Context: an optimization exercise on an open-source flow, tuned for small area. The choices shown serve that exercise and are no tape-out recipe.
Where RTL was checked, it was by simulation tests only, not by an equivalence proof against the original.
Some runs may be left out. An edit can pass the tests and still lose a function that they never use.
For runs 3 to 5, only the layout was checked, not whether the RTL still works.

## design/flow/design.v

```verilog
module uart_core
#(
	parameter DATA_BITS=8
	,parameter BAUD_BITS=16
	,parameter ERR_BITS=2
	,parameter UART_ADDR_BITS=8
	,parameter UART_DATA_BITS=32
)
(
	input wire clk  
	,input wire nRst  
	,input wire [UART_ADDR_BITS-1:0] addrIn  
	,input wire [UART_DATA_BITS-1:0] dataIn  
	,output wire [UART_DATA_BITS-1:0] dataOut  
	,input wire wr  
	,input wire valid  
	,output wire ready  
	,output wire irq  
	,output reg uartTxLine  
	,input wire uartRxLine  
);
	wire a00=(addrIn==8'h00);
	wire a04=(addrIn==8'h04);
	wire a08=(addrIn==8'h08);
	wire a0C=(addrIn==8'h0C);
	wire a10=(addrIn==8'h10);
	wire a14=(addrIn==8'h14);
	wire a18=(addrIn==8'h18);
	wire a1C=(addrIn==8'h1C);
	wire a24=(addrIn==8'h24);
	wire aOther=~(a00|a04|a08|a0C|a10|a14|a18|a1C|a24);
	wire wv=valid&wr;
	reg [7:0] txData;	 
	reg txStart;
	reg enTx;
	reg enRx;
	reg testMode;
	reg cfgParity;
	reg cfgStop;
	reg cfgOs;
	reg [15:1] cfgDiv;
	reg rstTxIn,rstTxD,rstTx;
	reg rstRxIn,rstRxD,rstRx;
	reg [7:0] intMask;
	reg [3:0] intClr;
	reg txBusyIntr;
	reg [7:0] dOut;
	reg [3:0] intPend;
	localparam TX_IDLE=4'd14;
	reg [3:0] txc;
	reg txPar;
	wire txBusy=(txc!=TX_IDLE);
	wire txBusyAll=txBusy|txStart;
	localparam RX_IDLE=4'd15;
	reg [3:0] rxc;
	reg [7:0] rxData;
	reg rxPar;
	reg rxR1,rxR2;
	reg rxOsStart;
	reg [1:0] rxErr;
	wire rxBusy=(rxc!=RX_IDLE);
	wire rxReady=rxR1^rxR2;
	assign ready=1'b1;
	assign dataOut={24'd0,dOut};
	assign irq=|intPend;
	wire txWrite=wv&a00&enTx;
	always @(posedge clk)
		if(txWrite&~txBusyAll)
			txData<=dataIn[7:0];
	always @(posedge clk)
	begin
		rstTxD<=rstTxIn;
		rstRxD<=rstRxIn;
		txBusyIntr<=txWrite&txBusyAll;
		intClr<=(wv&a24)? dataIn[3:0]:4'd0;
		if(wv&a08&~(txBusy|rxBusy))
		begin
			cfgOs<=dataIn[16];
			cfgParity<=dataIn[17];
			cfgStop<=dataIn[18];
		end
	end
	always @(posedge clk,negedge nRst)
	begin
		if(~nRst)
		begin
			txStart<=0;
			enTx<=0;
			enRx<=0;
			testMode<=0;
			cfgDiv<=0;
			rstTxIn<=0;
			rstTx<=1;
			rstRxIn<=0;
			rstRx<=1;
			intMask<=0;
			dOut<=0;
			intPend<=0;
		end
		else
		begin
			rstTx<=rstTxIn&~rstTxD;
			rstRx<=rstRxIn&~rstRxD;
			if(txWrite&~txBusyAll)
				txStart<=1;
			else if(txBusy)
				txStart<=0;
			intPend<=(~intClr)&(intPend|(intMask[3:0]&{txBusyIntr,rxErr,rxReady}));
			if(wv&a08&~(txBusy|rxBusy))
				cfgDiv<=dataIn[15:1];
			if(wv&a0C)
			begin
				if(dataIn[0])
					enTx<=1;
				else if(~txBusy)
					enTx<=0;
				if(dataIn[1])
					enRx<=1;
				else if(~rxBusy)
					enRx<=0;
				testMode<=&dataIn[2:0];
			end
			if(wv&a10)
			begin
				rstTxIn<=~dataIn[0];
				rstRxIn<=~dataIn[1];
			end
			if(wv&a1C)
				intMask<=dataIn[7:0];
			if(valid)
			begin
				if(aOther)
					dOut<=8'd0;
				else if(~wr)
				begin
					if(a04&enRx)
						dOut<=rxData&{8{rxR1}};
					else if(a0C)
						dOut<={3'd0,testMode,rstRx,rstTx,enRx,enTx};
					else if(a14)
						dOut<={5'd0,rxReady,rxBusy,txBusyAll};
					else if(a18)
						dOut<={4'd0,intPend};
					else if(a1C)
						dOut<=intMask;
				end
			end
		end
	end
	reg [15:0] bCnt;
	reg bLevel;
	reg [3:0] bTx;
	wire [14:0] half=cfgDiv[15:1];
	wire [16:0] bInc={1'b0,bCnt}+17'd1;
	wire bWrap=(half!=15'd0)&(bInc>={2'b0,half});
	wire tickRx=bWrap&~bLevel;
	wire tickTx=tickRx&(cfgOs? (bTx==4'b0111):(bTx[2:0]==3'b011));
	always @(posedge clk,negedge nRst)
	begin
		if(~nRst)
		begin
			bCnt<=0;
			bLevel<=0;
			bTx<=0;
		end
		else
		begin
			if(bWrap)
			begin
				bCnt<=0;
				bLevel<=~bLevel;
			end
			else
				bCnt<=bInc[15:0];
			if(tickRx)
				bTx<=bTx+4'd1;
		end
	end
	wire txBit=txData[txc[2:0]];
	always @(posedge clk)
		if(tickTx)
		begin
			if(txc==4'd15)
				txPar<=cfgParity;
			else if(~txc[3])
				txPar<=txPar^txBit;
		end
	always @(posedge clk,negedge nRst)
	begin
		if(~nRst)
		begin
			txc<=TX_IDLE;
			uartTxLine<=1;
		end
		else if(rstTx)
		begin
			txc<=TX_IDLE;
			uartTxLine<=1;
		end
		else if(tickTx)
		begin
			case(txc)
				4'd14: begin
					uartTxLine<=1;
					if(txStart)
						txc<=4'd15;
				end
				4'd15: begin
					uartTxLine<=0;
					txc<=4'd0;
				end
				4'd8: begin
					uartTxLine<=txPar;
					txc<=4'd9;
				end
				4'd9: begin
					uartTxLine<=1;
					txc<=4'd10;
				end
				4'd10: begin
					txc<=cfgStop? 4'd11:TX_IDLE;
				end
				4'd11,4'd12,4'd13: begin
					txc<=TX_IDLE;
				end
				default: begin
					uartTxLine<=txBit;
					txc<=txc+4'd1;
				end
			endcase
		end
	end
	wire rxLine=testMode? uartTxLine:uartRxLine;
	reg [4:0] osCnt;
	reg osOp;		 
	reg osM0,osM1,osM2;
	reg osReady;
	reg osFirst;
	wire osActive=rxOsStart|osReady;
	wire sBit=(osM0&osM1)|(osM1&osM2)|(osM2&osM0);
	wire [4:0] smb=osFirst? (osOp? 5'd15:5'd7):(osOp? 5'd7:5'd3);
	wire osAtM1=(osCnt==smb-5'd1);
	wire osAtMid=(osCnt==smb);
	wire osAtP1=(osCnt==smb+5'd1);
	always @(posedge clk)
		if(tickRx)
			osOp<=cfgOs;
	always @(posedge clk)
		if(tickRx&osActive&osAtMid)
			osM1<=rxLine;
	always @(posedge clk)
	begin
		if(rstRx)
		begin
			osCnt<=0;
			osM0<=0;
			osM2<=0;
			osReady<=0;
			osFirst<=0;
		end
		else if(tickRx&osActive)
		begin
			if(osAtM1)
				osM0<=rxLine;
			if(osAtP1)
				osM2<=rxLine;
			if(osAtMid)
			begin
				osReady<=1;
				osCnt<=0;
				osFirst<=1;
			end
			else
			begin
				osReady<=0;
				osCnt<=osCnt+5'd1;
			end
		end
	end
	always @(posedge clk)
	begin
		if(rstRx)
		begin
			rxOsStart<=0;
			rxErr<=0;
		end
		else if(tickRx)
		begin
			if(rxc==RX_IDLE)
			begin
				if(~rxLine)
				begin
					rxOsStart<=1;
					if(osReady&~sBit)
						rxErr<=0;
				end
			end
			else if(rxc>=4'd10)
			begin
				if(rxPar)
					rxErr<=2'd1;
				else if(osReady&(rxc<(cfgStop? 4'd12:4'd11))&~sBit)
					rxErr<=2'd2;
			end
		end
	end
	always @(posedge clk)
		if(tickRx&osReady&(rxc<4'd8))
			rxData<={sBit,rxData[7:1]};
	always @(posedge clk)
		if(tickRx)
		begin
			if(rxc==RX_IDLE)
				rxPar<=0;
			else if(rxc==4'd9)
				rxPar<=rxPar^cfgParity;
			else if(osReady&(rxc<4'd9))
				rxPar<=rxPar^sBit;
		end
	always @(posedge clk,negedge nRst)
	begin
		if(~nRst)
		begin
			rxc<=RX_IDLE;
			rxR1<=0;
			rxR2<=0;
		end
		else if(rstRx)
		begin
			rxc<=RX_IDLE;
			rxR1<=0;
			rxR2<=0;
		end
		else if(tickRx)
		begin
			rxR2<=rxR1;
			if(rxc==RX_IDLE)
			begin
				if(~rxLine)
				begin
					if(osReady&~sBit)
					begin
						rxc<=4'd0;
						rxR1<=0;
						rxR2<=0;
					end
				end
			end
			else if(rxc<4'd9)
			begin
				if(osReady)
					rxc<=rxc+4'd1;
			end
			else if(rxc==4'd9)
				rxc<=4'd10;
			else
			begin
				if(rxPar)
				begin
					rxc<=RX_IDLE;
				end
				else if(osReady)
				begin
					if(rxc<(cfgStop? 4'd12:4'd11))
					begin
						if(sBit)
							rxc<=rxc+4'd1;
						else
							rxc<=RX_IDLE;
					end
					else
					begin
						rxR1<=1;
						rxc<=RX_IDLE;
					end
				end
			end
		end
	end
endmodule
```

## design/flow/constraint.sdc

```tcl
create_clock -name core_clock -period 10.0 [get_ports {clk}]
set_input_delay 2.0000 -clock core_clock [delete_from_list [all_inputs] [get_ports {clk}]]
set_output_delay 2.0000 -clock core_clock [all_outputs]
set_load 0.01 [all_outputs]
```

## design/flow/run.sh

```bash
#!/bin/bash
# synth_recipe.tcl (not shown) runs the flow's synth.tcl, then flattens the netlist and writes it again
# the make line also repeats each setting of config.mk as NAME=value (left out here)
make -C /OpenROAD-flow-scripts/flow DESIGN_CONFIG=/design/flow/config.mk WORK_HOME=/design/flow/orfs CLKGATE_MAP_FILE= SYNTH_SCRIPT=/design/flow/synth_recipe.tcl finish
```

## design/flow/config.mk

```make
export PLATFORM = sky130hd
export DESIGN_NAME = uart_core
export DESIGN_NICKNAME = uart_core
export VERILOG_FILES = /design/flow/design.v
export SDC_FILE = /design/flow/constraint.sdc
export NUM_CORES = 4
export LEC_CHECK = 0
export CAP_MARGIN = 20
export CORE_MARGIN = 2
export CORE_UTILIZATION = 40
export CTS_BUF_LIST = sky130_fd_sc_hd__clkbuf_8
export SLEW_MARGIN = 20
```

==> metrics.md, run 1 <==
| Metric | Value |
|---|---|
| Outcome | `complete, no violations` |
| Clock Tree Root | `clkbuf_8` |
| Final Hold Viols | `0` |
| Post-CTS Hold Buffers | `0` |
| Setup-failing EPs final | `0` |
| Critical Path Source Type | `primary input` |
| Cell count of the worst reg-to-reg path | `12` |
| Post-synthesis mux area share | `0.0387` |
| Top post-synthesis cells by area | `dfrtp_1, edfxtp_1, ha_1` |
| Post-CTS Repair Setup Buffers | `0` |
| Total GRT Usage | `0.175` |
| Seq/Total Area, Yosys | `0.475` |
| Signal buffers share of area | `0.0591` |
| First drt pass iteration count | `4` |
| HP Start | `rstTxD` |
| Clock buf/inv share | `0.0584` |
| Wirelength per Cell | `15.6 um` |
| Post-layout min period | `4.41 ns` |
| Num sequential | `117` |
| Worst-path maximum fanout | `6` |
| Worst hold path class | `reg2reg` |
| Commonest non-fill, non-tap cell in the layout | `nand2_1` |
| RSZ-0062 raised after global routing | `false` |
| Fmax | `227 MHz` |
| Drt initial violations | `264` |
| DRC errors left | `0` |
| Setup TNS | `0 ns` |
| WL final | `13700 um` |
| Worst path depth | `7` |
| Simple-gate share of the synthesized area | `0.177` |
| Slew @ Worst Pin | `0.976 ns` |
| Reg2Reg Launch Point | `bCnt[0]` |
| Num CTS Buffers | `17` |
| Final net count | `752` |
| DR top layer | `met4` |
| Register with the most flip-flops | `bCnt` |
| Yosys cell types | `73` |
| Hold WS | `0.345 ns` |
| Max_slew headroom | `0.349` |
| Crit path capture | `dOut[3]` |
| Clkbuf count | `19` |
| Data required time of the worst path | `10.33 ns` |
| Vias in the first global route | `4549` |
| Tap Cells | `188` |
| Area growth from synthesis to layout | `14.7%` |
| Largest class | `multi-input gates` |
| Met3 usage in global routing | `0.0486` |
| Post-synthesis cell area | `6240 um2` |
| Count of non-CTS inverters in the layout | `38` |
| Global route overflow | `0` |
| Final Non-Filler Cells | `875` |
| Slew Limit Fails | `0` |
| Buffers on Ports | `41` |
| Synth Register Bits | `117` |
| Share of cells above drive strength 1 | `0.111` |
| Count of multi-input gates | `457` |
| HPWL Detailed | `10200 um` |
| Worst path buffer plus inverter count | `1` |
| Synth Area in Adders | `0.0678` |
| CTS tree | `done` |
| Critical Path AT | `4.73 ns` |
| Critical Path Start | `addrIn[7]` |
| Cells along the critical path | `clkdlybuf4s50_1, nor4b_1, nand3_1, nor2_1, mux2_2, a221o_1, a22o_1` |
| Dpl cell area | `6730 um2` |
| Max stage delay on crit path | `0.61 ns` |
| Number of fill cells | `1450` |
| R2R setup slack | `6.20 ns` |
| Post-cts resize count | `0` |
| Die ar. | `16600 um2` |
| Kind of cell with the highest combined delay on the critical path | `simple AND/OR/NAND/NOR gates` |
| Syn Area/Cell | `9.92 um2` |
| M2 GR Usage | `0.278` |
| Critical path endpoint category | `flip-flop` |
| Worst setup path category | `in2reg` |
| Most used flip-flop cell after synthesis | `dfrtp_1` |
| Multi-input combinational area share | `0.416` |
| CTS HTree Levels | `4` |
| Synthesis Warnings | `1` |
| Largest registers | `bCnt (16), cfgDiv (15)` |
| Clk sinks | `117` |
| Vias per cell | `5.39` |
| Final ANT Viol Nets | `0` |
| FF/Latch Area | `2960 um2` |
| Reg-to-reg critical path endpoint | `rxData[3]` |
| Multi-input logic area | `2970 um2` |
| Hold Crit Endpoint | `rstTx` |
| XOR/XNOR share of the synthesized area | `0.0309` |
| Post-synthesis compound-gate area fraction | `0.145` |
| Synth top cells by count | `nand2_1, dfrtp_1, nor2_1` |
| Final WS setup | `5.59 ns` |
| Post-Syn Instances | `629` |
| Largest net degree at the start of global routing | `76` |
| Met1 Usage GRT | `0.230` |
| Synth top area share | `0.261` |
| Starting Density | `0.410` |
| Clk pin slew, worst setup/hold paths | `0.08 ns` |
| Slowest CP cell | `nor4b_1` |
| Most common cell in the netlist | `nand2_1` |
| Tcrit/Tclk final | `0.441` |
| GPL Wtd Cong | `0.850` |
| Synth async-reset ratio | `0.641` |
| Number of synthesized flops with an enable pin | `23` |
| Detailed route wirelength on metal3 | `675 um` |
| Vias | `4716` |
| Max reg flops | `16` |
| Commonest non-fill, non-tap cells in the layout | `nand2_1, dfrtp_1, nor2_1, clkdlybuf4s50_1, inv_1` |
| IO Count | `80` |
| Clk buf depth | `2` |
| Synth area leader | `dfrtp_1` |
| Metal-1 WL | `6330 um` |
| Largest family of logic cells by synthesized area | `simple AND/OR/NAND/NOR gates` |
| WHS Path Cells | `1` |
| Pre-CTS setup slack | `5.20 ns` |
| Wire length on met2 | `6480 um` |
| Initial antenna violation count | `0` |
| MaxCap Viol Count | `0` |
| Inst Count DP | `843` |
| Number of diodes | `0` |
| Layer with the highest usage | `met2` |
| Number of non-clock buffers | `43` |
| First-pass GRT wire length | `22400 um` |
run_1/floorplan.png
Scale bar: 50 um. Pins as bars on the die edge. Tap cells in grey.
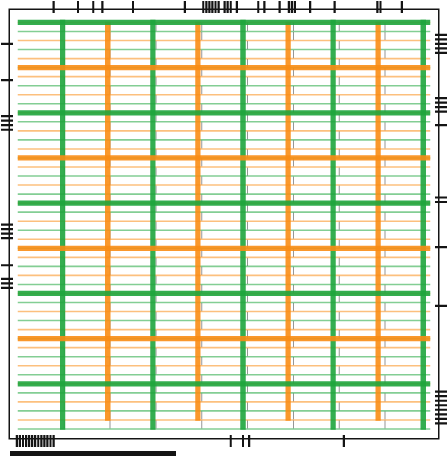
| net | colour |
|---|---|
| VDD | orange |
| VSS | green |
signal pins: 80
rows: 45
tap cells: 188
met1 rails: 46
met5 straps: 9
Die H: 129 um
CORE AREA: 15200 um2
chip width: 129 um

run_1/class_map.png
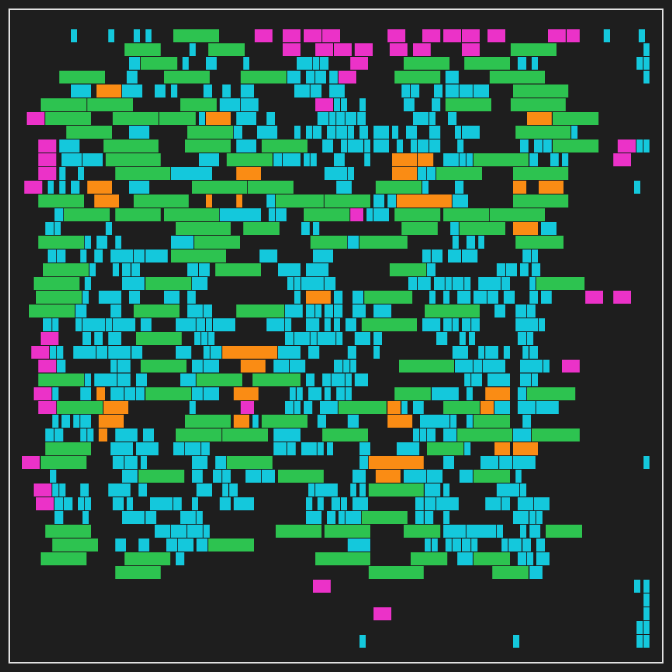
| class | colour | cells | share of their area |
|---|---|---|---|
| registers | green | 117 | 43% |
| remaining buffers and delay cells | magenta | 43 | 6.1% |
| clock drivers and dummy loads | orange | 32 | 6.0% |
| remaining logic cells | cyan | 495 | 45% |
final core utilization: 0.471
Final Cell Area: 7150 um2
Seq/total area: 0.414
Site Rows: 45

run_1/clock_wires.png
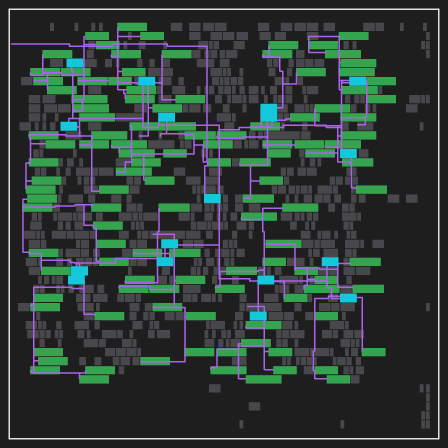
[clock-net drivers] cyan | count: 17
[clock wires] purple | length: 1560 um
[flip-flops] green | count: 117
flops lie: widely spread
routed clock nets: 18
clock latency on the worst-skew pair: 0.44 ns
setup skew after layout: 0.0102 ns

--- run 2 (diff from run 1) ---
--- a/design/flow/config.mk
+++ b/design/flow/config.mk
@@ -10,3 +10,2 @@
 export CORE_UTILIZATION = 40
-export CTS_BUF_LIST = sky130_fd_sc_hd__clkbuf_8
 export SLEW_MARGIN = 20
run_2/layers.png
Scale bar: 50 um.
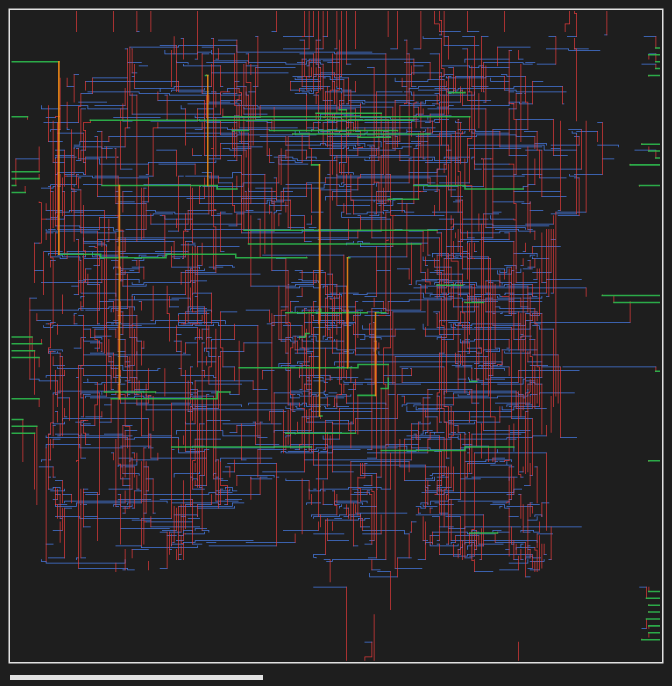
| layer | colour | wire length |
|---|---|---|
| M3 | green | 677 um |
| M1 | blue | 6440 um |
| M4 | orange | 190 um |
| M2 | red | 6670 um |
Wirelength per Cell: 16.0 um
Total GRT Usage: 0.177
WL final: 14000 um
Vias: 4720

run_2/placed.png
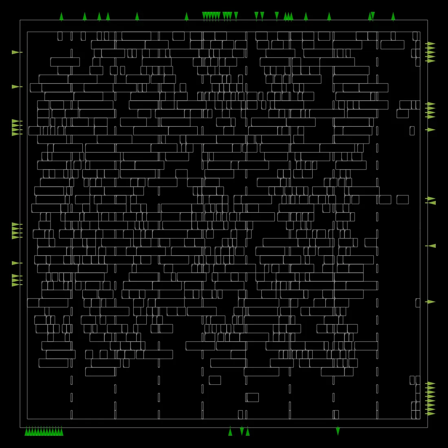
Seq/total area: 0.402
number of fill cells: 1401
final core utilization: 0.485

==> run 2 against run 1 <==
  * Core utilization is 1.4 points higher
  * Clock-buffer cell count is 1 higher
  * Non-clock buffer count is 1 higher
  * Highest routed layer unchanged
  * Cell count is 0.11% higher
  * Setup slack worse by 0.0097 ns
  * Flip-flop and latch count stayed put
==> metrics.md, run 2 <==
| Metric | Value |
|---|---|
| Commonest non-fill, non-tap cells in the layout | `nand2_1, dfrtp_1, nor2_1, clkdlybuf4s50_1` |
| Tcrit/Tclk final | `0.442 (+0.000966)` |
| Clock buf/inv share | `0.0827 (+0.0243)` |
| IO Count | `80 (unchanged)` |
| Met1 Usage GRT | `0.232 (+0.00166)` |
| Buffers on Ports | `41 (unchanged)` |
| Cell count of the worst reg-to-reg path | `12 (unchanged)` |
| Vias per cell | `5.39 (about the same)` |
| Clock latency on the worst-skew pair | `0.42 ns (-0.02 ns)` |
| Final ANT Viol Nets | `0 (unchanged)` |
| Post-CTS Hold Buffers | `0 (unchanged)` |
| Starting Density | `0.410 (unchanged)` |
| Met3 usage in global routing | `0.0453 (-0.00333)` |
| WHS Path Cells | `1 (unchanged)` |
| Setup-failing EPs final | `0 (unchanged)` |
| Final WS setup | `5.58 ns (-0.00966 ns)` |
| Worst-path maximum fanout | `6 (unchanged)` |
| Largest registers | `bCnt (16), cfgDiv (15)` |
| Critical Path Source Type | `primary input` |
| First drt pass iteration count | `4 (unchanged)` |
| Count of multi-input gates | `457 (unchanged)` |
| Max reg flops | `16 (unchanged)` |
| RSZ-0062 raised after global routing | `false` |
| First-pass GRT wire length | `22800 um (+1.6%)` |
| Critical path endpoint category | `flip-flop` |
| Drt initial violations | `307 (+16%)` |
| Largest family of logic cells by synthesized area | `simple AND/OR/NAND/NOR gates` |
| Clock Tree Root | `clkbuf_16` |
| Wire length on met2 | `6670 um (+3.1%)` |
| GPL Wtd Cong | `0.850 (unchanged)` |
| Register with the most flip-flops | `bCnt` |
| Worst hold path class | `reg2reg` |
| Slew @ Worst Pin | `0.889 ns (-0.0878 ns)` |
| Layer with the highest usage | `met2` |
| Largest class | `multi-input gates` |
| Global route overflow | `0 (unchanged)` |
| Post-synthesis cell area | `6240 um2 (unchanged)` |
| Clk pin slew, worst setup/hold paths | `0.06 ns (-0.02 ns)` |
| Detailed route wirelength on metal3 | `676 um (+0.15%)` |
| Vias in the first global route | `4606 (+1.3%)` |
| Post-CTS Repair Setup Buffers | `0 (unchanged)` |
| Worst setup path category | `in2reg` |
| Yosys cell types | `73 (unchanged)` |
| Post-cts resize count | `0 (unchanged)` |
| Clk buf depth | `2 (unchanged)` |
| Worst path depth | `7 (unchanged)` |
| Post-layout min period | `4.42 ns (+0.00966 ns)` |
| Post-synthesis mux area share | `0.0387 (unchanged)` |
| M2 GR Usage | `0.287 (+0.00903)` |
| Synth Register Bits | `117 (unchanged)` |
| Top post-synthesis cells by area | `dfrtp_1, edfxtp_1, ha_1` |
| Synth Area in Adders | `0.0678 (unchanged)` |
| Seq/Total Area, Yosys | `0.475 (unchanged)` |
| Crit path capture | `dOut[3]` |
| MaxCap Viol Count | `0 (unchanged)` |
| Die H | `129 um (unchanged)` |
| Kind of cell with the highest combined delay on the critical path | `simple AND/OR/NAND/NOR gates` |
| CORE AREA | `15200 um2 (unchanged)` |
| Clk sinks | `117 (unchanged)` |
| Inst Count DP | `843 (unchanged)` |
| Signal buffers share of area | `0.0601 (+0.00102)` |
| Hold Crit Endpoint | `rstTx` |
| Critical Path Start | `addrIn[7]` |
| CTS HTree Levels | `4 (unchanged)` |
| Synth area leader | `dfrtp_1` |
| Number of non-clock buffers | `44 (+2.3%)` |
| Final net count | `753 (+0.13%)` |
| Data required time of the worst path | `10.30 ns (-0.03 ns)` |
| Reg-to-reg critical path endpoint | `rxData[0]` |
| Syn Area/Cell | `9.92 um2 (unchanged)` |
| Final Hold Viols | `0 (unchanged)` |
| FF/Latch Area | `2960 um2 (unchanged)` |
| Multi-input logic area | `2970 um2 (unchanged)` |
| Largest net degree at the start of global routing | `76 (unchanged)` |
| Simple-gate share of the synthesized area | `0.177 (unchanged)` |
| Setup TNS | `0 ns (unchanged)` |
| DRC errors left | `0 (unchanged)` |
| Slowest CP cell | `nor4b_1` |
| Die ar. | `16600 um2 (unchanged)` |
| Pre-CTS setup slack | `5.20 ns (unchanged)` |
| Synth top area share | `0.261 (unchanged)` |
| Site Rows | `45 (unchanged)` |
| Synth async-reset ratio | `0.641 (unchanged)` |
| Num sequential | `117 (unchanged)` |
| Fmax | `226 MHz (-0.22%)` |
| Dpl cell area | `6730 um2 (unchanged)` |
| Cells along the critical path | `clkdlybuf4s50_1, nor4b_1, nand3_1, nor2_1, mux2_2, a221o_1, a22o_1` |
| Outcome | `complete, no violations` |
| Clkbuf count | `20 (+1)` |
| Number of diodes | `0 (unchanged)` |
| Post-synthesis compound-gate area fraction | `0.145 (unchanged)` |
| Max stage delay on crit path | `0.61 ns (about the same)` |
| Area growth from synthesis to layout | `18.1%` |
| DR top layer | `met4` |
| HP Start | `rstTxD` |
| Synthesis Warnings | `1 (unchanged)` |
| R2R setup slack | `6.20 ns (about the same)` |
| Worst path buffer plus inverter count | `1 (unchanged)` |
| Metal-1 WL | `6440 um (+1.7%)` |
| Final Non-Filler Cells | `876 (+0.11%)` |
| Post-Syn Instances | `629 (unchanged)` |
| Share of cells above drive strength 1 | `0.112 (+0.00129)` |
| Reg2Reg Launch Point | `bCnt[0]` |
| Count of non-CTS inverters in the layout | `38 (unchanged)` |
| CTS tree | `done` |
| Number of synthesized flops with an enable pin | `23 (unchanged)` |
| Hold WS | `0.341 ns (-0.00433 ns)` |
| Initial antenna violation count | `0 (unchanged)` |
| Most common cell in the netlist | `nand2_1` |
| Num CTS Buffers | `17 (unchanged)` |
| Most used flip-flop cell after synthesis | `dfrtp_1` |
| Slew Limit Fails | `0 (unchanged)` |
| HPWL Detailed | `10200 um (unchanged)` |
| Chip width | `129 um (unchanged)` |
| Critical Path AT | `4.71 ns (-0.02 ns)` |
| Multi-input combinational area share | `0.404 (-0.0119)` |
| Commonest non-fill, non-tap cell in the layout | `nand2_1` |
| Tap Cells | `188 (unchanged)` |
| XOR/XNOR share of the synthesized area | `0.0309 (unchanged)` |
| Max_slew headroom | `0.408 (+0.0586)` |
| Synth top cells by count | `nand2_1, dfrtp_1, nor2_1` |
run_2/class_map.png
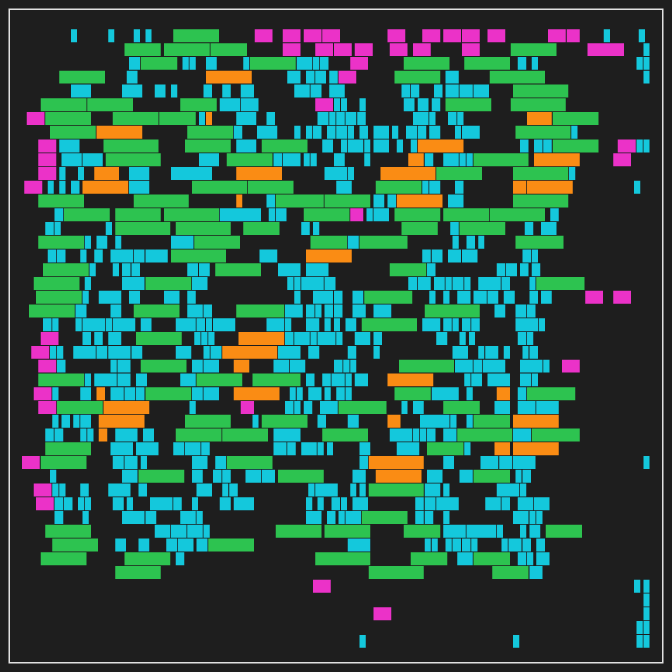
| class | colour | cells | share of their area |
|---|---|---|---|
| remaining buffers and delay cells | magenta | 44 | 6.2% |
| registers | green | 117 | 42% |
| remaining logic cells | cyan | 495 | 44% |
| clock drivers and dummy loads | orange | 32 | 8.5% |
Final Cell Area: 7370 um2

run_2/clock_wires.png
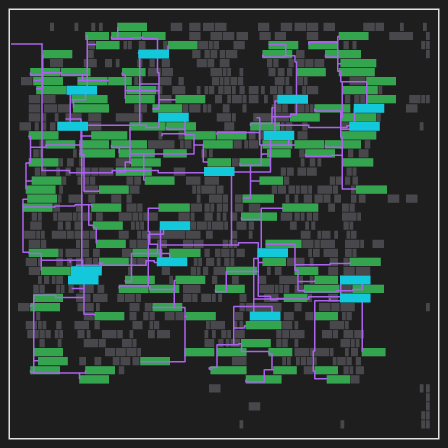
setup skew after layout: 0.00957 ns

--- run 3 (diff from run 2) ---
--- a/design/flow/design.v
+++ b/design/flow/design.v
@@ -153,4 +153,3 @@
 	wire [14:0] half=cfgDiv[15:1];
-	wire [16:0] bInc={1'b0,bCnt}+17'd1;
-	wire bWrap=(half!=15'd0)&(bInc>={2'b0,half});
+	wire bWrap=(half!=15'd0)&({1'b0,bCnt}>={2'b0,half}-17'd1);
 	wire tickRx=bWrap&~bLevel;
@@ -173,3 +172,3 @@
 			else
-				bCnt<=bInc[15:0];
+				bCnt<=bCnt+16'd1;
 			if(tickRx)
run_3/clock_wires.png
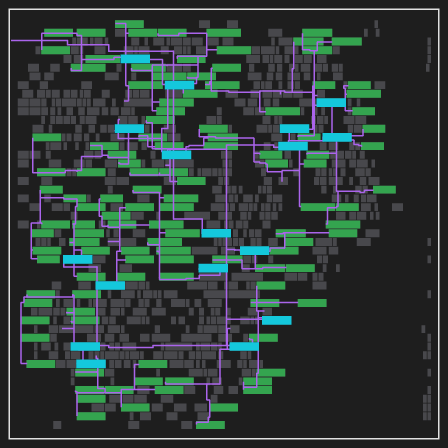
[clock wires] purple | length: 1600 um
[flip-flops] green | count: 117
[clock-net drivers] cyan | count: 17
flops lie: widely spread
routed clock nets: 18
setup skew after layout: 0.00658 ns
clock latency on the worst-skew pair: 0.42 ns

run_3/class_map.png
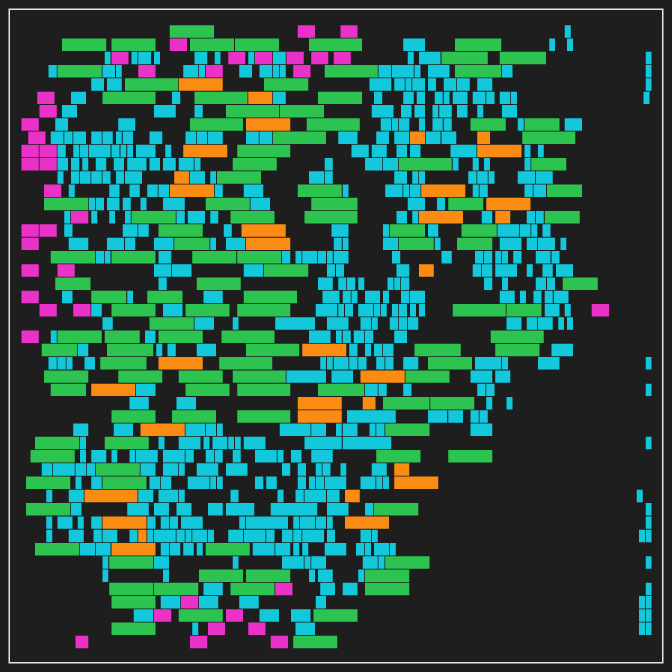
| class | colour | cells | share of their area |
|---|---|---|---|
| clock drivers and dummy loads | orange | 32 | 8.5% |
| remaining buffers and delay cells | magenta | 41 | 5.4% |
| registers | green | 117 | 39% |
| remaining logic cells | cyan | 520 | 47% |
Site Rows: 47
final core utilization: 0.474
CORE AREA: 16500 um2
Seq/total area: 0.378

==> run 3 against run 2 <==
  * Area after synthesis grew 7.7%
  * Still clean
  * Core utilization is 1.0 points lower
  * Register-to-register slack worse by 0.55 ns
  * Critical path type is now reg2reg
  * Critical endpoint is now rxData[0]
  * Flip-flop and latch count did not move
  * Worst hold slack hardly changed
  * Sequential share of layout area shrank 2.4 points
  * Cell area is 6.4% higher
  * Via count rose by 7.6%
  * Setup slack better by 0.064 ns
==> metrics.md, run 3 <==
| Metric | Value |
|---|---|
| Outcome | `complete, no violations` |
| First drt pass iteration count | `5 (+1)` |
| FF/Latch Area | `2960 um2 (unchanged)` |
| Pre-CTS setup slack | `5.26 ns (+0.0613 ns)` |
| Most used flip-flop cell after synthesis | `dfrtp_1` |
| GPL Wtd Cong | `0.890 (+4.7%)` |
| Initial antenna violation count | `0 (unchanged)` |
| Reg2Reg Launch Point | `cfgDiv[5]` |
| Slowest CP cell | `or4_4` |
| Share of cells above drive strength 1 | `0.135 (+0.0233)` |
| Inst Count DP | `898 (+6.5%)` |
| Signal buffers share of area | `0.0521 (-0.00808)` |
| Tcrit/Tclk final | `0.435 (-0.00643)` |
| Top cell by count, worst path | `nand2_1` |
| Critical Path Start | `cfgDiv[5]` |
| WHS Path Cells | `1 (unchanged)` |
| Worst setup path category | `reg2reg` |
| Met1 Usage GRT | `0.249 (+0.0171)` |
| Critical Path Source Type | `flip-flop` |
| Setup-failing EPs final | `0 (unchanged)` |
| Worst path depth | `12 (+5)` |
| Post-CTS Repair Setup Buffers | `0 (unchanged)` |
| Kind of cell with the highest combined delay on the critical path | `simple AND/OR/NAND/NOR gates` |
| Drt initial violations | `358 (+17%)` |
| Largest net degree at the start of global routing | `76 (unchanged)` |
| Commonest non-fill, non-tap cells in the layout | `dfrtp_1, nor2_1, nand2_1, clkdlybuf4s50_1, ha_1` |
| M2 GR Usage | `0.283 (-0.00405)` |
| Slew Limit Fails | `0 (unchanged)` |
| Tap Cells | `220 (+17%)` |
| Post-CTS Hold Buffers | `0 (unchanged)` |
| First-pass GRT wire length | `25500 um (+12%)` |
| Max_slew headroom | `0.322 (-0.0859)` |
| Final net count | `779 (+3.5%)` |
| Post-Syn Instances | `657 (+4.5%)` |
| Clk pin slew, worst setup/hold paths | `0.06 ns (about the same)` |
| HP Start | `rstRxD` |
| Post-synthesis mux area share | `0.0642 (+0.0255)` |
| Post-cts resize count | `0 (unchanged)` |
| Synth area leader | `dfrtp_1` |
| HPWL Detailed | `11000 um (+8.2%)` |
| Clkbuf count | `22 (+10%)` |
| Number of synthesized flops with an enable pin | `23 (unchanged)` |
| Yosys cell types | `82 (+12%)` |
| Worst-path maximum fanout | `24 (+18)` |
| Starting Density | `0.407 (-0.00369)` |
| Synthesis Warnings | `1 (unchanged)` |
| Simple-gate share of the synthesized area | `0.181 (+0.00349)` |
| Largest registers | `bCnt (16), cfgDiv (15)` |
| Fmax | `230 MHz (+1.5%)` |
| Hold Crit Endpoint | `rstRx` |
| Met3 usage in global routing | `0.0392 (-0.00613)` |
| Count of non-CTS inverters in the layout | `29 (-24%)` |
| Clk sinks | `117 (unchanged)` |
| Cell count of the worst reg-to-reg path | `12 (unchanged)` |
| Wire length on met2 | `7200 um (+7.9%)` |
| Cells along the critical path | `or4_4, nor3_4, nand2_1, nor4_1, xnor2_1, ha_1, nand2_1, nor3_1, o2111ai_4, o211ai_4, nand2_4, nor3_2` |
| Synth top cells by count | `dfrtp_1, nor2_1, nand2_1` |
| Global route overflow | `0 (unchanged)` |
| Seq/Total Area, Yosys | `0.441 (-0.0340)` |
| Synth Area in Adders | `0.0704 (+0.00259)` |
| Crit path capture | `rxData[0]` |
| Register with the most flip-flops | `bCnt` |
| Critical path endpoint category | `flip-flop` |
| Clk buf depth | `2 (unchanged)` |
| R2R setup slack | `5.65 ns (-0.55 ns)` |
| Area growth from synthesis to layout | `16.6%` |
| Worst hold path class | `reg2reg` |
| Num sequential | `117 (unchanged)` |
| Commonest non-fill, non-tap cell in the layout | `dfrtp_1` |
| Clock buf/inv share | `0.0819 (-0.000815)` |
| Vias in the first global route | `5020 (+9.0%)` |
| Hold WS | `0.341 ns (+0.000321 ns)` |
| Detailed route wirelength on metal3 | `774 um (+14%)` |
| Largest class | `multi-input gates` |
| Synth top area share | `0.242 (-0.0187)` |
| Top post-synthesis cells by area | `dfrtp_1, edfxtp_1, ha_1` |
| Largest family of logic cells by synthesized area | `simple AND/OR/NAND/NOR gates` |
| Final WS setup | `5.65 ns (+0.0643 ns)` |
| Post-synthesis compound-gate area fraction | `0.135 (-0.00984)` |
| Die ar. | `17900 um2 (+7.5%)` |
| Synth async-reset ratio | `0.641 (unchanged)` |
| Multi-input combinational area share | `0.439 (+0.0353)` |
| Post-layout min period | `4.35 ns (-0.0643 ns)` |
| XOR/XNOR share of the synthesized area | `0.0456 (+0.0147)` |
| Number of diodes | `0 (unchanged)` |
| DR top layer | `met4` |
| DRC errors left | `0 (unchanged)` |
| Setup TNS | `0 ns (unchanged)` |
| Count of multi-input gates | `491 (+7.4%)` |
| CTS tree | `done` |
| CTS HTree Levels | `4 (unchanged)` |
| Data required time of the worst path | `10.05 ns (-0.25 ns)` |
| Final ANT Viol Nets | `0 (unchanged)` |
| Buffers on Ports | `41 (unchanged)` |
| Most common cell in the netlist | `dfrtp_1` |
| Num CTS Buffers | `17 (unchanged)` |
| Multi-input logic area | `3440 um2 (+16%)` |
| Dpl cell area | `7190 um2 (+6.8%)` |
| Slew @ Worst Pin | `1.01 ns (+0.120 ns)` |
| MaxCap Viol Count | `0 (unchanged)` |
| Post-synthesis cell area | `6720 um2 (+7.7%)` |
| RSZ-0062 raised after global routing | `false` |
| Reg-to-reg critical path endpoint | `rxData[0]` |
| Max stage delay on crit path | `0.60 ns (about the same)` |
| Worst path buffer plus inverter count | `0 (-1)` |
| Critical Path AT | `4.40 ns (-0.31 ns)` |
| Synth Register Bits | `117 (unchanged)` |
| Syn Area/Cell | `10.2 um2 (+3.1%)` |
| Final Hold Viols | `0 (unchanged)` |
| Number of non-clock buffers | `41 (-6.8%)` |
| Clock Tree Root | `clkbuf_16` |
| Max reg flops | `16 (unchanged)` |
| Number of fill cells | `1511 (+7.9%)` |
| Layer with the highest usage | `met2` |
| Metal-1 WL | `7220 um (+12%)` |
| Vias per cell | `5.46 (+1.3%)` |
run_3/layers.png
Scale bar: 50 um.
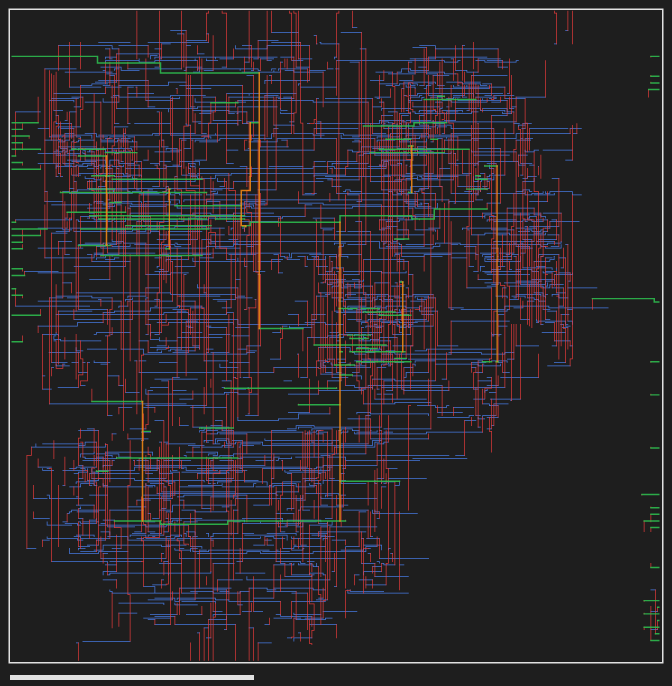
| layer | colour | wire length |
|---|---|---|
| M1 | blue | 7220 um |
| M2 | red | 7200 um |
| M3 | green | 775 um |
| M4 | orange | 257 um |
Wirelength per Cell: 16.6 um
Vias: 5077
WL final: 15500 um
Total GRT Usage: 0.181

run_3/top_view.png
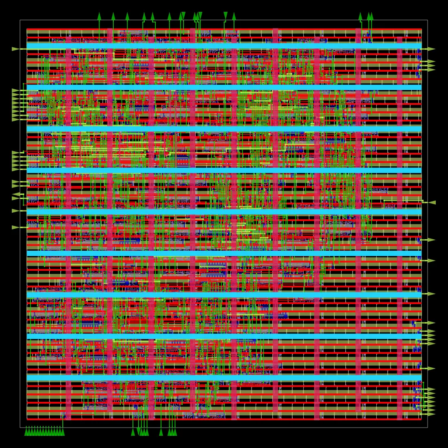
chip width: 134 um
IO Count: 80
Final Non-Filler Cells: 930
Die H: 134 um
Final Cell Area: 7840 um2

--- run 4 (diff from run 3) ---
--- a/design/flow/config.mk
+++ b/design/flow/config.mk
@@ -7,2 +7,3 @@
 export LEC_CHECK = 0
+export ABC_AREA = 1
 export CAP_MARGIN = 20
@@ -10,2 +11,5 @@
 export CORE_UTILIZATION = 40
+export CTS_BUF_LIST = sky130_fd_sc_hd__clkbuf_4
+export CTS_CLUSTER_DIAMETER = 100
+export CTS_CLUSTER_SIZE = 30
 export SLEW_MARGIN = 20
run_4/placed.png
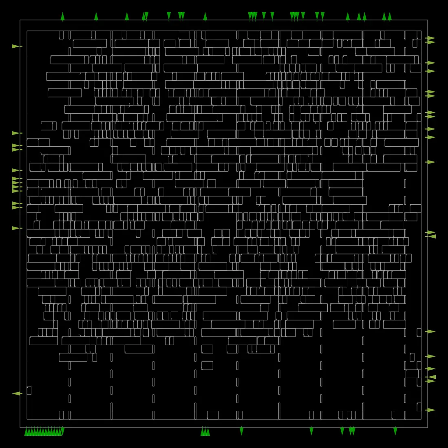
Final Non-Filler Cells: 1141
num sequential: 117
final core utilization: 0.458
number of fill cells: 1683
CORE AREA: 16600 um2

run_4/top_view.png
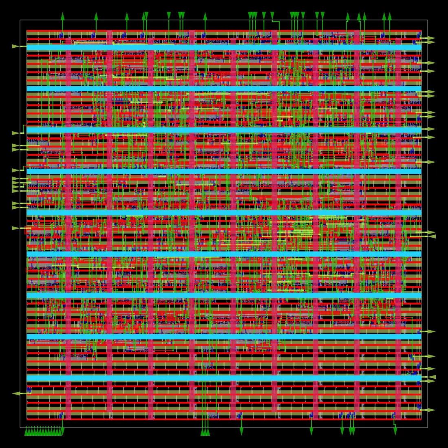
chip width: 134 um
Final Cell Area: 7600 um2
Die H: 134 um

==> run 4 against run 3 <==
  * Wire length down 4.8%
  * Flip-flop and latch count did not move
  * Maximum frequency up 3.8%
==> metrics.md, run 4 <==
| Metric | Value |
|---|---|
| Worst path buffer plus inverter count | `3 (+3)` |
| Post-CTS Repair Setup Buffers | `0 (unchanged)` |
| Met1 Usage GRT | `0.242 (-0.00637)` |
| Fmax | `239 MHz (+3.8%)` |
| FF/Latch Area | `2960 um2 (unchanged)` |
| First drt pass iteration count | `5 (unchanged)` |
| Post-layout min period | `4.19 ns (-0.161 ns)` |
| Largest net degree at the start of global routing | `76 (unchanged)` |
| Post-synthesis compound-gate area fraction | `0.0888 (-0.0464)` |
| Cell count of the worst reg-to-reg path | `19 (+7)` |
| Reg-to-reg critical path endpoint | `rxData[0]` |
| Critical Path AT | `4.35 ns (-0.05 ns)` |
| Worst-path maximum fanout | `11 (-54%)` |
| Synth top area share | `0.240 (-0.00197)` |
| Site Rows | `47 (unchanged)` |
| Clk sinks | `117 (unchanged)` |
| Drt initial violations | `369 (+3.1%)` |
| Post-Syn Instances | `861 (+31%)` |
| Wirelength per Cell | `12.9 um (-22%)` |
| Largest class | `multi-input gates` |
| Kind of cell with the highest combined delay on the critical path | `simple AND/OR/NAND/NOR gates` |
| Tap Cells | `220 (unchanged)` |
| Synthesis Warnings | `1 (unchanged)` |
| Buffers on Ports | `41 (unchanged)` |
| Largest registers | `bCnt (16), cfgDiv (15)` |
| Final Hold Viols | `0 (unchanged)` |
| DR top layer | `met4` |
| Final WS setup | `5.81 ns (+0.161 ns)` |
| Clock Tree Root | `clkbuf_4` |
| Post-synthesis mux area share | `0 (-0.0642)` |
| Clk pin slew, worst setup/hold paths | `0.10 ns (+0.04 ns)` |
| Final ANT Viol Nets | `0 (unchanged)` |
| Worst setup path category | `reg2reg` |
| Synth top cells by count | `nand2_1, inv_1, nor2_1` |
| Reg2Reg Launch Point | `cfgDiv[1]` |
| Synth Area in Adders | `0.0698 (-0.000572)` |
| Clkbuf count | `20 (-9.1%)` |
| Share of cells above drive strength 1 | `0.0771 (-0.0581)` |
| Crit path capture | `rxData[0]` |
| Simple-gate share of the synthesized area | `0.274 (+0.0933)` |
| Setup TNS | `0 ns (unchanged)` |
| MaxCap Viol Count | `0 (unchanged)` |
| Critical Path Source Type | `flip-flop` |
| Slew Limit Fails | `0 (unchanged)` |
| Worst hold path class | `reg2reg` |
| Top cell by count, worst path | `nor2_1` |
| HPWL Detailed | `10900 um (-1.2%)` |
| Inst Count DP | `1109 (+23%)` |
| Met3 usage in global routing | `0.0378 (-0.00140)` |
| Synth area leader | `dfrtp_1` |
| Total GRT Usage | `0.175 (-0.00641)` |
| Initial antenna violation count | `0 (unchanged)` |
| Count of non-CTS inverters in the layout | `109 (+280%)` |
| Number of non-clock buffers | `41 (unchanged)` |
| Clk buf depth | `2 (unchanged)` |
| Syn Area/Cell | `7.87 um2 (-23%)` |
| XOR/XNOR share of the synthesized area | `0.0323 (-0.0133)` |
| Vias in the first global route | `5232 (+4.2%)` |
| Commonest non-fill, non-tap cells in the layout | `nand2_1, inv_1, nor2_1, dfrtp_1, nand3_1` |
| Global route overflow | `0 (unchanged)` |
| GPL Wtd Cong | `0.861 (-3.2%)` |
| Seq/Total Area, Yosys | `0.437 (-0.00358)` |
| Outcome | `complete, no violations` |
| Max_slew headroom | `0.311 (-0.0106)` |
| Post-synthesis cell area | `6770 um2 (+0.82%)` |
| Count of multi-input gates | `622 (+27%)` |
| RSZ-0062 raised after global routing | `false` |
| Multi-input combinational area share | `0.428 (-0.0113)` |
| Hold WS | `0.344 ns (+0.00265 ns)` |
| Max stage delay on crit path | `0.90 ns (+0.30 ns)` |
| Number of synthesized flops with an enable pin | `23 (unchanged)` |
| Metal-1 WL | `7440 um (+3.1%)` |
| Slowest CP cell | `nor3_1` |
| Area growth from synthesis to layout | `12.2%` |
| Layer with the highest usage | `met2` |
| First-pass GRT wire length | `24900 um (-2.1%)` |
| Most used flip-flop cell after synthesis | `dfrtp_1` |
| Hold Crit Endpoint | `rstTx` |
| Num CTS Buffers | `17 (unchanged)` |
| Register with the most flip-flops | `bCnt` |
| Critical Path Start | `cfgDiv[1]` |
| Commonest non-fill, non-tap cell in the layout | `nand2_1` |
| Post-cts resize count | `0 (unchanged)` |
| IO Count | `80 (unchanged)` |
| Wire length on met2 | `6530 um (-9.3%)` |
| Most common cell in the netlist | `nand2_1` |
| Data required time of the worst path | `10.16 ns (+0.11 ns)` |
| Slew @ Worst Pin | `1.03 ns (+0.0164 ns)` |
| Number of diodes | `0 (unchanged)` |
| Vias per cell | `4.77 (-13%)` |
| HP Start | `rstTxD` |
| Post-CTS Hold Buffers | `0 (unchanged)` |
| Worst path depth | `19 (+7)` |
| Die ar. | `18000 um2 (+0.79%)` |
| Critical path endpoint category | `flip-flop` |
| Max reg flops | `16 (unchanged)` |
| Synth Register Bits | `117 (unchanged)` |
| Largest family of logic cells by synthesized area | `simple AND/OR/NAND/NOR gates` |
| Detailed route wirelength on metal3 | `526 um (-32%)` |
| CTS HTree Levels | `4 (unchanged)` |
| Tcrit/Tclk final | `0.419 (-0.0161)` |
| Final net count | `990 (+27%)` |
| Signal buffers share of area | `0.0542 (+0.00212)` |
| WL final | `14700 um (-4.8%)` |
| DRC errors left | `0 (unchanged)` |
| Pre-CTS setup slack | `5.35 ns (+0.0880 ns)` |
| Clock buf/inv share | `0.0379 (-0.0440)` |
| Yosys cell types | `50 (-39%)` |
| WHS Path Cells | `1 (unchanged)` |
| M2 GR Usage | `0.274 (-0.00943)` |
| Synth async-reset ratio | `0.641 (unchanged)` |
| Vias | `5445 (+7.2%)` |
| Starting Density | `0.408 (+0.00188)` |
| Cells along the critical path | `inv_1, ha_1, nand2_1, nor2_1, inv_1, nor2_1, nand2_1, o21ai_0, inv_1, a31oi_1, ha_1, nand2_1, nor2_1, nand2_1, nor2_1, nor2_1, nand3_2, nand3_2, nor3_1` |
| Setup-failing EPs final | `0 (unchanged)` |
| Top post-synthesis cells by area | `dfrtp_1, nand2_1, edfxtp_1` |
| R2R setup slack | `5.81 ns (+0.16 ns)` |
| Multi-input logic area | `3250 um2 (-5.5%)` |
| Dpl cell area | `7300 um2 (+1.6%)` |
run_4/class_map.png
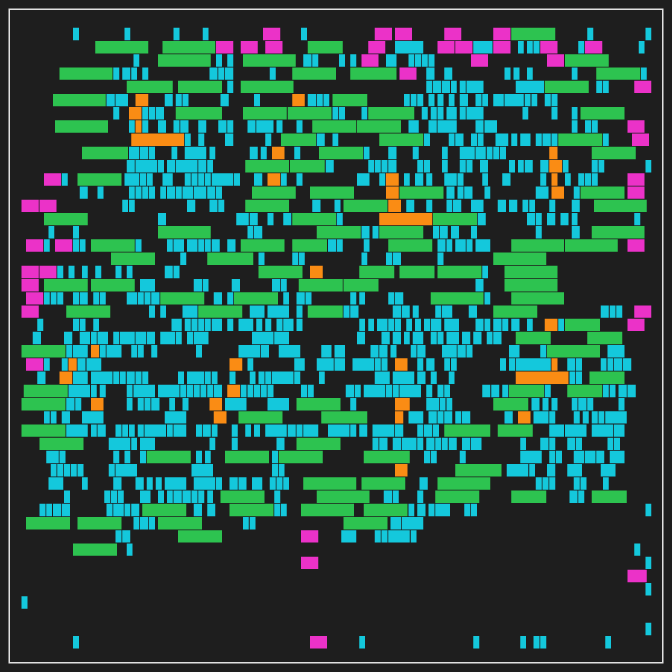
| class | colour | cells | share of their area |
|---|---|---|---|
| registers | green | 117 | 40% |
| remaining buffers and delay cells | magenta | 41 | 5.6% |
| remaining logic cells | cyan | 731 | 50% |
| clock drivers and dummy loads | orange | 32 | 3.9% |
Seq/total area: 0.390

run_4/clock_wires.png
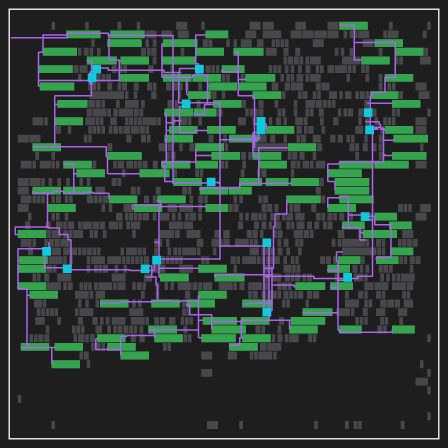
clock latency on the worst-skew pair: 0.54 ns
setup skew after layout: 0.0242 ns

--- run 5 (diff from run 4) ---
--- a/design/flow/design.v
+++ b/design/flow/design.v
@@ -69,15 +69,2 @@
 			txData<=dataIn[7:0];
-	always @(posedge clk)
-	begin
-		rstTxD<=rstTxIn;
-		rstRxD<=rstRxIn;
-		txBusyIntr<=txWrite&txBusyAll;
-		intClr<=(wv&a24)? dataIn[3:0]:4'd0;
-		if(wv&a08&~(txBusy|rxBusy))
-		begin
-			cfgOs<=dataIn[16];
-			cfgParity<=dataIn[17];
-			cfgStop<=dataIn[18];
-		end
-	end
 	always @(posedge clk,negedge nRst)
@@ -90,8 +77,15 @@
 			testMode<=0;
+			cfgParity<=0;
+			cfgStop<=0;
+			cfgOs<=0;
 			cfgDiv<=0;
 			rstTxIn<=0;
+			rstTxD<=0;
 			rstTx<=1;
 			rstRxIn<=0;
+			rstRxD<=0;
 			rstRx<=1;
 			intMask<=0;
+			intClr<=0;
+			txBusyIntr<=0;
 			dOut<=0;
@@ -101,2 +95,4 @@
 		begin
+			rstTxD<=rstTxIn;
+			rstRxD<=rstRxIn;
 			rstTx<=rstTxIn&~rstTxD;
@@ -107,5 +103,12 @@
 				txStart<=0;
+			txBusyIntr<=txWrite&txBusyAll;
+			intClr<=(wv&a24)? dataIn[3:0]:4'd0;
 			intPend<=(~intClr)&(intPend|(intMask[3:0]&{txBusyIntr,rxErr,rxReady}));
 			if(wv&a08&~(txBusy|rxBusy))
+			begin
 				cfgDiv<=dataIn[15:1];
+				cfgOs<=dataIn[16];
+				cfgParity<=dataIn[17];
+				cfgStop<=dataIn[18];
+			end
 			if(wv&a0C)
@@ -249,5 +252,13 @@
 			osM1<=rxLine;
-	always @(posedge clk)
+	always @(posedge clk,negedge nRst)
 	begin
-		if(rstRx)
+		if(~nRst)
+		begin
+			osCnt<=0;
+			osM0<=0;
+			osM2<=0;
+			osReady<=0;
+			osFirst<=0;
+		end
+		else if(rstRx)
 		begin
@@ -279,29 +290,2 @@
 	always @(posedge clk)
-	begin
-		if(rstRx)
-		begin
-			rxOsStart<=0;
-			rxErr<=0;
-		end
-		else if(tickRx)
-		begin
-			if(rxc==RX_IDLE)
-			begin
-				if(~rxLine)
-				begin
-					rxOsStart<=1;
-					if(osReady&~sBit)
-						rxErr<=0;
-				end
-			end
-			else if(rxc>=4'd10)
-			begin
-				if(rxPar)
-					rxErr<=2'd1;
-				else if(osReady&(rxc<(cfgStop? 4'd12:4'd11))&~sBit)
-					rxErr<=2'd2;
-			end
-		end
-	end
-	always @(posedge clk)
 		if(tickRx&osReady&(rxc<4'd8))
@@ -325,2 +309,4 @@
 			rxR2<=0;
+			rxOsStart<=0;
+			rxErr<=0;
 		end
@@ -331,2 +317,4 @@
 			rxR2<=0;
+			rxOsStart<=0;
+			rxErr<=0;
 		end
@@ -339,2 +327,3 @@
 				begin
+					rxOsStart<=1;
 					if(osReady&~sBit)
@@ -342,2 +331,3 @@
 						rxc<=4'd0;
+						rxErr<=0;
 						rxR1<=0;
@@ -358,2 +348,3 @@
 				begin
+					rxErr<=2'd1;
 					rxc<=RX_IDLE;
@@ -367,3 +358,6 @@
 						else
+						begin
+							rxErr<=2'd2;
 							rxc<=RX_IDLE;
+						end
 					end
==> design/flow/config.mk (replaced) <==
export PLATFORM = sky130hd
export DESIGN_NAME = uart_core
export DESIGN_NICKNAME = uart_core
export VERILOG_FILES = /design/flow/design.v
export SDC_FILE = /design/flow/constraint.sdc
export NUM_CORES = 4
export LEC_CHECK = 0
export CAP_MARGIN = 20
export CORE_MARGIN = 2
export CORE_UTILIZATION = 40
export SLEW_MARGIN = 20
run_5/placed.png
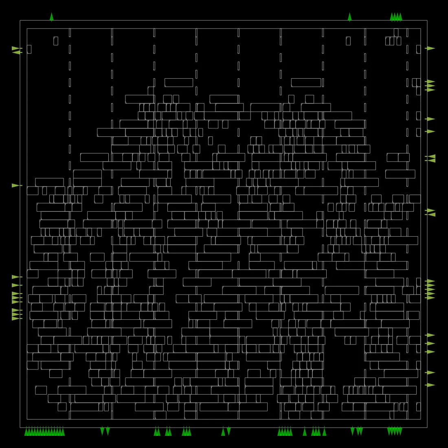
Tap Cells: 220
CORE AREA: 16500 um2
number of fill cells: 1503

run_5/clock_wires.png
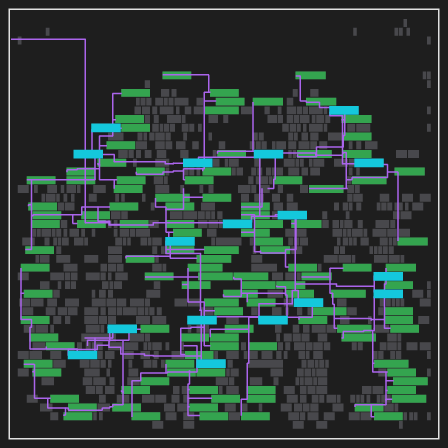
[flip-flops] green | count: 117
[clock-net drivers] cyan | count: 17
[clock wires] purple | length: 1640 um
routed clock nets: 18
clock latency on the worst-skew pair: 0.42 ns

==> run 5 against run 4 <==
  * Area after synthesis decreased by 1.4%
  * Clock skew fell by 0.016 ns
  * Maximum frequency decreased by 14%
  * Core utilization grew 1.3 points
  * Cell area increased by 2.2%
  * Largest cell class unchanged
==> metrics.md, run 5 <==
| Metric | Value |
|---|---|
| Post-CTS Repair Setup Buffers | `0 (unchanged)` |
| Tcrit/Tclk final | `0.488 (+0.0689)` |
| Outcome | `complete, no violations` |
| Starting Density | `0.406 (-0.00271)` |
| Synthesis Warnings | `1 (unchanged)` |
| Most used flip-flop cell after synthesis | `dfrtp_1` |
| Signal buffers share of area | `0.0554 (+0.00127)` |
| Post-synthesis mux area share | `0.0687 (+0.0687)` |
| DRC errors left | `0 (unchanged)` |
| DR top layer | `met4` |
| Slowest CP cell | `nand4_1` |
| Largest family of logic cells by synthesized area | `simple AND/OR/NAND/NOR gates` |
| Slew @ Worst Pin | `1.02 ns (-0.00292 ns)` |
| Data required time of the worst path | `10.07 ns (-0.09 ns)` |
| M2 GR Usage | `0.300 (+0.0260)` |
| Cells along the critical path | `nor4_1, nor2b_4, nand3_1, nor4_1, xnor2_1, ha_1, nand4_1, or4_1, a21o_1, nand4_1, nand2_2, inv_1, and3_1` |
| Max stage delay on crit path | `0.71 ns (-0.19 ns)` |
| Critical path endpoint category | `flip-flop` |
| Met1 Usage GRT | `0.240 (-0.00256)` |
| Max_slew headroom | `0.316 (+0.00517)` |
| Commonest non-fill, non-tap cells in the layout | `dfrtp_1, nor2_1, nand2_1, clkdlybuf4s50_1, ha_1` |
| CTS HTree Levels | `4 (unchanged)` |
| Pre-CTS setup slack | `5.12 ns (-0.223 ns)` |
| Vias per cell | `5.47 (+15%)` |
| Slew Limit Fails | `0 (unchanged)` |
| Kind of cell with the highest combined delay on the critical path | `simple AND/OR/NAND/NOR gates` |
| Synth top cells by count | `dfrtp_1, nor2_1, nand2_1` |
| Crit path capture | `rxData[5]` |
| Cell count of the worst reg-to-reg path | `13 (-6)` |
| Num CTS Buffers | `17 (unchanged)` |
| Total GRT Usage | `0.182 (+0.00731)` |
| Worst setup path category | `reg2reg` |
| Final Hold Viols | `0 (unchanged)` |
| Setup-failing EPs final | `0 (unchanged)` |
| Vias in the first global route | `4985 (-4.7%)` |
| Critical Path Source Type | `flip-flop` |
| Wirelength per Cell | `16.3 um (+27%)` |
| Post-cts resize count | `0 (unchanged)` |
| Detailed route wirelength on metal3 | `749 um (+42%)` |
| Synth async-reset ratio | `0.829 (+0.188)` |
| MaxCap Viol Count | `0 (unchanged)` |
| Hold Crit Endpoint | `rstTx` |
| Dpl cell area | `7170 um2 (-1.9%)` |
| First-pass GRT wire length | `25700 um (+3.0%)` |
| Clk pin slew, worst setup/hold paths | `0.05 ns (-0.05 ns)` |
| Syn Area/Cell | `10.0 um2 (+28%)` |
| Fmax | `205 MHz (-14%)` |
| Number of non-clock buffers | `44 (+7.3%)` |
| Synth Register Bits | `117 (unchanged)` |
| Critical Path Start | `cfgDiv[5]` |
| Layer with the highest usage | `met2` |
| Reg-to-reg critical path endpoint | `rxData[5]` |
| Post-CTS Hold Buffers | `0 (unchanged)` |
| Post-Syn Instances | `665 (-23%)` |
| Inst Count DP | `899 (-19%)` |
| Register with the most flip-flops | `bCnt` |
| Worst path depth | `13 (-6)` |
| Seq/Total Area, Yosys | `0.455 (+0.0180)` |
| RSZ-0062 raised after global routing | `false` |
| WHS Path Cells | `1 (unchanged)` |
| Post-layout min period | `4.88 ns (+0.689 ns)` |
| Metal-1 WL | `6860 um (-7.8%)` |
| Met3 usage in global routing | `0.0464 (+0.00863)` |
| Multi-input combinational area share | `0.425 (-0.00226)` |
| Share of cells above drive strength 1 | `0.124 (+0.0465)` |
| Final Non-Filler Cells | `932 (-18%)` |
| First drt pass iteration count | `5 (unchanged)` |
| Count of multi-input gates | `483 (-22%)` |
| Critical Path AT | `4.95 ns (+0.60 ns)` |
| Global route overflow | `0 (unchanged)` |
| Worst hold path class | `reg2reg` |
| Setup TNS | `0 ns (unchanged)` |
| Clk sinks | `117 (unchanged)` |
| Simple-gate share of the synthesized area | `0.171 (-0.103)` |
| Wire length on met2 | `7450 um (+14%)` |
| Synth Area in Adders | `0.0689 (-0.000905)` |
| Initial antenna violation count | `0 (unchanged)` |
| Number of synthesized flops with an enable pin | `20 (-13%)` |
run_5/class_map.png
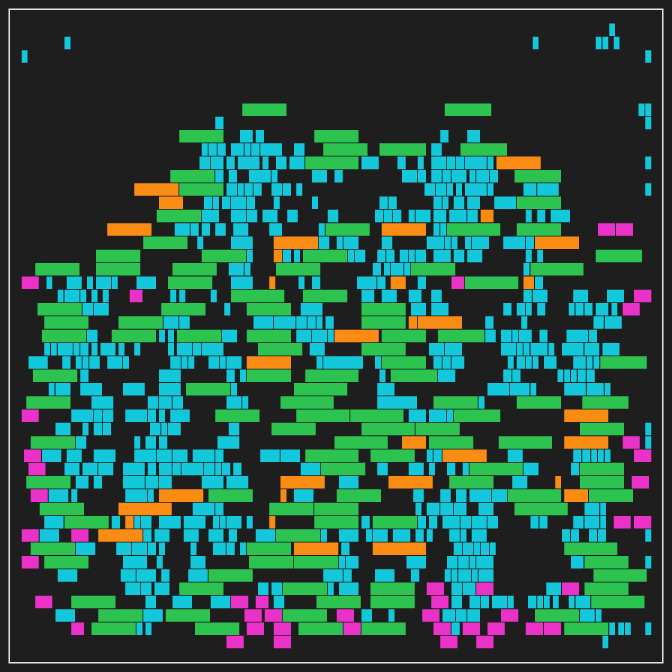
| class | colour | cells | share of their area |
|---|---|---|---|
| clock drivers and dummy loads | orange | 32 | 7.7% |
| remaining logic cells | cyan | 519 | 46% |
| remaining buffers and delay cells | magenta | 44 | 5.7% |
| registers | green | 117 | 41% |
Seq/total area: 0.392
final core utilization: 0.471
Final Cell Area: 7760 um2

run_5/top_view.png
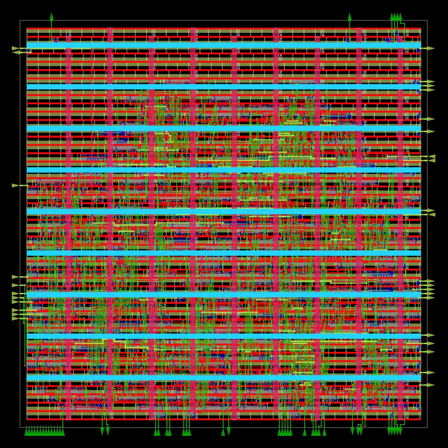
Die H: 133 um
chip width: 133 um
WL final: 15200 um
Die ar.: 17800 um2

## Run 6: files that changed since run 5, shown whole
removed: design/flow/run.sh
==> design/flow/design.v <==
module uart_core
#(
	parameter DATA_BITS=8
	,parameter BAUD_BITS=16
	,parameter ERR_BITS=2
	,parameter UART_ADDR_BITS=8
	,parameter UART_DATA_BITS=32
)
(
	input wire clk  
	,input wire nRst  
	,input wire [UART_ADDR_BITS-1:0] addrIn  
	,input wire [UART_DATA_BITS-1:0] dataIn  
	,output wire [UART_DATA_BITS-1:0] dataOut  
	,input wire wr  
	,input wire valid  
	,output wire ready  
	,output wire irq  
	,output reg uartTxLine  
	,input wire uartRxLine  
);
	wire a00=(addrIn==8'h00);
	wire a04=(addrIn==8'h04);
	wire a08=(addrIn==8'h08);
	wire a0C=(addrIn==8'h0C);
	wire a10=(addrIn==8'h10);
	wire a14=(addrIn==8'h14);
	wire a18=(addrIn==8'h18);
	wire a1C=(addrIn==8'h1C);
	wire a24=(addrIn==8'h24);
	wire aOther=~(a00|a04|a08|a0C|a10|a14|a18|a1C|a24);
	wire wv=valid&wr;
	reg [7:0] txData;	 
	reg txStart;
	reg enTx;
	reg enRx;
	reg testMode;
	reg cfgParity;
	reg cfgStop;
	reg cfgOs;
	reg [15:1] cfgDiv;
	reg rstTxIn,rstTxD,rstTx;
	reg rstRxIn,rstRxD,rstRx;
	reg [7:0] intMask;
	reg [3:0] intClr;
	reg txBusyIntr;
	reg [7:0] dOut;
	reg [3:0] intPend;
	localparam TX_IDLE=4'd14;
	reg [3:0] txc;
	reg txPar;
	wire txBusy=(txc!=TX_IDLE);
	wire txBusyAll=txBusy|txStart;
	localparam RX_IDLE=4'd15;
	reg [3:0] rxc;
	reg [7:0] rxData;
	reg rxPar;
	reg rxR1,rxR2;
	reg rxOsStart;
	reg [1:0] rxErr;
	wire rxBusy=(rxc!=RX_IDLE);
	wire rxReady=rxR1^rxR2;
	assign ready=1'b1;
	assign dataOut={24'd0,dOut};
	assign irq=|intPend;
	wire txWrite=wv&a00&enTx;
	always @(posedge clk)
		if(txWrite&~txBusyAll)
			txData<=dataIn[7:0];
	always @(posedge clk)
	begin
		rstTxD<=rstTxIn;
		rstRxD<=rstRxIn;
		txBusyIntr<=txWrite&txBusyAll;
		intClr<=(wv&a24)? dataIn[3:0]:4'd0;
		if(wv&a08&~(txBusy|rxBusy))
		begin
			cfgOs<=dataIn[16];
			cfgParity<=dataIn[17];
			cfgStop<=dataIn[18];
		end
	end
	always @(posedge clk,negedge nRst)
	begin
		if(~nRst)
		begin
			txStart<=0;
			enTx<=0;
			enRx<=0;
			testMode<=0;
			cfgDiv<=0;
			rstTxIn<=0;
			rstTx<=1;
			rstRxIn<=0;
			rstRx<=1;
			intMask<=0;
			dOut<=0;
			intPend<=0;
		end
		else
		begin
			rstTx<=rstTxIn&~rstTxD;
			rstRx<=rstRxIn&~rstRxD;
			if(txWrite&~txBusyAll)
				txStart<=1;
			else if(txBusy)
				txStart<=0;
			intPend<=(~intClr)&(intPend|(intMask[3:0]&{txBusyIntr,rxErr,rxReady}));
			if(wv&a08&~(txBusy|rxBusy))
				cfgDiv<=dataIn[15:1];
			if(wv&a0C)
			begin
				if(dataIn[0])
					enTx<=1;
				else if(~txBusy)
					enTx<=0;
				if(dataIn[1])
					enRx<=1;
				else if(~rxBusy)
					enRx<=0;
				testMode<=&dataIn[2:0];
			end
			if(wv&a10)
			begin
				rstTxIn<=~dataIn[0];
				rstRxIn<=~dataIn[1];
			end
			if(wv&a1C)
				intMask<=dataIn[7:0];
			if(valid)
			begin
				if(aOther)
					dOut<=8'd0;
				else if(~wr)
				begin
					if(a04&enRx)
						dOut<=rxData&{8{rxR1}};
					else if(a0C)
						dOut<={3'd0,testMode,rstRx,rstTx,enRx,enTx};
					else if(a14)
						dOut<={5'd0,rxReady,rxBusy,txBusyAll};
					else if(a18)
						dOut<={4'd0,intPend};
					else if(a1C)
						dOut<=intMask;
				end
			end
		end
	end
	reg [15:0] bCnt;
	reg bLevel;
	reg [3:0] bTx;
	wire [14:0] half=cfgDiv[15:1];
	wire [16:0] bInc={1'b0,bCnt}+17'd1;
	wire bWrap=(half!=15'd0)&(bInc>={2'b0,half});
	wire tickRx=bWrap&~bLevel;
	wire tickTx=tickRx&(cfgOs? (bTx==4'b0111):(bTx[2:0]==3'b011));
	always @(posedge clk,negedge nRst)
	begin
		if(~nRst)
		begin
			bCnt<=0;
			bLevel<=0;
			bTx<=0;
		end
		else
		begin
			if(bWrap)
			begin
				bCnt<=0;
				bLevel<=~bLevel;
			end
			else
				bCnt<=bInc[15:0];
			if(tickRx)
				bTx<=bTx+4'd1;
		end
	end
	wire txBit=txData[txc[2:0]];
	always @(posedge clk)
		if(tickTx)
		begin
			if(txc==4'd15)
				txPar<=cfgParity;
			else if(~txc[3])
				txPar<=txPar^txBit;
		end
	always @(posedge clk,negedge nRst)
	begin
		if(~nRst)
		begin
			txc<=TX_IDLE;
			uartTxLine<=1;
		end
		else if(rstTx)
		begin
			txc<=TX_IDLE;
			uartTxLine<=1;
		end
		else if(tickTx)
		begin
			case(txc)
				4'd14: begin
					uartTxLine<=1;
					if(txStart)
						txc<=4'd15;
				end
				4'd15: begin
					uartTxLine<=0;
					txc<=4'd0;
				end
				4'd8: begin
					uartTxLine<=txPar;
					txc<=4'd9;
				end
				4'd9: begin
					uartTxLine<=1;
					txc<=4'd10;
				end
				4'd10: begin
					txc<=cfgStop? 4'd11:TX_IDLE;
				end
				4'd11,4'd12,4'd13: begin
					txc<=TX_IDLE;
				end
				default: begin
					uartTxLine<=txBit;
					txc<=txc+4'd1;
				end
			endcase
		end
	end
	wire rxLine=testMode? uartTxLine:uartRxLine;
	reg [4:0] osCnt;
	reg osOp;		 
	reg osM0,osM1,osM2;
	reg osReady;
	reg osFirst;
	wire osActive=rxOsStart|osReady;
	wire sBit=(osM0&osM1)|(osM1&osM2)|(osM2&osM0);
	wire [4:0] smb=osFirst? (osOp? 5'd15:5'd7):(osOp? 5'd7:5'd3);
	wire osAtM1=(osCnt==smb-5'd1);
	wire osAtMid=(osCnt==smb);
	wire osAtP1=(osCnt==smb+5'd1);
	always @(posedge clk)
		if(tickRx)
			osOp<=cfgOs;
	always @(posedge clk)
		if(tickRx&osActive&osAtMid)
			osM1<=rxLine;
	always @(posedge clk)
	begin
		if(rstRx)
		begin
			osCnt<=0;
			osM0<=0;
			osM2<=0;
			osReady<=0;
			osFirst<=0;
		end
		else if(tickRx&osActive)
		begin
			if(osAtM1)
				osM0<=rxLine;
			if(osAtP1)
				osM2<=rxLine;
			if(osAtMid)
			begin
				osReady<=1;
				osCnt<=0;
				osFirst<=1;
			end
			else
			begin
				osReady<=0;
				osCnt<=osCnt+5'd1;
			end
		end
	end
	always @(posedge clk)
	begin
		if(rstRx)
		begin
			rxOsStart<=0;
			rxErr<=0;
		end
		else if(tickRx)
		begin
			if(rxc==RX_IDLE)
			begin
				if(~rxLine)
				begin
					rxOsStart<=1;
					if(osReady&~sBit)
						rxErr<=0;
				end
			end
			else if(rxc>=4'd10)
			begin
				if(rxPar)
					rxErr<=2'd1;
				else if(osReady&(rxc<(cfgStop? 4'd12:4'd11))&~sBit)
					rxErr<=2'd2;
			end
		end
	end
	always @(posedge clk)
		if(tickRx&osReady&(rxc<4'd8))
			rxData<={sBit,rxData[7:1]};
	always @(posedge clk)
		if(tickRx)
		begin
			if(rxc==RX_IDLE)
				rxPar<=0;
			else if(rxc==4'd9)
				rxPar<=rxPar^cfgParity;
			else if(osReady&(rxc<4'd9))
				rxPar<=rxPar^sBit;
		end
	always @(posedge clk,negedge nRst)
	begin
		if(~nRst)
		begin
			rxc<=RX_IDLE;
			rxR1<=0;
			rxR2<=0;
		end
		else if(rstRx)
		begin
			rxc<=RX_IDLE;
			rxR1<=0;
			rxR2<=0;
		end
		else if(tickRx)
		begin
			rxR2<=rxR1;
			if(rxc==RX_IDLE)
			begin
				if(~rxLine)
				begin
					if(osReady&~sBit)
					begin
						rxc<=4'd0;
						rxR1<=0;
						rxR2<=0;
					end
				end
			end
			else if(rxc<4'd9)
			begin
				if(osReady)
					rxc<=rxc+4'd1;
			end
			else if(rxc==4'd9)
				rxc<=4'd10;
			else
			begin
				if(rxPar)
				begin
					rxc<=RX_IDLE;
				end
				else if(osReady)
				begin
					if(rxc<(cfgStop? 4'd12:4'd11))
					begin
						if(sBit)
							rxc<=rxc+4'd1;
						else
							rxc<=RX_IDLE;
					end
					else
					begin
						rxR1<=1;
						rxc<=RX_IDLE;
					end
				end
			end
		end
	end
endmodule
==> design/flow/flow/run.sh <==
#!/bin/bash
# Own layout flow: the standard flow (standard.sh) with two changes:
#  1. after the standard synthesis, the combinational logic is re-mapped by
#     ABC for area (flow/remap.ys); every register keeps its instance, name
#     and cell type from the standard synthesis;
#  2. port buffers are sky130_fd_sc_hd__buf_2 instead of the default choice.
# Each tool's output goes to a log file in the work folder.
set -euo pipefail
W=$(pwd)
R=$W/orfs/results/$FLOW_PLATFORM/uart_core/base
LIB=$FLOW_HOME/platforms/$FLOW_PLATFORM/lib/sky130_fd_sc_hd__tt_025C_1v80.lib
YOSYS=${YOSYS_EXE:-$(command -v yosys || echo "$FLOW_HOME/../tools/install/yosys/bin/yosys")}
export BUFFER_PORTS_ARGS="-buffer_cell sky130_fd_sc_hd__buf_2"

bash standard.sh synth > "$W/flow_1_synth.log" 2>&1

cp "$R/1_2_yosys.v" "$W/1_2_yosys_standard.v"
sed -e "s#@LIB@#$LIB#g" -e "s#@IN@#$W/1_2_yosys_standard.v#" -e "s#@OUT@#$W/1_2_yosys_remap.v#" \
  "$W/flow/remap.ys" > "$W/remap.ys"
"$YOSYS" -s "$W/remap.ys" > "$W/flow_2_remap.log" 2>&1
cp "$W/1_2_yosys_remap.v" "$R/1_2_yosys.v"
touch "$R/1_2_yosys.v"

bash standard.sh > "$W/flow_3_layout.log" 2>&1
==> design/flow/flow/remap.ys <==
# Area re-mapping of the combinational logic of the standard synthesis netlist.
# Registers (and tie cells) stay the very instances the standard synthesis made,
# with their names and cell types; only the logic between them is re-mapped by
# ABC with an area-oriented script (no buffering or upsizing).
read_liberty -ignore_miss_func @LIB@
read_verilog -sv @IN@
hierarchy -top uart_core
setattr -mod -set keep_hierarchy 1 sky130_fd_sc_hd__df* sky130_fd_sc_hd__edf* sky130_fd_sc_hd__sdf* sky130_fd_sc_hd__dl* sky130_fd_sc_hd__conb_1
flatten
opt_clean -purge
abc -liberty @LIB@ -dont_use sky130_fd_sc_hd__probe_p_8 -dont_use sky130_fd_sc_hd__probec_p_8 -dont_use sky130_fd_sc_hd__lpflow_bleeder_1 -dont_use sky130_fd_sc_hd__lpflow_clkbufkapwr_1 -dont_use sky130_fd_sc_hd__lpflow_clkbufkapwr_16 -dont_use sky130_fd_sc_hd__lpflow_clkbufkapwr_2 -dont_use sky130_fd_sc_hd__lpflow_clkbufkapwr_4 -dont_use sky130_fd_sc_hd__lpflow_clkbufkapwr_8 -dont_use sky130_fd_sc_hd__lpflow_clkinvkapwr_1 -dont_use sky130_fd_sc_hd__lpflow_clkinvkapwr_16 -dont_use sky130_fd_sc_hd__lpflow_clkinvkapwr_2 -dont_use sky130_fd_sc_hd__lpflow_clkinvkapwr_4 -dont_use sky130_fd_sc_hd__lpflow_clkinvkapwr_8 -dont_use sky130_fd_sc_hd__lpflow_decapkapwr_12 -dont_use sky130_fd_sc_hd__lpflow_decapkapwr_3 -dont_use sky130_fd_sc_hd__lpflow_decapkapwr_4 -dont_use sky130_fd_sc_hd__lpflow_decapkapwr_6 -dont_use sky130_fd_sc_hd__lpflow_decapkapwr_8 -dont_use sky130_fd_sc_hd__lpflow_inputiso0n_1 -dont_use sky130_fd_sc_hd__lpflow_inputiso0p_1 -dont_use sky130_fd_sc_hd__lpflow_inputiso1n_1 -dont_use sky130_fd_sc_hd__lpflow_inputiso1p_1 -dont_use sky130_fd_sc_hd__lpflow_inputisolatch_1 -dont_use sky130_fd_sc_hd__lpflow_isobufsrc_1 -dont_use sky130_fd_sc_hd__lpflow_isobufsrc_16 -dont_use sky130_fd_sc_hd__lpflow_isobufsrc_2 -dont_use sky130_fd_sc_hd__lpflow_isobufsrc_4 -dont_use sky130_fd_sc_hd__lpflow_isobufsrc_8 -dont_use sky130_fd_sc_hd__lpflow_isobufsrckapwr_16 -dont_use sky130_fd_sc_hd__lpflow_lsbuf_lh_hl_isowell_tap_1 -dont_use sky130_fd_sc_hd__lpflow_lsbuf_lh_hl_isowell_tap_2 -dont_use sky130_fd_sc_hd__lpflow_lsbuf_lh_hl_isowell_tap_4 -dont_use sky130_fd_sc_hd__lpflow_lsbuf_lh_isowell_4 -dont_use sky130_fd_sc_hd__lpflow_lsbuf_lh_isowell_tap_1 -dont_use sky130_fd_sc_hd__lpflow_lsbuf_lh_isowell_tap_2 -dont_use sky130_fd_sc_hd__lpflow_lsbuf_lh_isowell_tap_4 -dont_use sky130_fd_sc_hd__fill_1 -dont_use sky130_fd_sc_hd__fill_2 -dont_use sky130_fd_sc_hd__fill_4 -dont_use sky130_fd_sc_hd__fill_8 -script +strash;dch,-f;amap;strash;dch,-f;amap;strash;dch,-f;amap;topo
opt_clean -purge
hilomap -singleton -hicell sky130_fd_sc_hd__conb_1 HI -locell sky130_fd_sc_hd__conb_1 LO
# left out here: clean up, clear keep_hierarchy
select uart_core
stat
write_verilog -noattr -nohex -nodec -selected @OUT@
==> design/flow/standard.sh <==
#!/bin/bash
# synth_recipe.tcl (not shown) runs the flow's synth.tcl, then flattens the netlist and writes it again
# the make line also repeats each setting of config.mk as NAME=value (left out here)
make -C /OpenROAD-flow-scripts/flow DESIGN_CONFIG=/design/flow/config.mk WORK_HOME=/design/flow/orfs CLKGATE_MAP_FILE= SYNTH_SCRIPT=/design/flow/synth_recipe.tcl "${@:-finish}"
==> design/flow/config.mk <==
export PLATFORM = sky130hd
export DESIGN_NAME = uart_core
export DESIGN_NICKNAME = uart_core
export VERILOG_FILES = /design/flow/design.v
export SDC_FILE = /design/flow/constraint.sdc
export NUM_CORES = 4
export LEC_CHECK = 0
export CAP_MARGIN = 20
export CORE_MARGIN = 2
export CORE_UTILIZATION = 40
export CTS_BUF_LIST = sky130_fd_sc_hd__clkbuf_8
export SLEW_MARGIN = 20
run_6/class_map.png
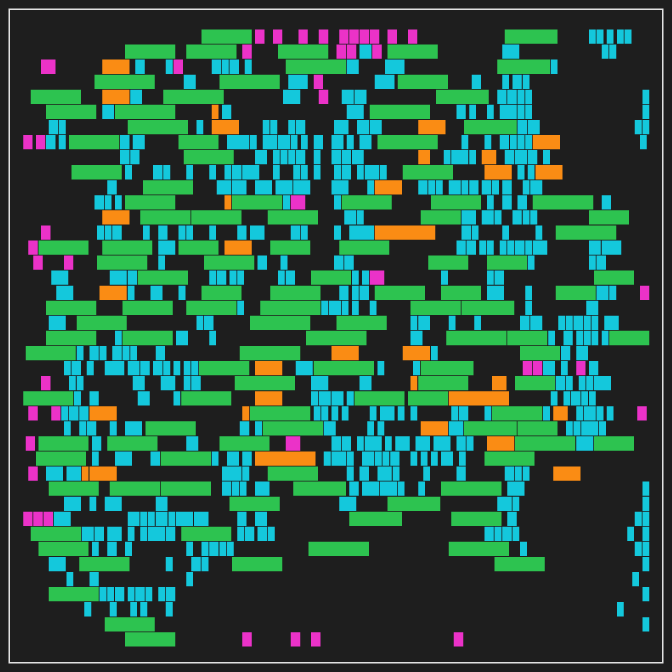
| class | colour | cells | share of their area |
|---|---|---|---|
| clock drivers and dummy loads | orange | 32 | 7.0% |
| registers | green | 117 | 50% |
| remaining buffers and delay cells | magenta | 44 | 3.9% |
| remaining logic cells | cyan | 464 | 39% |
Seq/total area: 0.483
Site Rows: 41
CORE AREA: 12600 um2
final core utilization: 0.485
Final Cell Area: 6120 um2

run_6/placed.png
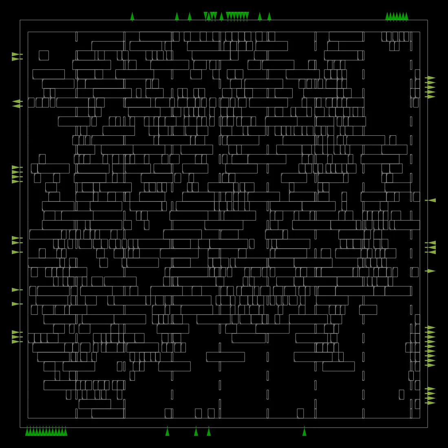
Final Non-Filler Cells: 829
number of fill cells: 1245
Tap Cells: 172

==> run 6 against run 5 <==
  * Still clean
  * Area after synthesis shrank 23%
  * Sequential share of layout area grew 9.2 points
  * Worst hold slack lost 0.0018 ns
  * Core utilization grew 1.4 points
  * Global-route usage is essentially flat
  * Clock skew grew 0.0053 ns
  * Largest cell class is now flip-flops and latches
==> metrics.md, run 6 <==
| Metric | Value |
|---|---|
| Clk sinks | `117 (unchanged)` |
| Critical Path AT | `5.91 ns (+0.96 ns)` |
| Synthesis Warnings | `1 (unchanged)` |
| Data required time of the worst path | `10.32 ns (+0.25 ns)` |
| Setup TNS | `0 ns (unchanged)` |
| Dpl cell area | `5710 um2 (-20%)` |
| Starting Density | `0.410 (+0.00390)` |
| Worst path depth | `37 (+24)` |
| Met3 usage in global routing | `0.0426 (-0.00379)` |
| Crit path capture | `osM2` |
| Signal buffers share of area | `0.0376 (-0.0179)` |
| Post-layout min period | `5.59 ns (+0.707 ns)` |
| Post-cts resize count | `0 (unchanged)` |
| First-pass GRT wire length | `20000 um (-22%)` |
| Share of cells above drive strength 1 | `0.126 (+0.00274)` |
| RSZ-0062 raised after global routing | `false` |
| Clock latency on the worst-skew pair | `0.44 ns (+0.02 ns)` |
| Slew Limit Fails | `0 (unchanged)` |
| Post-CTS Hold Buffers | `0 (unchanged)` |
| DRC errors left | `0 (unchanged)` |
| Kind of cell with the highest combined delay on the critical path | `simple AND/OR/NAND/NOR gates` |
| Post-Syn Instances | `558 (-16%)` |
| Max stage delay on crit path | `0.57 ns (-0.14 ns)` |
| DR top layer | `met4` |
| Commonest non-fill, non-tap cells in the layout | `nor2_1, clkinv_1, dfrtp_1, nand2_1, buf_2` |
| Slew @ Worst Pin | `1.06 ns (+0.0407 ns)` |
| Num CTS Buffers | `17 (unchanged)` |
| Fmax | `179 MHz (-13%)` |
| Reg-to-reg critical path endpoint | `osM2` |
| Wire length on met2 | `5760 um (-23%)` |
| Max_slew headroom | `0.286 (-0.0305)` |
| Cell count of the worst reg-to-reg path | `37 (+24)` |
| Pre-CTS setup slack | `4.44 ns (-0.684 ns)` |
| Critical Path Source Type | `flip-flop` |
| Critical path endpoint category | `flip-flop` |
| Tcrit/Tclk final | `0.559 (+0.0707)` |
| Vias per cell | `5.29 (-3.3%)` |
| Final Hold Viols | `0 (unchanged)` |
| Worst setup path category | `reg2reg` |
| Multi-input combinational area share | `0.334 (-0.0913)` |
| Inst Count DP | `797 (-11%)` |
| Worst hold path class | `reg2reg` |
| WHS Path Cells | `1 (unchanged)` |
| Initial antenna violation count | `0 (unchanged)` |
| Detailed route wirelength on metal3 | `552 um (-26%)` |
| Vias in the first global route | `4115 (-17%)` |
| Outcome | `complete, no violations` |
| M2 GR Usage | `0.292 (-0.00804)` |
| CTS HTree Levels | `4 (unchanged)` |
| Count of multi-input gates | `395 (-18%)` |
| Global route overflow | `0 (unchanged)` |
| Slowest CP cell | `a2111oi_0` |
| Met1 Usage GRT | `0.242 (+0.00176)` |
run_6/layers.png
Scale bar: 20 um.
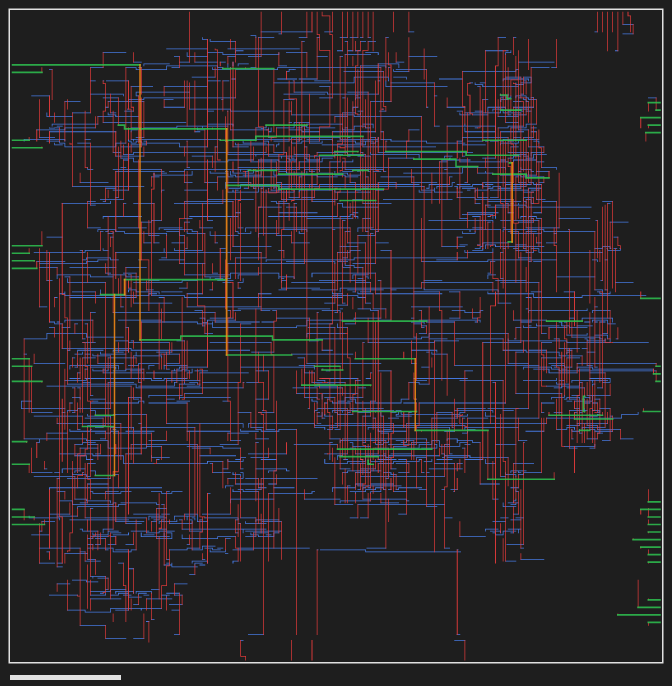
| layer | colour | wire length |
|---|---|---|
| M3 | green | 553 um |
| M4 | orange | 153 um |
| M2 | red | 5760 um |
| M1 | blue | 5550 um |
Vias: 4384
Total GRT Usage: 0.182
Wirelength per Cell: 14.5 um
WL final: 12000 um

run_6/top_view.png
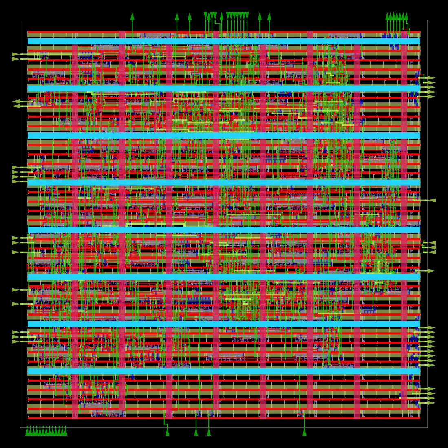
Die H: 118 um
chip width: 118 um
Die ar.: 13800 um2

--- run 7 (diff from run 6) ---
--- a/design/flow/flow/run.sh
+++ b/design/flow/flow/run.sh
@@ -5,3 +5,5 @@
 #     and cell type from the standard synthesis;
-#  2. port buffers are sky130_fd_sc_hd__buf_2 instead of the default choice.
+#  2. port buffers are sky130_fd_sc_hd__buf_2 instead of the default choice;
+#  3. clock tree synthesis without dummy loads (CTS_ARGS);
+#  4. constant outputs share the synthesis's tie cells (SKIP_REPAIR_TIE_FANOUT).
 # Each tool's output goes to a log file in the work folder.
@@ -13,2 +15,4 @@
 export BUFFER_PORTS_ARGS="-buffer_cell sky130_fd_sc_hd__buf_2"
+export CTS_ARGS="-sink_clustering_enable -repair_clock_nets -buf_list sky130_fd_sc_hd__clkbuf_8 -dont_use_dummy_load"
+export SKIP_REPAIR_TIE_FANOUT=1
 
run_7/placed.png
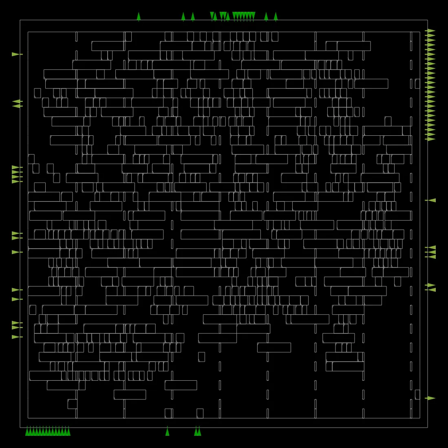
final core utilization: 0.464
Seq/total area: 0.505
Final Non-Filler Cells: 791
number of fill cells: 1242

run_7/layers.png
Scale bar: 20 um.
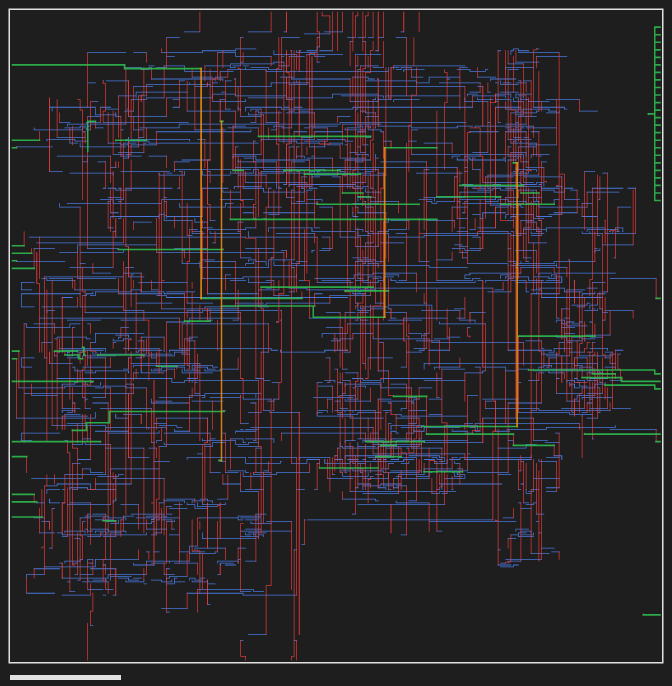
| layer | colour | wire length |
|---|---|---|
| M3 | green | 639 um |
| M2 | red | 5520 um |
| M1 | blue | 5570 um |
| M4 | orange | 181 um |
Vias: 4204
WL final: 11900 um
Wirelength per Cell: 15.1 um
Total GRT Usage: 0.183

==> run 7 against run 6 <==
  * Clock skew is 0.0058 ns higher
  * Cell area shrank 4.3%
  * Maximum frequency is 0.54% lower
  * Cell count decreased by 4.6%
  * First-iteration DRC count down 28%
  * Core utilization shrank 2.1 points
  * Non-clock buffer count did not move
  * Setup slack worse by 0.030 ns
  * Critical path type unchanged
  * Critical endpoint unchanged
==> metrics.md, run 7 <==
| Metric | Value |
|---|---|
| Outcome | `complete, no violations` |
| Detailed route wirelength on metal3 | `639 um (+16%)` |
| Count of multi-input gates | `372 (-5.8%)` |
| Post-CTS Hold Buffers | `0 (unchanged)` |
| HPWL Detailed | `8670 um` |
| Data required time of the worst path | `10.29 ns (-0.03 ns)` |
| Pre-CTS setup slack | `4.42 ns (-0.0167 ns)` |
| Num CTS Buffers | `17 (unchanged)` |
| DR top layer | `met4` |
| Worst setup path category | `reg2reg` |
| Initial antenna violation count | `0 (unchanged)` |
| Worst hold path class | `reg2reg` |
| Critical path endpoint category | `flip-flop` |
| Site Rows | `41 (unchanged)` |
| Starting Density | `0.410 (unchanged)` |
| IO Count | `80` |
| Fmax | `178 MHz (-0.54%)` |
| Reg2Reg Launch Point | `bCnt[0]` |
| Inst Count DP | `774 (-2.9%)` |
| HP Start | `rstRxD` |
| Clk sinks | `117 (unchanged)` |
| Synthesis Warnings | `1 (unchanged)` |
| Num sequential | `117` |
| M2 GR Usage | `0.288 (-0.00363)` |
| Max_slew headroom | `0.352 (+0.0661)` |
| Number of non-clock buffers | `44` |
| Commonest non-fill, non-tap cells in the layout | `nor2_1, clkinv_1, dfrtp_1, nand2_1, buf_2` |
| Vias in the first global route | `4212 (+2.4%)` |
| DRC errors left | `0 (unchanged)` |
| Cell count of the worst reg-to-reg path | `37 (unchanged)` |
| Dpl cell area | `5620 um2 (-1.5%)` |
| Drt initial violations | `263` |
| Post-cts resize count | `0 (unchanged)` |
| Crit path capture | `osM2` |
| Max reg flops | `16` |
| Count of non-CTS inverters in the layout | `69` |
| Critical Path AT | `5.91 ns (about the same)` |
| Worst path buffer plus inverter count | `13` |
| Signal buffers share of area | `0.0393 (+0.00170)` |
| CTS HTree Levels | `4 (unchanged)` |
| Register with the most flip-flops | `bCnt` |
| Kind of cell with the highest combined delay on the critical path | `simple AND/OR/NAND/NOR gates` |
| Final Hold Viols | `0 (unchanged)` |
| Post-Syn Instances | `558 (unchanged)` |
| Die H | `118 um (unchanged)` |
| CTS tree | `done` |
| Slew Limit Fails | `0 (unchanged)` |
| Slowest CP cell | `a2111oi_0` |
| Worst path depth | `37 (unchanged)` |
| Met3 usage in global routing | `0.0523 (+0.00969)` |
| Met1 Usage GRT | `0.241 (-0.000727)` |
| Clock latency on the worst-skew pair | `0.43 ns (about the same)` |
| Clk pin slew, worst setup/hold paths | `0.07 ns` |
| Tcrit/Tclk final | `0.562 (+0.00304)` |
| Share of cells above drive strength 1 | `0.118 (-0.00840)` |
| Hold Crit Endpoint | `rstRx` |
| Worst-path maximum fanout | `9` |
| First-pass GRT wire length | `20100 um (+0.56%)` |
| RSZ-0062 raised after global routing | `false` |
| Post-layout min period | `5.62 ns (+0.0304 ns)` |
| WHS Path Cells | `1 (unchanged)` |
| Max stage delay on crit path | `0.60 ns (+0.03 ns)` |
| Tap Cells | `172 (unchanged)` |
| Clk buf depth | `2` |
| Setup TNS | `0 ns (unchanged)` |
| CORE AREA | `12600 um2 (unchanged)` |
| Global route overflow | `0 (unchanged)` |
| Slew @ Worst Pin | `0.965 ns (-0.0983 ns)` |
| Vias per cell | `5.31 (+0.50%)` |
| Die ar. | `13800 um2 (unchanged)` |
| GPL Wtd Cong | `0.873` |
| Wire length on met2 | `5520 um (-4.1%)` |
| Area growth from synthesis to layout | `13.3%` |
| Multi-input combinational area share | `0.334 (+0.000390)` |
| Reg-to-reg critical path endpoint | `osM2` |
| Critical Path Start | `bCnt[0]` |
| Chip width | `118 um (unchanged)` |
| Critical Path Source Type | `flip-flop` |
run_7/top_view.png
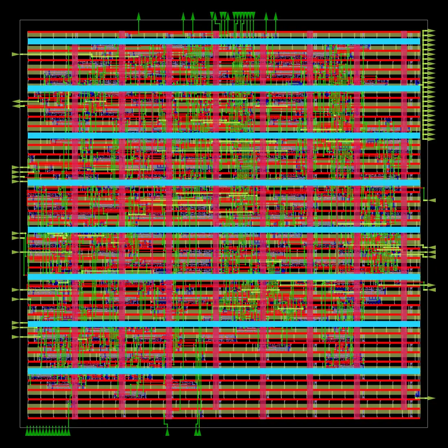
Final Cell Area: 5860 um2

run_7/clock_wires.png
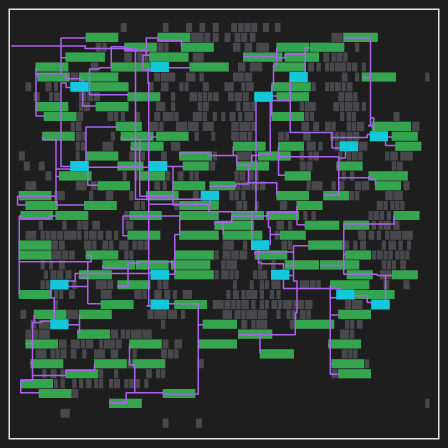
[flip-flops] green | count: 117
[clock wires] purple | length: 1480 um
[clock-net drivers] cyan | count: 17
routed clock nets: 18
setup skew after layout: 0.0188 ns

--- run 8 (diff from run 7) ---
--- a/design/flow/flow/run.sh
+++ b/design/flow/flow/run.sh
@@ -5,3 +5,3 @@
 #     and cell type from the standard synthesis;
-#  2. port buffers are sky130_fd_sc_hd__buf_2 instead of the default choice;
+#  2. port buffers are sky130_fd_sc_hd__buf_1 instead of the default choice;
 #  3. clock tree synthesis without dummy loads (CTS_ARGS);
@@ -14,3 +14,3 @@
 YOSYS=${YOSYS_EXE:-$(command -v yosys || echo "$FLOW_HOME/../tools/install/yosys/bin/yosys")}
-export BUFFER_PORTS_ARGS="-buffer_cell sky130_fd_sc_hd__buf_2"
+export BUFFER_PORTS_ARGS="-buffer_cell sky130_fd_sc_hd__buf_1"
 export CTS_ARGS="-sink_clustering_enable -repair_clock_nets -buf_list sky130_fd_sc_hd__clkbuf_8 -dont_use_dummy_load"
run_8/clock_wires.png
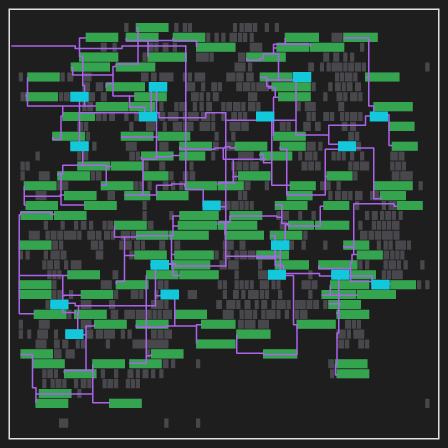
[clock wires] purple | length: 1470 um
[flip-flops] green | count: 117
[clock-net drivers] cyan | count: 17
routed clock nets: 18
flops lie: widely spread
setup skew after layout: 0.0177 ns
clock latency on the worst-skew pair: 0.43 ns

run_8/layers.png
Scale bar: 20 um.
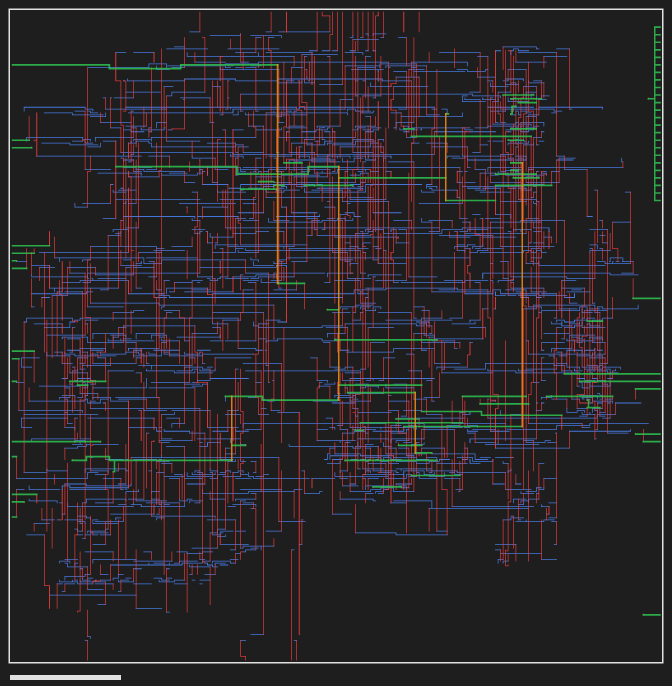
| layer | colour | wire length |
|---|---|---|
| M4 | orange | 167 um |
| M3 | green | 637 um |
| M2 | red | 5520 um |
| M1 | blue | 5530 um |
Total GRT Usage: 0.182
Wirelength per Cell: 14.9 um
WL final: 11900 um
Vias: 4216

==> run 8 against run 7 <==
  * Largest cell class unchanged
  * Critical path type unchanged
  * Via count is 0.29% higher
  * Synthesized cell count stayed put
  * Critical endpoint unchanged
  * Still clean on timing, DRC and antenna
  * Cell area is 0.34% lower
  * Register-to-register slack worse by 0.07 ns
  * Die area stayed put
  * Core utilization is 0.16 points lower
  * Global-route usage is 0.13 points lower
  * Clock skew is 0.0011 ns lower
  * Critical path depth stayed put
  * Setup slack worse by 0.065 ns
==> metrics.md, run 8 <==
| Metric | Value |
|---|---|
| Signal buffers share of area | `0.0364 (-0.00287)` |
| Die H | `118 um (unchanged)` |
| HP Start | `rstTxD` |
| Critical Path AT | `5.97 ns (+0.06 ns)` |
| Final net count | `668` |
| DR top layer | `met4` |
| Share of cells above drive strength 1 | `0.0548 (-0.0632)` |
| Multi-input logic area | `1960 um2` |
| Pre-CTS setup slack | `4.40 ns (-0.0252 ns)` |
| Reg2Reg Launch Point | `bCnt[0]` |
| Clk buf depth | `2 (unchanged)` |
| Met3 usage in global routing | `0.0518 (-0.000484)` |
| Cell count of the worst reg-to-reg path | `37 (unchanged)` |
| Chip width | `118 um (unchanged)` |
| First-pass GRT wire length | `20100 um (+0.13%)` |
| Largest net degree at the start of global routing | `76` |
| Synthesis Warnings | `1 (unchanged)` |
| Worst hold path class | `reg2reg` |
| Post-layout min period | `5.68 ns (+0.0650 ns)` |
| Worst setup path category | `reg2reg` |
| Tap Cells | `172 (unchanged)` |
| Count of multi-input gates | `372 (unchanged)` |
| Setup TNS | `0 ns (unchanged)` |
| Critical path endpoint category | `flip-flop` |
| MaxCap Viol Count | `0` |
| Layer with the highest usage | `met2` |
| Reg-to-reg critical path endpoint | `osM2` |
| Slew Limit Fails | `0 (unchanged)` |
| Num sequential | `117 (unchanged)` |
| First drt pass iteration count | `6` |
| Clk pin slew, worst setup/hold paths | `0.06 ns (about the same)` |
| Wire length on met2 | `5520 um (-0.11%)` |
| Number of fill cells | `1250 (+0.64%)` |
| Top cell by count, worst path | `clkinv_1` |
| Inst Count DP | `774 (unchanged)` |
| Final Hold Viols | `0 (unchanged)` |
| Num CTS Buffers | `17 (unchanged)` |
| Worst path buffer plus inverter count | `13 (unchanged)` |
| Post-CTS Hold Buffers | `0 (unchanged)` |
| Multi-input combinational area share | `0.335 (+0.000719)` |
| Max_slew headroom | `0.313 (-0.0385)` |
| Final ANT Viol Nets | `0` |
| Hold Crit Endpoint | `rstTx` |
| Max reg flops | `16 (unchanged)` |
| Vias in the first global route | `4084 (-3.0%)` |
| Fmax | `176 MHz (-1.1%)` |
| CTS HTree Levels | `4 (unchanged)` |
| Die ar. | `13800 um2 (unchanged)` |
| Post-cts resize count | `0 (unchanged)` |
| Data required time of the worst path | `10.29 ns (about the same)` |
| Vias per cell | `5.32 (about the same)` |
| Largest class | `flip-flops and latches` |
| Area growth from synthesis to layout | `12.9%` |
| Critical Path Source Type | `flip-flop` |
| Clkbuf count | `17` |
| Global route overflow | `0 (unchanged)` |
| R2R setup slack | `4.32 ns` |
| Worst-path maximum fanout | `9 (unchanged)` |
| Slowest CP cell | `a2111oi_0` |
| CTS tree | `done` |
| WHS Path Cells | `1 (unchanged)` |
| Crit path capture | `osM2` |
| Post-Syn Instances | `558 (unchanged)` |
| HPWL Detailed | `8570 um (-1.1%)` |
| Commonest non-fill, non-tap cell in the layout | `nor2_1` |
| Seq/total area | `0.507 (+0.00173)` |
| Drt initial violations | `294 (+12%)` |
| Met1 Usage GRT | `0.247 (+0.00638)` |
| Critical Path Start | `bCnt[0]` |
| Clock Tree Root | `clkbuf_8` |
| Number of non-clock buffers | `46 (+4.5%)` |
| Worst path depth | `37 (unchanged)` |
| Largest registers | `bCnt (16), cfgDiv (15)` |
| Post-synthesis cell area | `5170 um2` |
| Commonest non-fill, non-tap cells in the layout | `nor2_1, clkinv_1, dfrtp_1, nand2_1, buf_1` |
| GPL Wtd Cong | `0.861 (-1.3%)` |
| Site Rows | `41 (unchanged)` |
| M2 GR Usage | `0.283 (-0.00472)` |
| IO Count | `80 (unchanged)` |
| Final WS setup | `4.32 ns` |
| Post-CTS Repair Setup Buffers | `0` |
| Number of diodes | `0` |
| Starting Density | `0.410 (unchanged)` |
| Clk sinks | `117 (unchanged)` |
| Dpl cell area | `5570 um2 (-0.89%)` |
| Outcome | `complete, no violations` |
| CORE AREA | `12600 um2 (unchanged)` |
| Kind of cell with the highest combined delay on the critical path | `simple AND/OR/NAND/NOR gates` |
| Count of non-CTS inverters in the layout | `69 (unchanged)` |
| Initial antenna violation count | `0 (unchanged)` |
| Max stage delay on crit path | `0.60 ns (about the same)` |
| Tcrit/Tclk final | `0.568 (+0.00650)` |
| Register with the most flip-flops | `bCnt` |
| Metal-1 WL | `5530 um` |
| Syn Area/Cell | `9.27 um2` |
| Hold WS | `0.352 ns` |
| Slew @ Worst Pin | `1.03 ns (+0.0613 ns)` |
| Final Cell Area | `5840 um2 (-0.34%)` |
| RSZ-0062 raised after global routing | `false` |
| FF/Latch Area | `2960 um2` |
| Buffers on Ports | `41` |
| Clock buf/inv share | `0.0401` |
| Detailed route wirelength on metal3 | `636 um (-0.47%)` |
| Setup-failing EPs final | `0` |
| DRC errors left | `0 (unchanged)` |
run_8/top_view.png
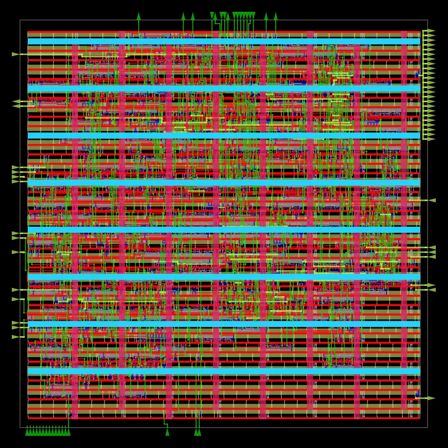
Final Non-Filler Cells: 793
final core utilization: 0.463

run_8/floorplan.png
Scale bar: 20 um. Pins as bars on the die edge. Tap cells in grey.
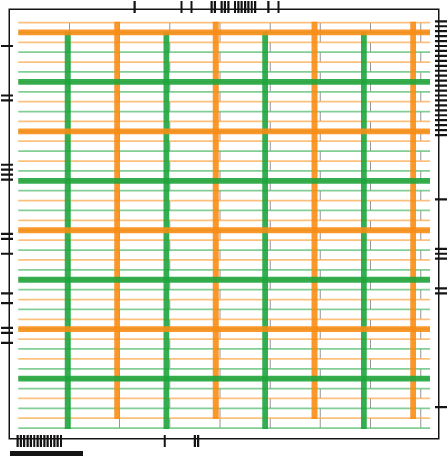

--- run 9 (diff from run 8) ---
--- a/design/flow/config.mk
+++ b/design/flow/config.mk
@@ -10,3 +10,3 @@
 export CORE_UTILIZATION = 40
-export CTS_BUF_LIST = sky130_fd_sc_hd__clkbuf_8
+export GPL_TIMING_DRIVEN = 0
 export SLEW_MARGIN = 20
run_9/clock_wires.png
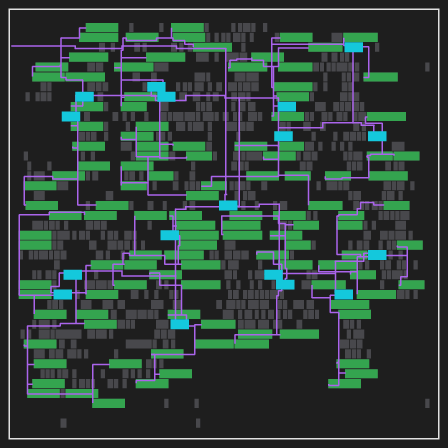
[clock wires] purple | length: 1460 um
[clock-net drivers] cyan | count: 17
[flip-flops] green | count: 117
routed clock nets: 18
clock latency on the worst-skew pair: 0.44 ns
setup skew after layout: 0.0222 ns

run_9/layers.png
Scale bar: 20 um.
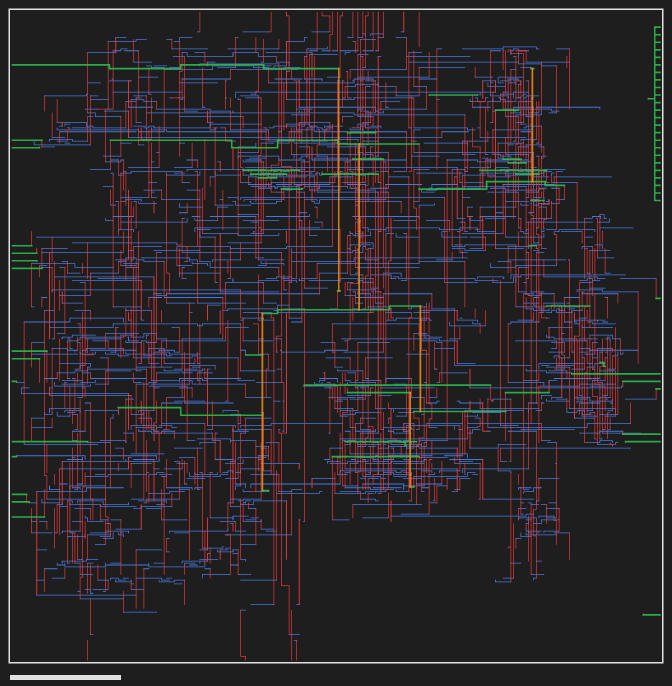
Total GRT Usage: 0.180
Wirelength per Cell: 15.0 um

==> run 9 against run 8 <==
  * Still clean on timing, DRC and antenna
  * Area after synthesis did not move
  * Register-to-register slack got worse by 0.61 ns
  * Core utilization barely moved
  * Sequential share of layout area barely moved
  * Die area did not move
  * Worst hold slack got worse by 0.021 ns
  * Cell area barely moved
  * Critical endpoint unchanged
==> metrics.md, run 9 <==
| Metric | Value |
|---|---|
| Detailed route wirelength on metal3 | `561 um (-12%)` |
| CTS tree | `done` |
| Critical Path Start | `bCnt[0]` |
| Area growth from synthesis to layout | `12.9% (about the same)` |
| Final WS setup | `3.71 ns (-0.608 ns)` |
| Num sequential | `117 (unchanged)` |
| Buffers on Ports | `41 (unchanged)` |
| Post-CTS Repair Setup Buffers | `0 (unchanged)` |
| Post-Syn Instances | `558 (unchanged)` |
| Worst path depth | `36 (-2.7%)` |
| Outcome | `complete, no violations` |
| Post-CTS Hold Buffers | `0 (unchanged)` |
| Clk buf depth | `2 (unchanged)` |
| Cell count of the worst reg-to-reg path | `36 (-2.7%)` |
| Clkbuf count | `17 (unchanged)` |
| Critical Path AT | `6.59 ns (+0.62 ns)` |
| Vias in the first global route | `4096 (+0.29%)` |
| Synthesis Warnings | `1 (unchanged)` |
| Clock Tree Root | `clkbuf_8` |
| Inst Count DP | `775 (+0.13%)` |
| Global route overflow | `0 (unchanged)` |
| MaxCap Viol Count | `0 (unchanged)` |
| RSZ-0062 raised after global routing | `false` |
| Vias per cell | `5.32 (about the same)` |
| Multi-input combinational area share | `0.336 (+0.00100)` |
| Largest registers | `bCnt (16), cfgDiv (15)` |
| DR top layer | `met4` |
| FF/Latch Area | `2960 um2 (unchanged)` |
| Met3 usage in global routing | `0.0533 (+0.00145)` |
| Critical Path Source Type | `flip-flop` |
| Clk pin slew, worst setup/hold paths | `0.06 ns (about the same)` |
| Final net count | `667 (-0.15%)` |
| Vias | `4212 (-0.095%)` |
| Die H | `118 um (unchanged)` |
| Commonest non-fill, non-tap cell in the layout | `nor2_1` |
| Commonest non-fill, non-tap cells in the layout | `nor2_1, clkinv_1, dfrtp_1, nand2_1, buf_1` |
| Die ar. | `13800 um2 (unchanged)` |
| Starting Density | `0.410 (unchanged)` |
| Worst path buffer plus inverter count | `12 (-1)` |
| Final Hold Viols | `0 (unchanged)` |
| Worst setup path category | `reg2reg` |
| Largest net degree at the start of global routing | `32 (-58%)` |
| Reg2Reg Launch Point | `bCnt[0]` |
| Wire length on met2 | `5600 um (+1.5%)` |
| Number of fill cells | `1273 (+1.8%)` |
| CORE AREA | `12600 um2 (unchanged)` |
| Critical path endpoint category | `flip-flop` |
| Post-cts resize count | `0 (unchanged)` |
| Top cell by count, worst path | `clkinv_1` |
| Multi-input logic area | `1960 um2 (+0.26%)` |
| Max stage delay on crit path | `0.71 ns (+0.11 ns)` |
| Worst hold path class | `reg2reg` |
| Post-layout min period | `6.29 ns (+0.608 ns)` |
| Setup-failing EPs final | `0 (unchanged)` |
| Number of diodes | `0 (unchanged)` |
| Slowest CP cell | `a2111oi_0` |
| Worst-path maximum fanout | `9 (unchanged)` |
| Layer with the highest usage | `met2` |
| Tcrit/Tclk final | `0.629 (+0.0608)` |
| Post-synthesis cell area | `5170 um2 (unchanged)` |
| Reg-to-reg critical path endpoint | `osM2` |
| Initial antenna violation count | `0 (unchanged)` |
| Data required time of the worst path | `10.30 ns (about the same)` |
| Slew Limit Fails | `0 (unchanged)` |
| CTS HTree Levels | `4 (unchanged)` |
| IO Count | `80 (unchanged)` |
| Clock buf/inv share | `0.0401 (about the same)` |
| Site Rows | `41 (unchanged)` |
| Count of multi-input gates | `372 (unchanged)` |
| Hold Crit Endpoint | `rstRx` |
| Slew @ Worst Pin | `1.05 ns (+0.0189 ns)` |
| Signal buffers share of area | `0.0352 (-0.00127)` |
| Hold WS | `0.331 ns (-0.0214 ns)` |
| Pre-CTS setup slack | `3.34 ns (-1.06 ns)` |
| Syn Area/Cell | `9.27 um2 (unchanged)` |
| Max_slew headroom | `0.301 (-0.0127)` |
| R2R setup slack | `3.71 ns (-0.61 ns)` |
| Num CTS Buffers | `17 (unchanged)` |
| GPL Wtd Cong | `0.849 (-1.4%)` |
| Chip width | `118 um (unchanged)` |
| Kind of cell with the highest combined delay on the critical path | `simple AND/OR/NAND/NOR gates` |
| Dpl cell area | `5600 um2 (+0.45%)` |
| Final ANT Viol Nets | `0 (unchanged)` |
| Drt initial violations | `257 (-13%)` |
| Setup TNS | `0 ns (unchanged)` |
| Register with the most flip-flops | `bCnt` |
| M2 GR Usage | `0.286 (+0.00291)` |
| Fmax | `159 MHz (-9.7%)` |
| HPWL Detailed | `8950 um (+4.5%)` |
| Max reg flops | `16 (unchanged)` |
| First-pass GRT wire length | `19600 um (-2.6%)` |
| Share of cells above drive strength 1 | `0.0548 (+0.0000883)` |
| Tap Cells | `172 (unchanged)` |
| HP Start | `rstRxD` |
| Number of non-clock buffers | `45 (-2.2%)` |
| First drt pass iteration count | `5 (-1)` |
| WHS Path Cells | `1 (unchanged)` |
| Metal-1 WL | `5560 um (+0.52%)` |
| Met1 Usage GRT | `0.236 (-0.0113)` |
| DRC errors left | `0 (unchanged)` |
| Crit path capture | `osM2` |
| Largest class | `flip-flops and latches` |
| Count of non-CTS inverters in the layout | `69 (unchanged)` |
| Clk sinks | `117 (unchanged)` |
run_9/placed.png
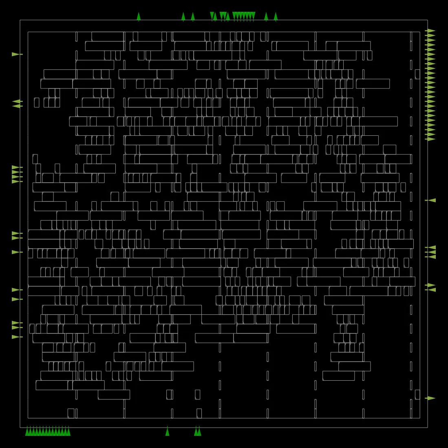
Seq/total area: 0.507
Final Non-Filler Cells: 792

run_9/top_view.png
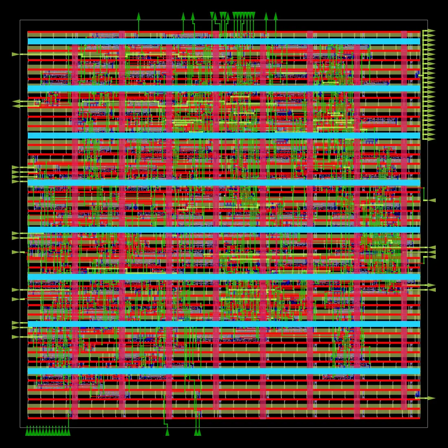
WL final: 11900 um
final core utilization: 0.462
Final Cell Area: 5840 um2

--- run 10 (diff from run 9) ---
--- a/design/flow/config.mk
+++ b/design/flow/config.mk
@@ -7,3 +7,3 @@
 export LEC_CHECK = 0
-export CAP_MARGIN = 20
+export CAP_MARGIN = 0
 export CORE_MARGIN = 2
@@ -11,2 +11,2 @@
 export GPL_TIMING_DRIVEN = 0
-export SLEW_MARGIN = 20
+export SLEW_MARGIN = 0
run_10/layers.png
Scale bar: 20 um.
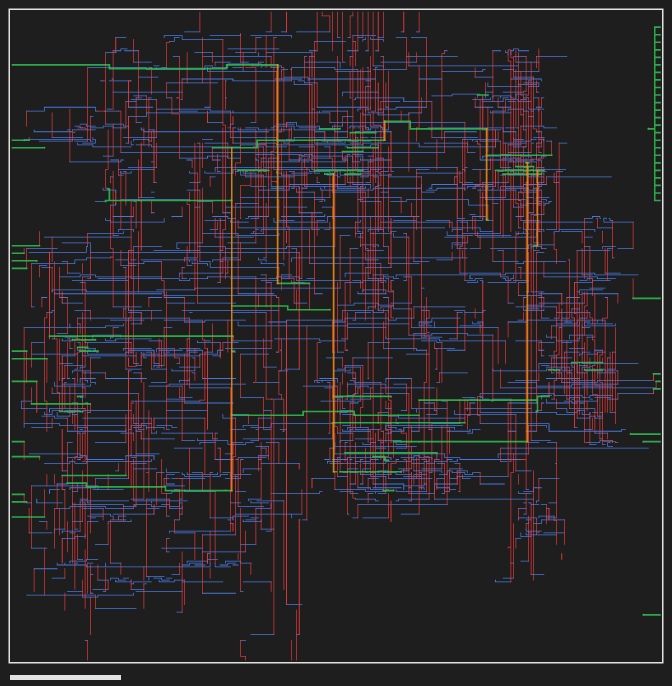
| layer | colour | wire length |
|---|---|---|
| M4 | orange | 239 um |
| M1 | blue | 5430 um |
| M2 | red | 5410 um |
| M3 | green | 612 um |
Total GRT Usage: 0.178
Vias: 4191

run_10/top_view.png
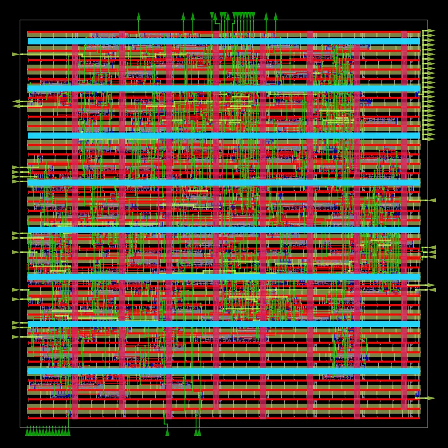
WL final: 11700 um
final core utilization: 0.461
Final Cell Area: 5820 um2
Final Non-Filler Cells: 791

==> run 10 against run 9 <==
  * Largest cell class unchanged
  * Sequential share of layout area increased by 0.17 points
  * Clock-buffer cell count did not move
  * Maximum frequency decreased by 7.3%
  * Critical endpoint unchanged
  * Flip-flop and latch count did not move
  * Global-route usage is 0.14 points lower
  * Still clean
  * Cell area down 0.34%
==> metrics.md, run 10 <==
| Metric | Value |
|---|---|
| Inst Count DP | `774 (-0.13%)` |
| Critical Path Start | `bCnt[0]` |
| Final WS setup | `3.21 ns (-0.499 ns)` |
| Data required time of the worst path | `10.30 ns (about the same)` |
| Number of non-clock buffers | `44 (-2.2%)` |
| Buffers on Ports | `41 (unchanged)` |
| Top cell by count, worst path | `clkinv_1` |
| Num CTS Buffers | `17 (unchanged)` |
| R2R setup slack | `3.21 ns (-0.50 ns)` |
| Global route overflow | `0 (unchanged)` |
| Clkbuf count | `17 (unchanged)` |
| Chip width | `118 um (unchanged)` |
| Met1 Usage GRT | `0.233 (-0.00331)` |
| Final Hold Viols | `0 (unchanged)` |
| Vias in the first global route | `4039 (-1.4%)` |
| First drt pass iteration count | `5 (unchanged)` |
| Clk sinks | `117 (unchanged)` |
| Largest class | `flip-flops and latches` |
| Drt initial violations | `312 (+21%)` |
| HPWL Detailed | `8870 um (-0.91%)` |
| DRC errors left | `0 (unchanged)` |
| Site Rows | `41 (unchanged)` |
| Post-CTS Repair Setup Buffers | `0 (unchanged)` |
| Count of non-CTS inverters in the layout | `69 (unchanged)` |
| Tcrit/Tclk final | `0.679 (+0.0499)` |
| GPL Wtd Cong | `0.849 (unchanged)` |
| Wirelength per Cell | `14.8 um (-1.4%)` |
| Max_slew headroom | `0.203 (-0.0975)` |
| Register with the most flip-flops | `bCnt` |
| Slowest CP cell | `nor3_1` |
| Vias per cell | `5.30 (-0.37%)` |
| Multi-input combinational area share | `0.336 (about the same)` |
| Clk pin slew, worst setup/hold paths | `0.06 ns (about the same)` |
| Die H | `118 um (unchanged)` |
| Worst path buffer plus inverter count | `12 (unchanged)` |
| Pre-CTS setup slack | `3.38 ns (+0.0386 ns)` |
| Post-CTS Hold Buffers | `0 (unchanged)` |
| Crit path capture | `osM2` |
| Starting Density | `0.410 (unchanged)` |
| Hold WS | `0.338 ns (+0.00728 ns)` |
| Syn Area/Cell | `9.27 um2 (unchanged)` |
| M2 GR Usage | `0.282 (-0.00472)` |
| Critical path endpoint category | `flip-flop` |
| Num sequential | `117 (unchanged)` |
| Slew @ Worst Pin | `1.19 ns (+0.141 ns)` |
| Die ar. | `13800 um2 (unchanged)` |
| IO Count | `80 (unchanged)` |
| Setup TNS | `0 ns (unchanged)` |
| Initial antenna violation count | `0 (unchanged)` |
| Met3 usage in global routing | `0.0547 (+0.00145)` |
| Tap Cells | `172 (unchanged)` |
| Critical Path AT | `7.09 ns (+0.50 ns)` |
| CTS tree | `done` |
| HP Start | `rstRxD` |
| Fmax | `147 MHz (-7.3%)` |
| Clock Tree Root | `clkbuf_8` |
| Final net count | `666 (-0.15%)` |
| Outcome | `complete, no violations` |
| Area growth from synthesis to layout | `12.5%` |
| Post-Syn Instances | `558 (unchanged)` |
| Cell count of the worst reg-to-reg path | `36 (unchanged)` |
| Clock latency on the worst-skew pair | `0.44 ns (about the same)` |
run_10/clock_wires.png
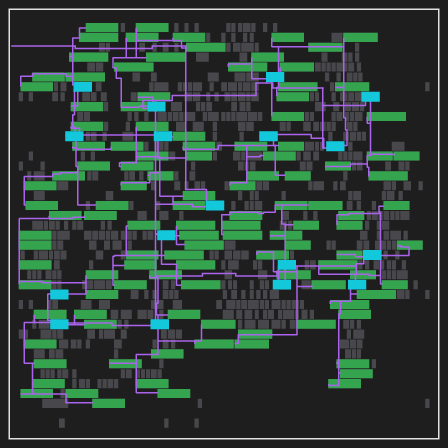
setup skew after layout: 0.0238 ns

run_10/class_map.png
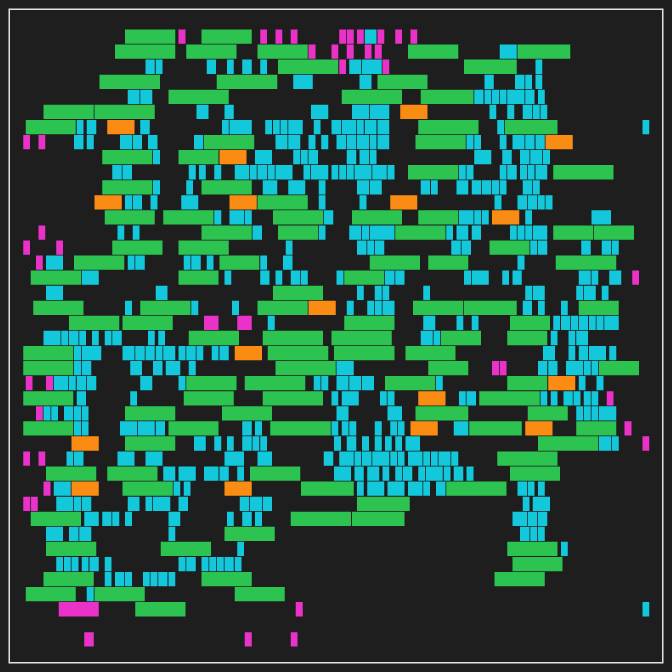
Seq/total area: 0.509

==> what the ideal ports hide <==
The flow's constraints put no driver on any port. The routed layouts listed below were extracted and timed again, unchanged, in two steps. Step 1 (the two cells are an assumption about what drives the block):
set clk [get_ports {clk}]
set_driving_cell -lib_cell sky130_fd_sc_hd__clkbuf_16 $clk
set_driving_cell -lib_cell sky130_fd_sc_hd__buf_2 [delete_from_list [all_inputs] $clk]
Step 2 times the ports against the registers' clock, not the clock port: input delays grow and output delays shrink by t, the midpoint of the rising clock arrivals with the driver on. Three values: no drivers, after step 1, after step 2; two values: the first two.
run	t (ns)	setup WS [ns]	worst setup path after step 2
run 1	0.470	5.592 / 5.604 / 5.134	input to register
run 2	0.451	5.582 / 5.599 / 5.149	input to register
run 3	0.456	5.646 / 5.646 / 5.337	input to register
run 4	0.567	5.808 / 5.808 / 5.384	input to register
run 5	0.459	5.118 / 5.118 / 5.118	register to register
run 6	0.467	4.412 / 4.412 / 4.412	register to register
run 7	0.459	4.381 / 4.381 / 4.381	register to register
run 8	0.457	4.316 / 4.316 / 4.316	register to register
run 9	0.468	3.708 / 3.708 / 3.708	register to register
run 10	0.462	3.210 / 3.210 / 3.210	register to register
After both steps every run listed still meets setup and hold. The setup slack of run 1, which loses most, moves by +0.012 ns with the drivers and by -0.458 ns with both steps.
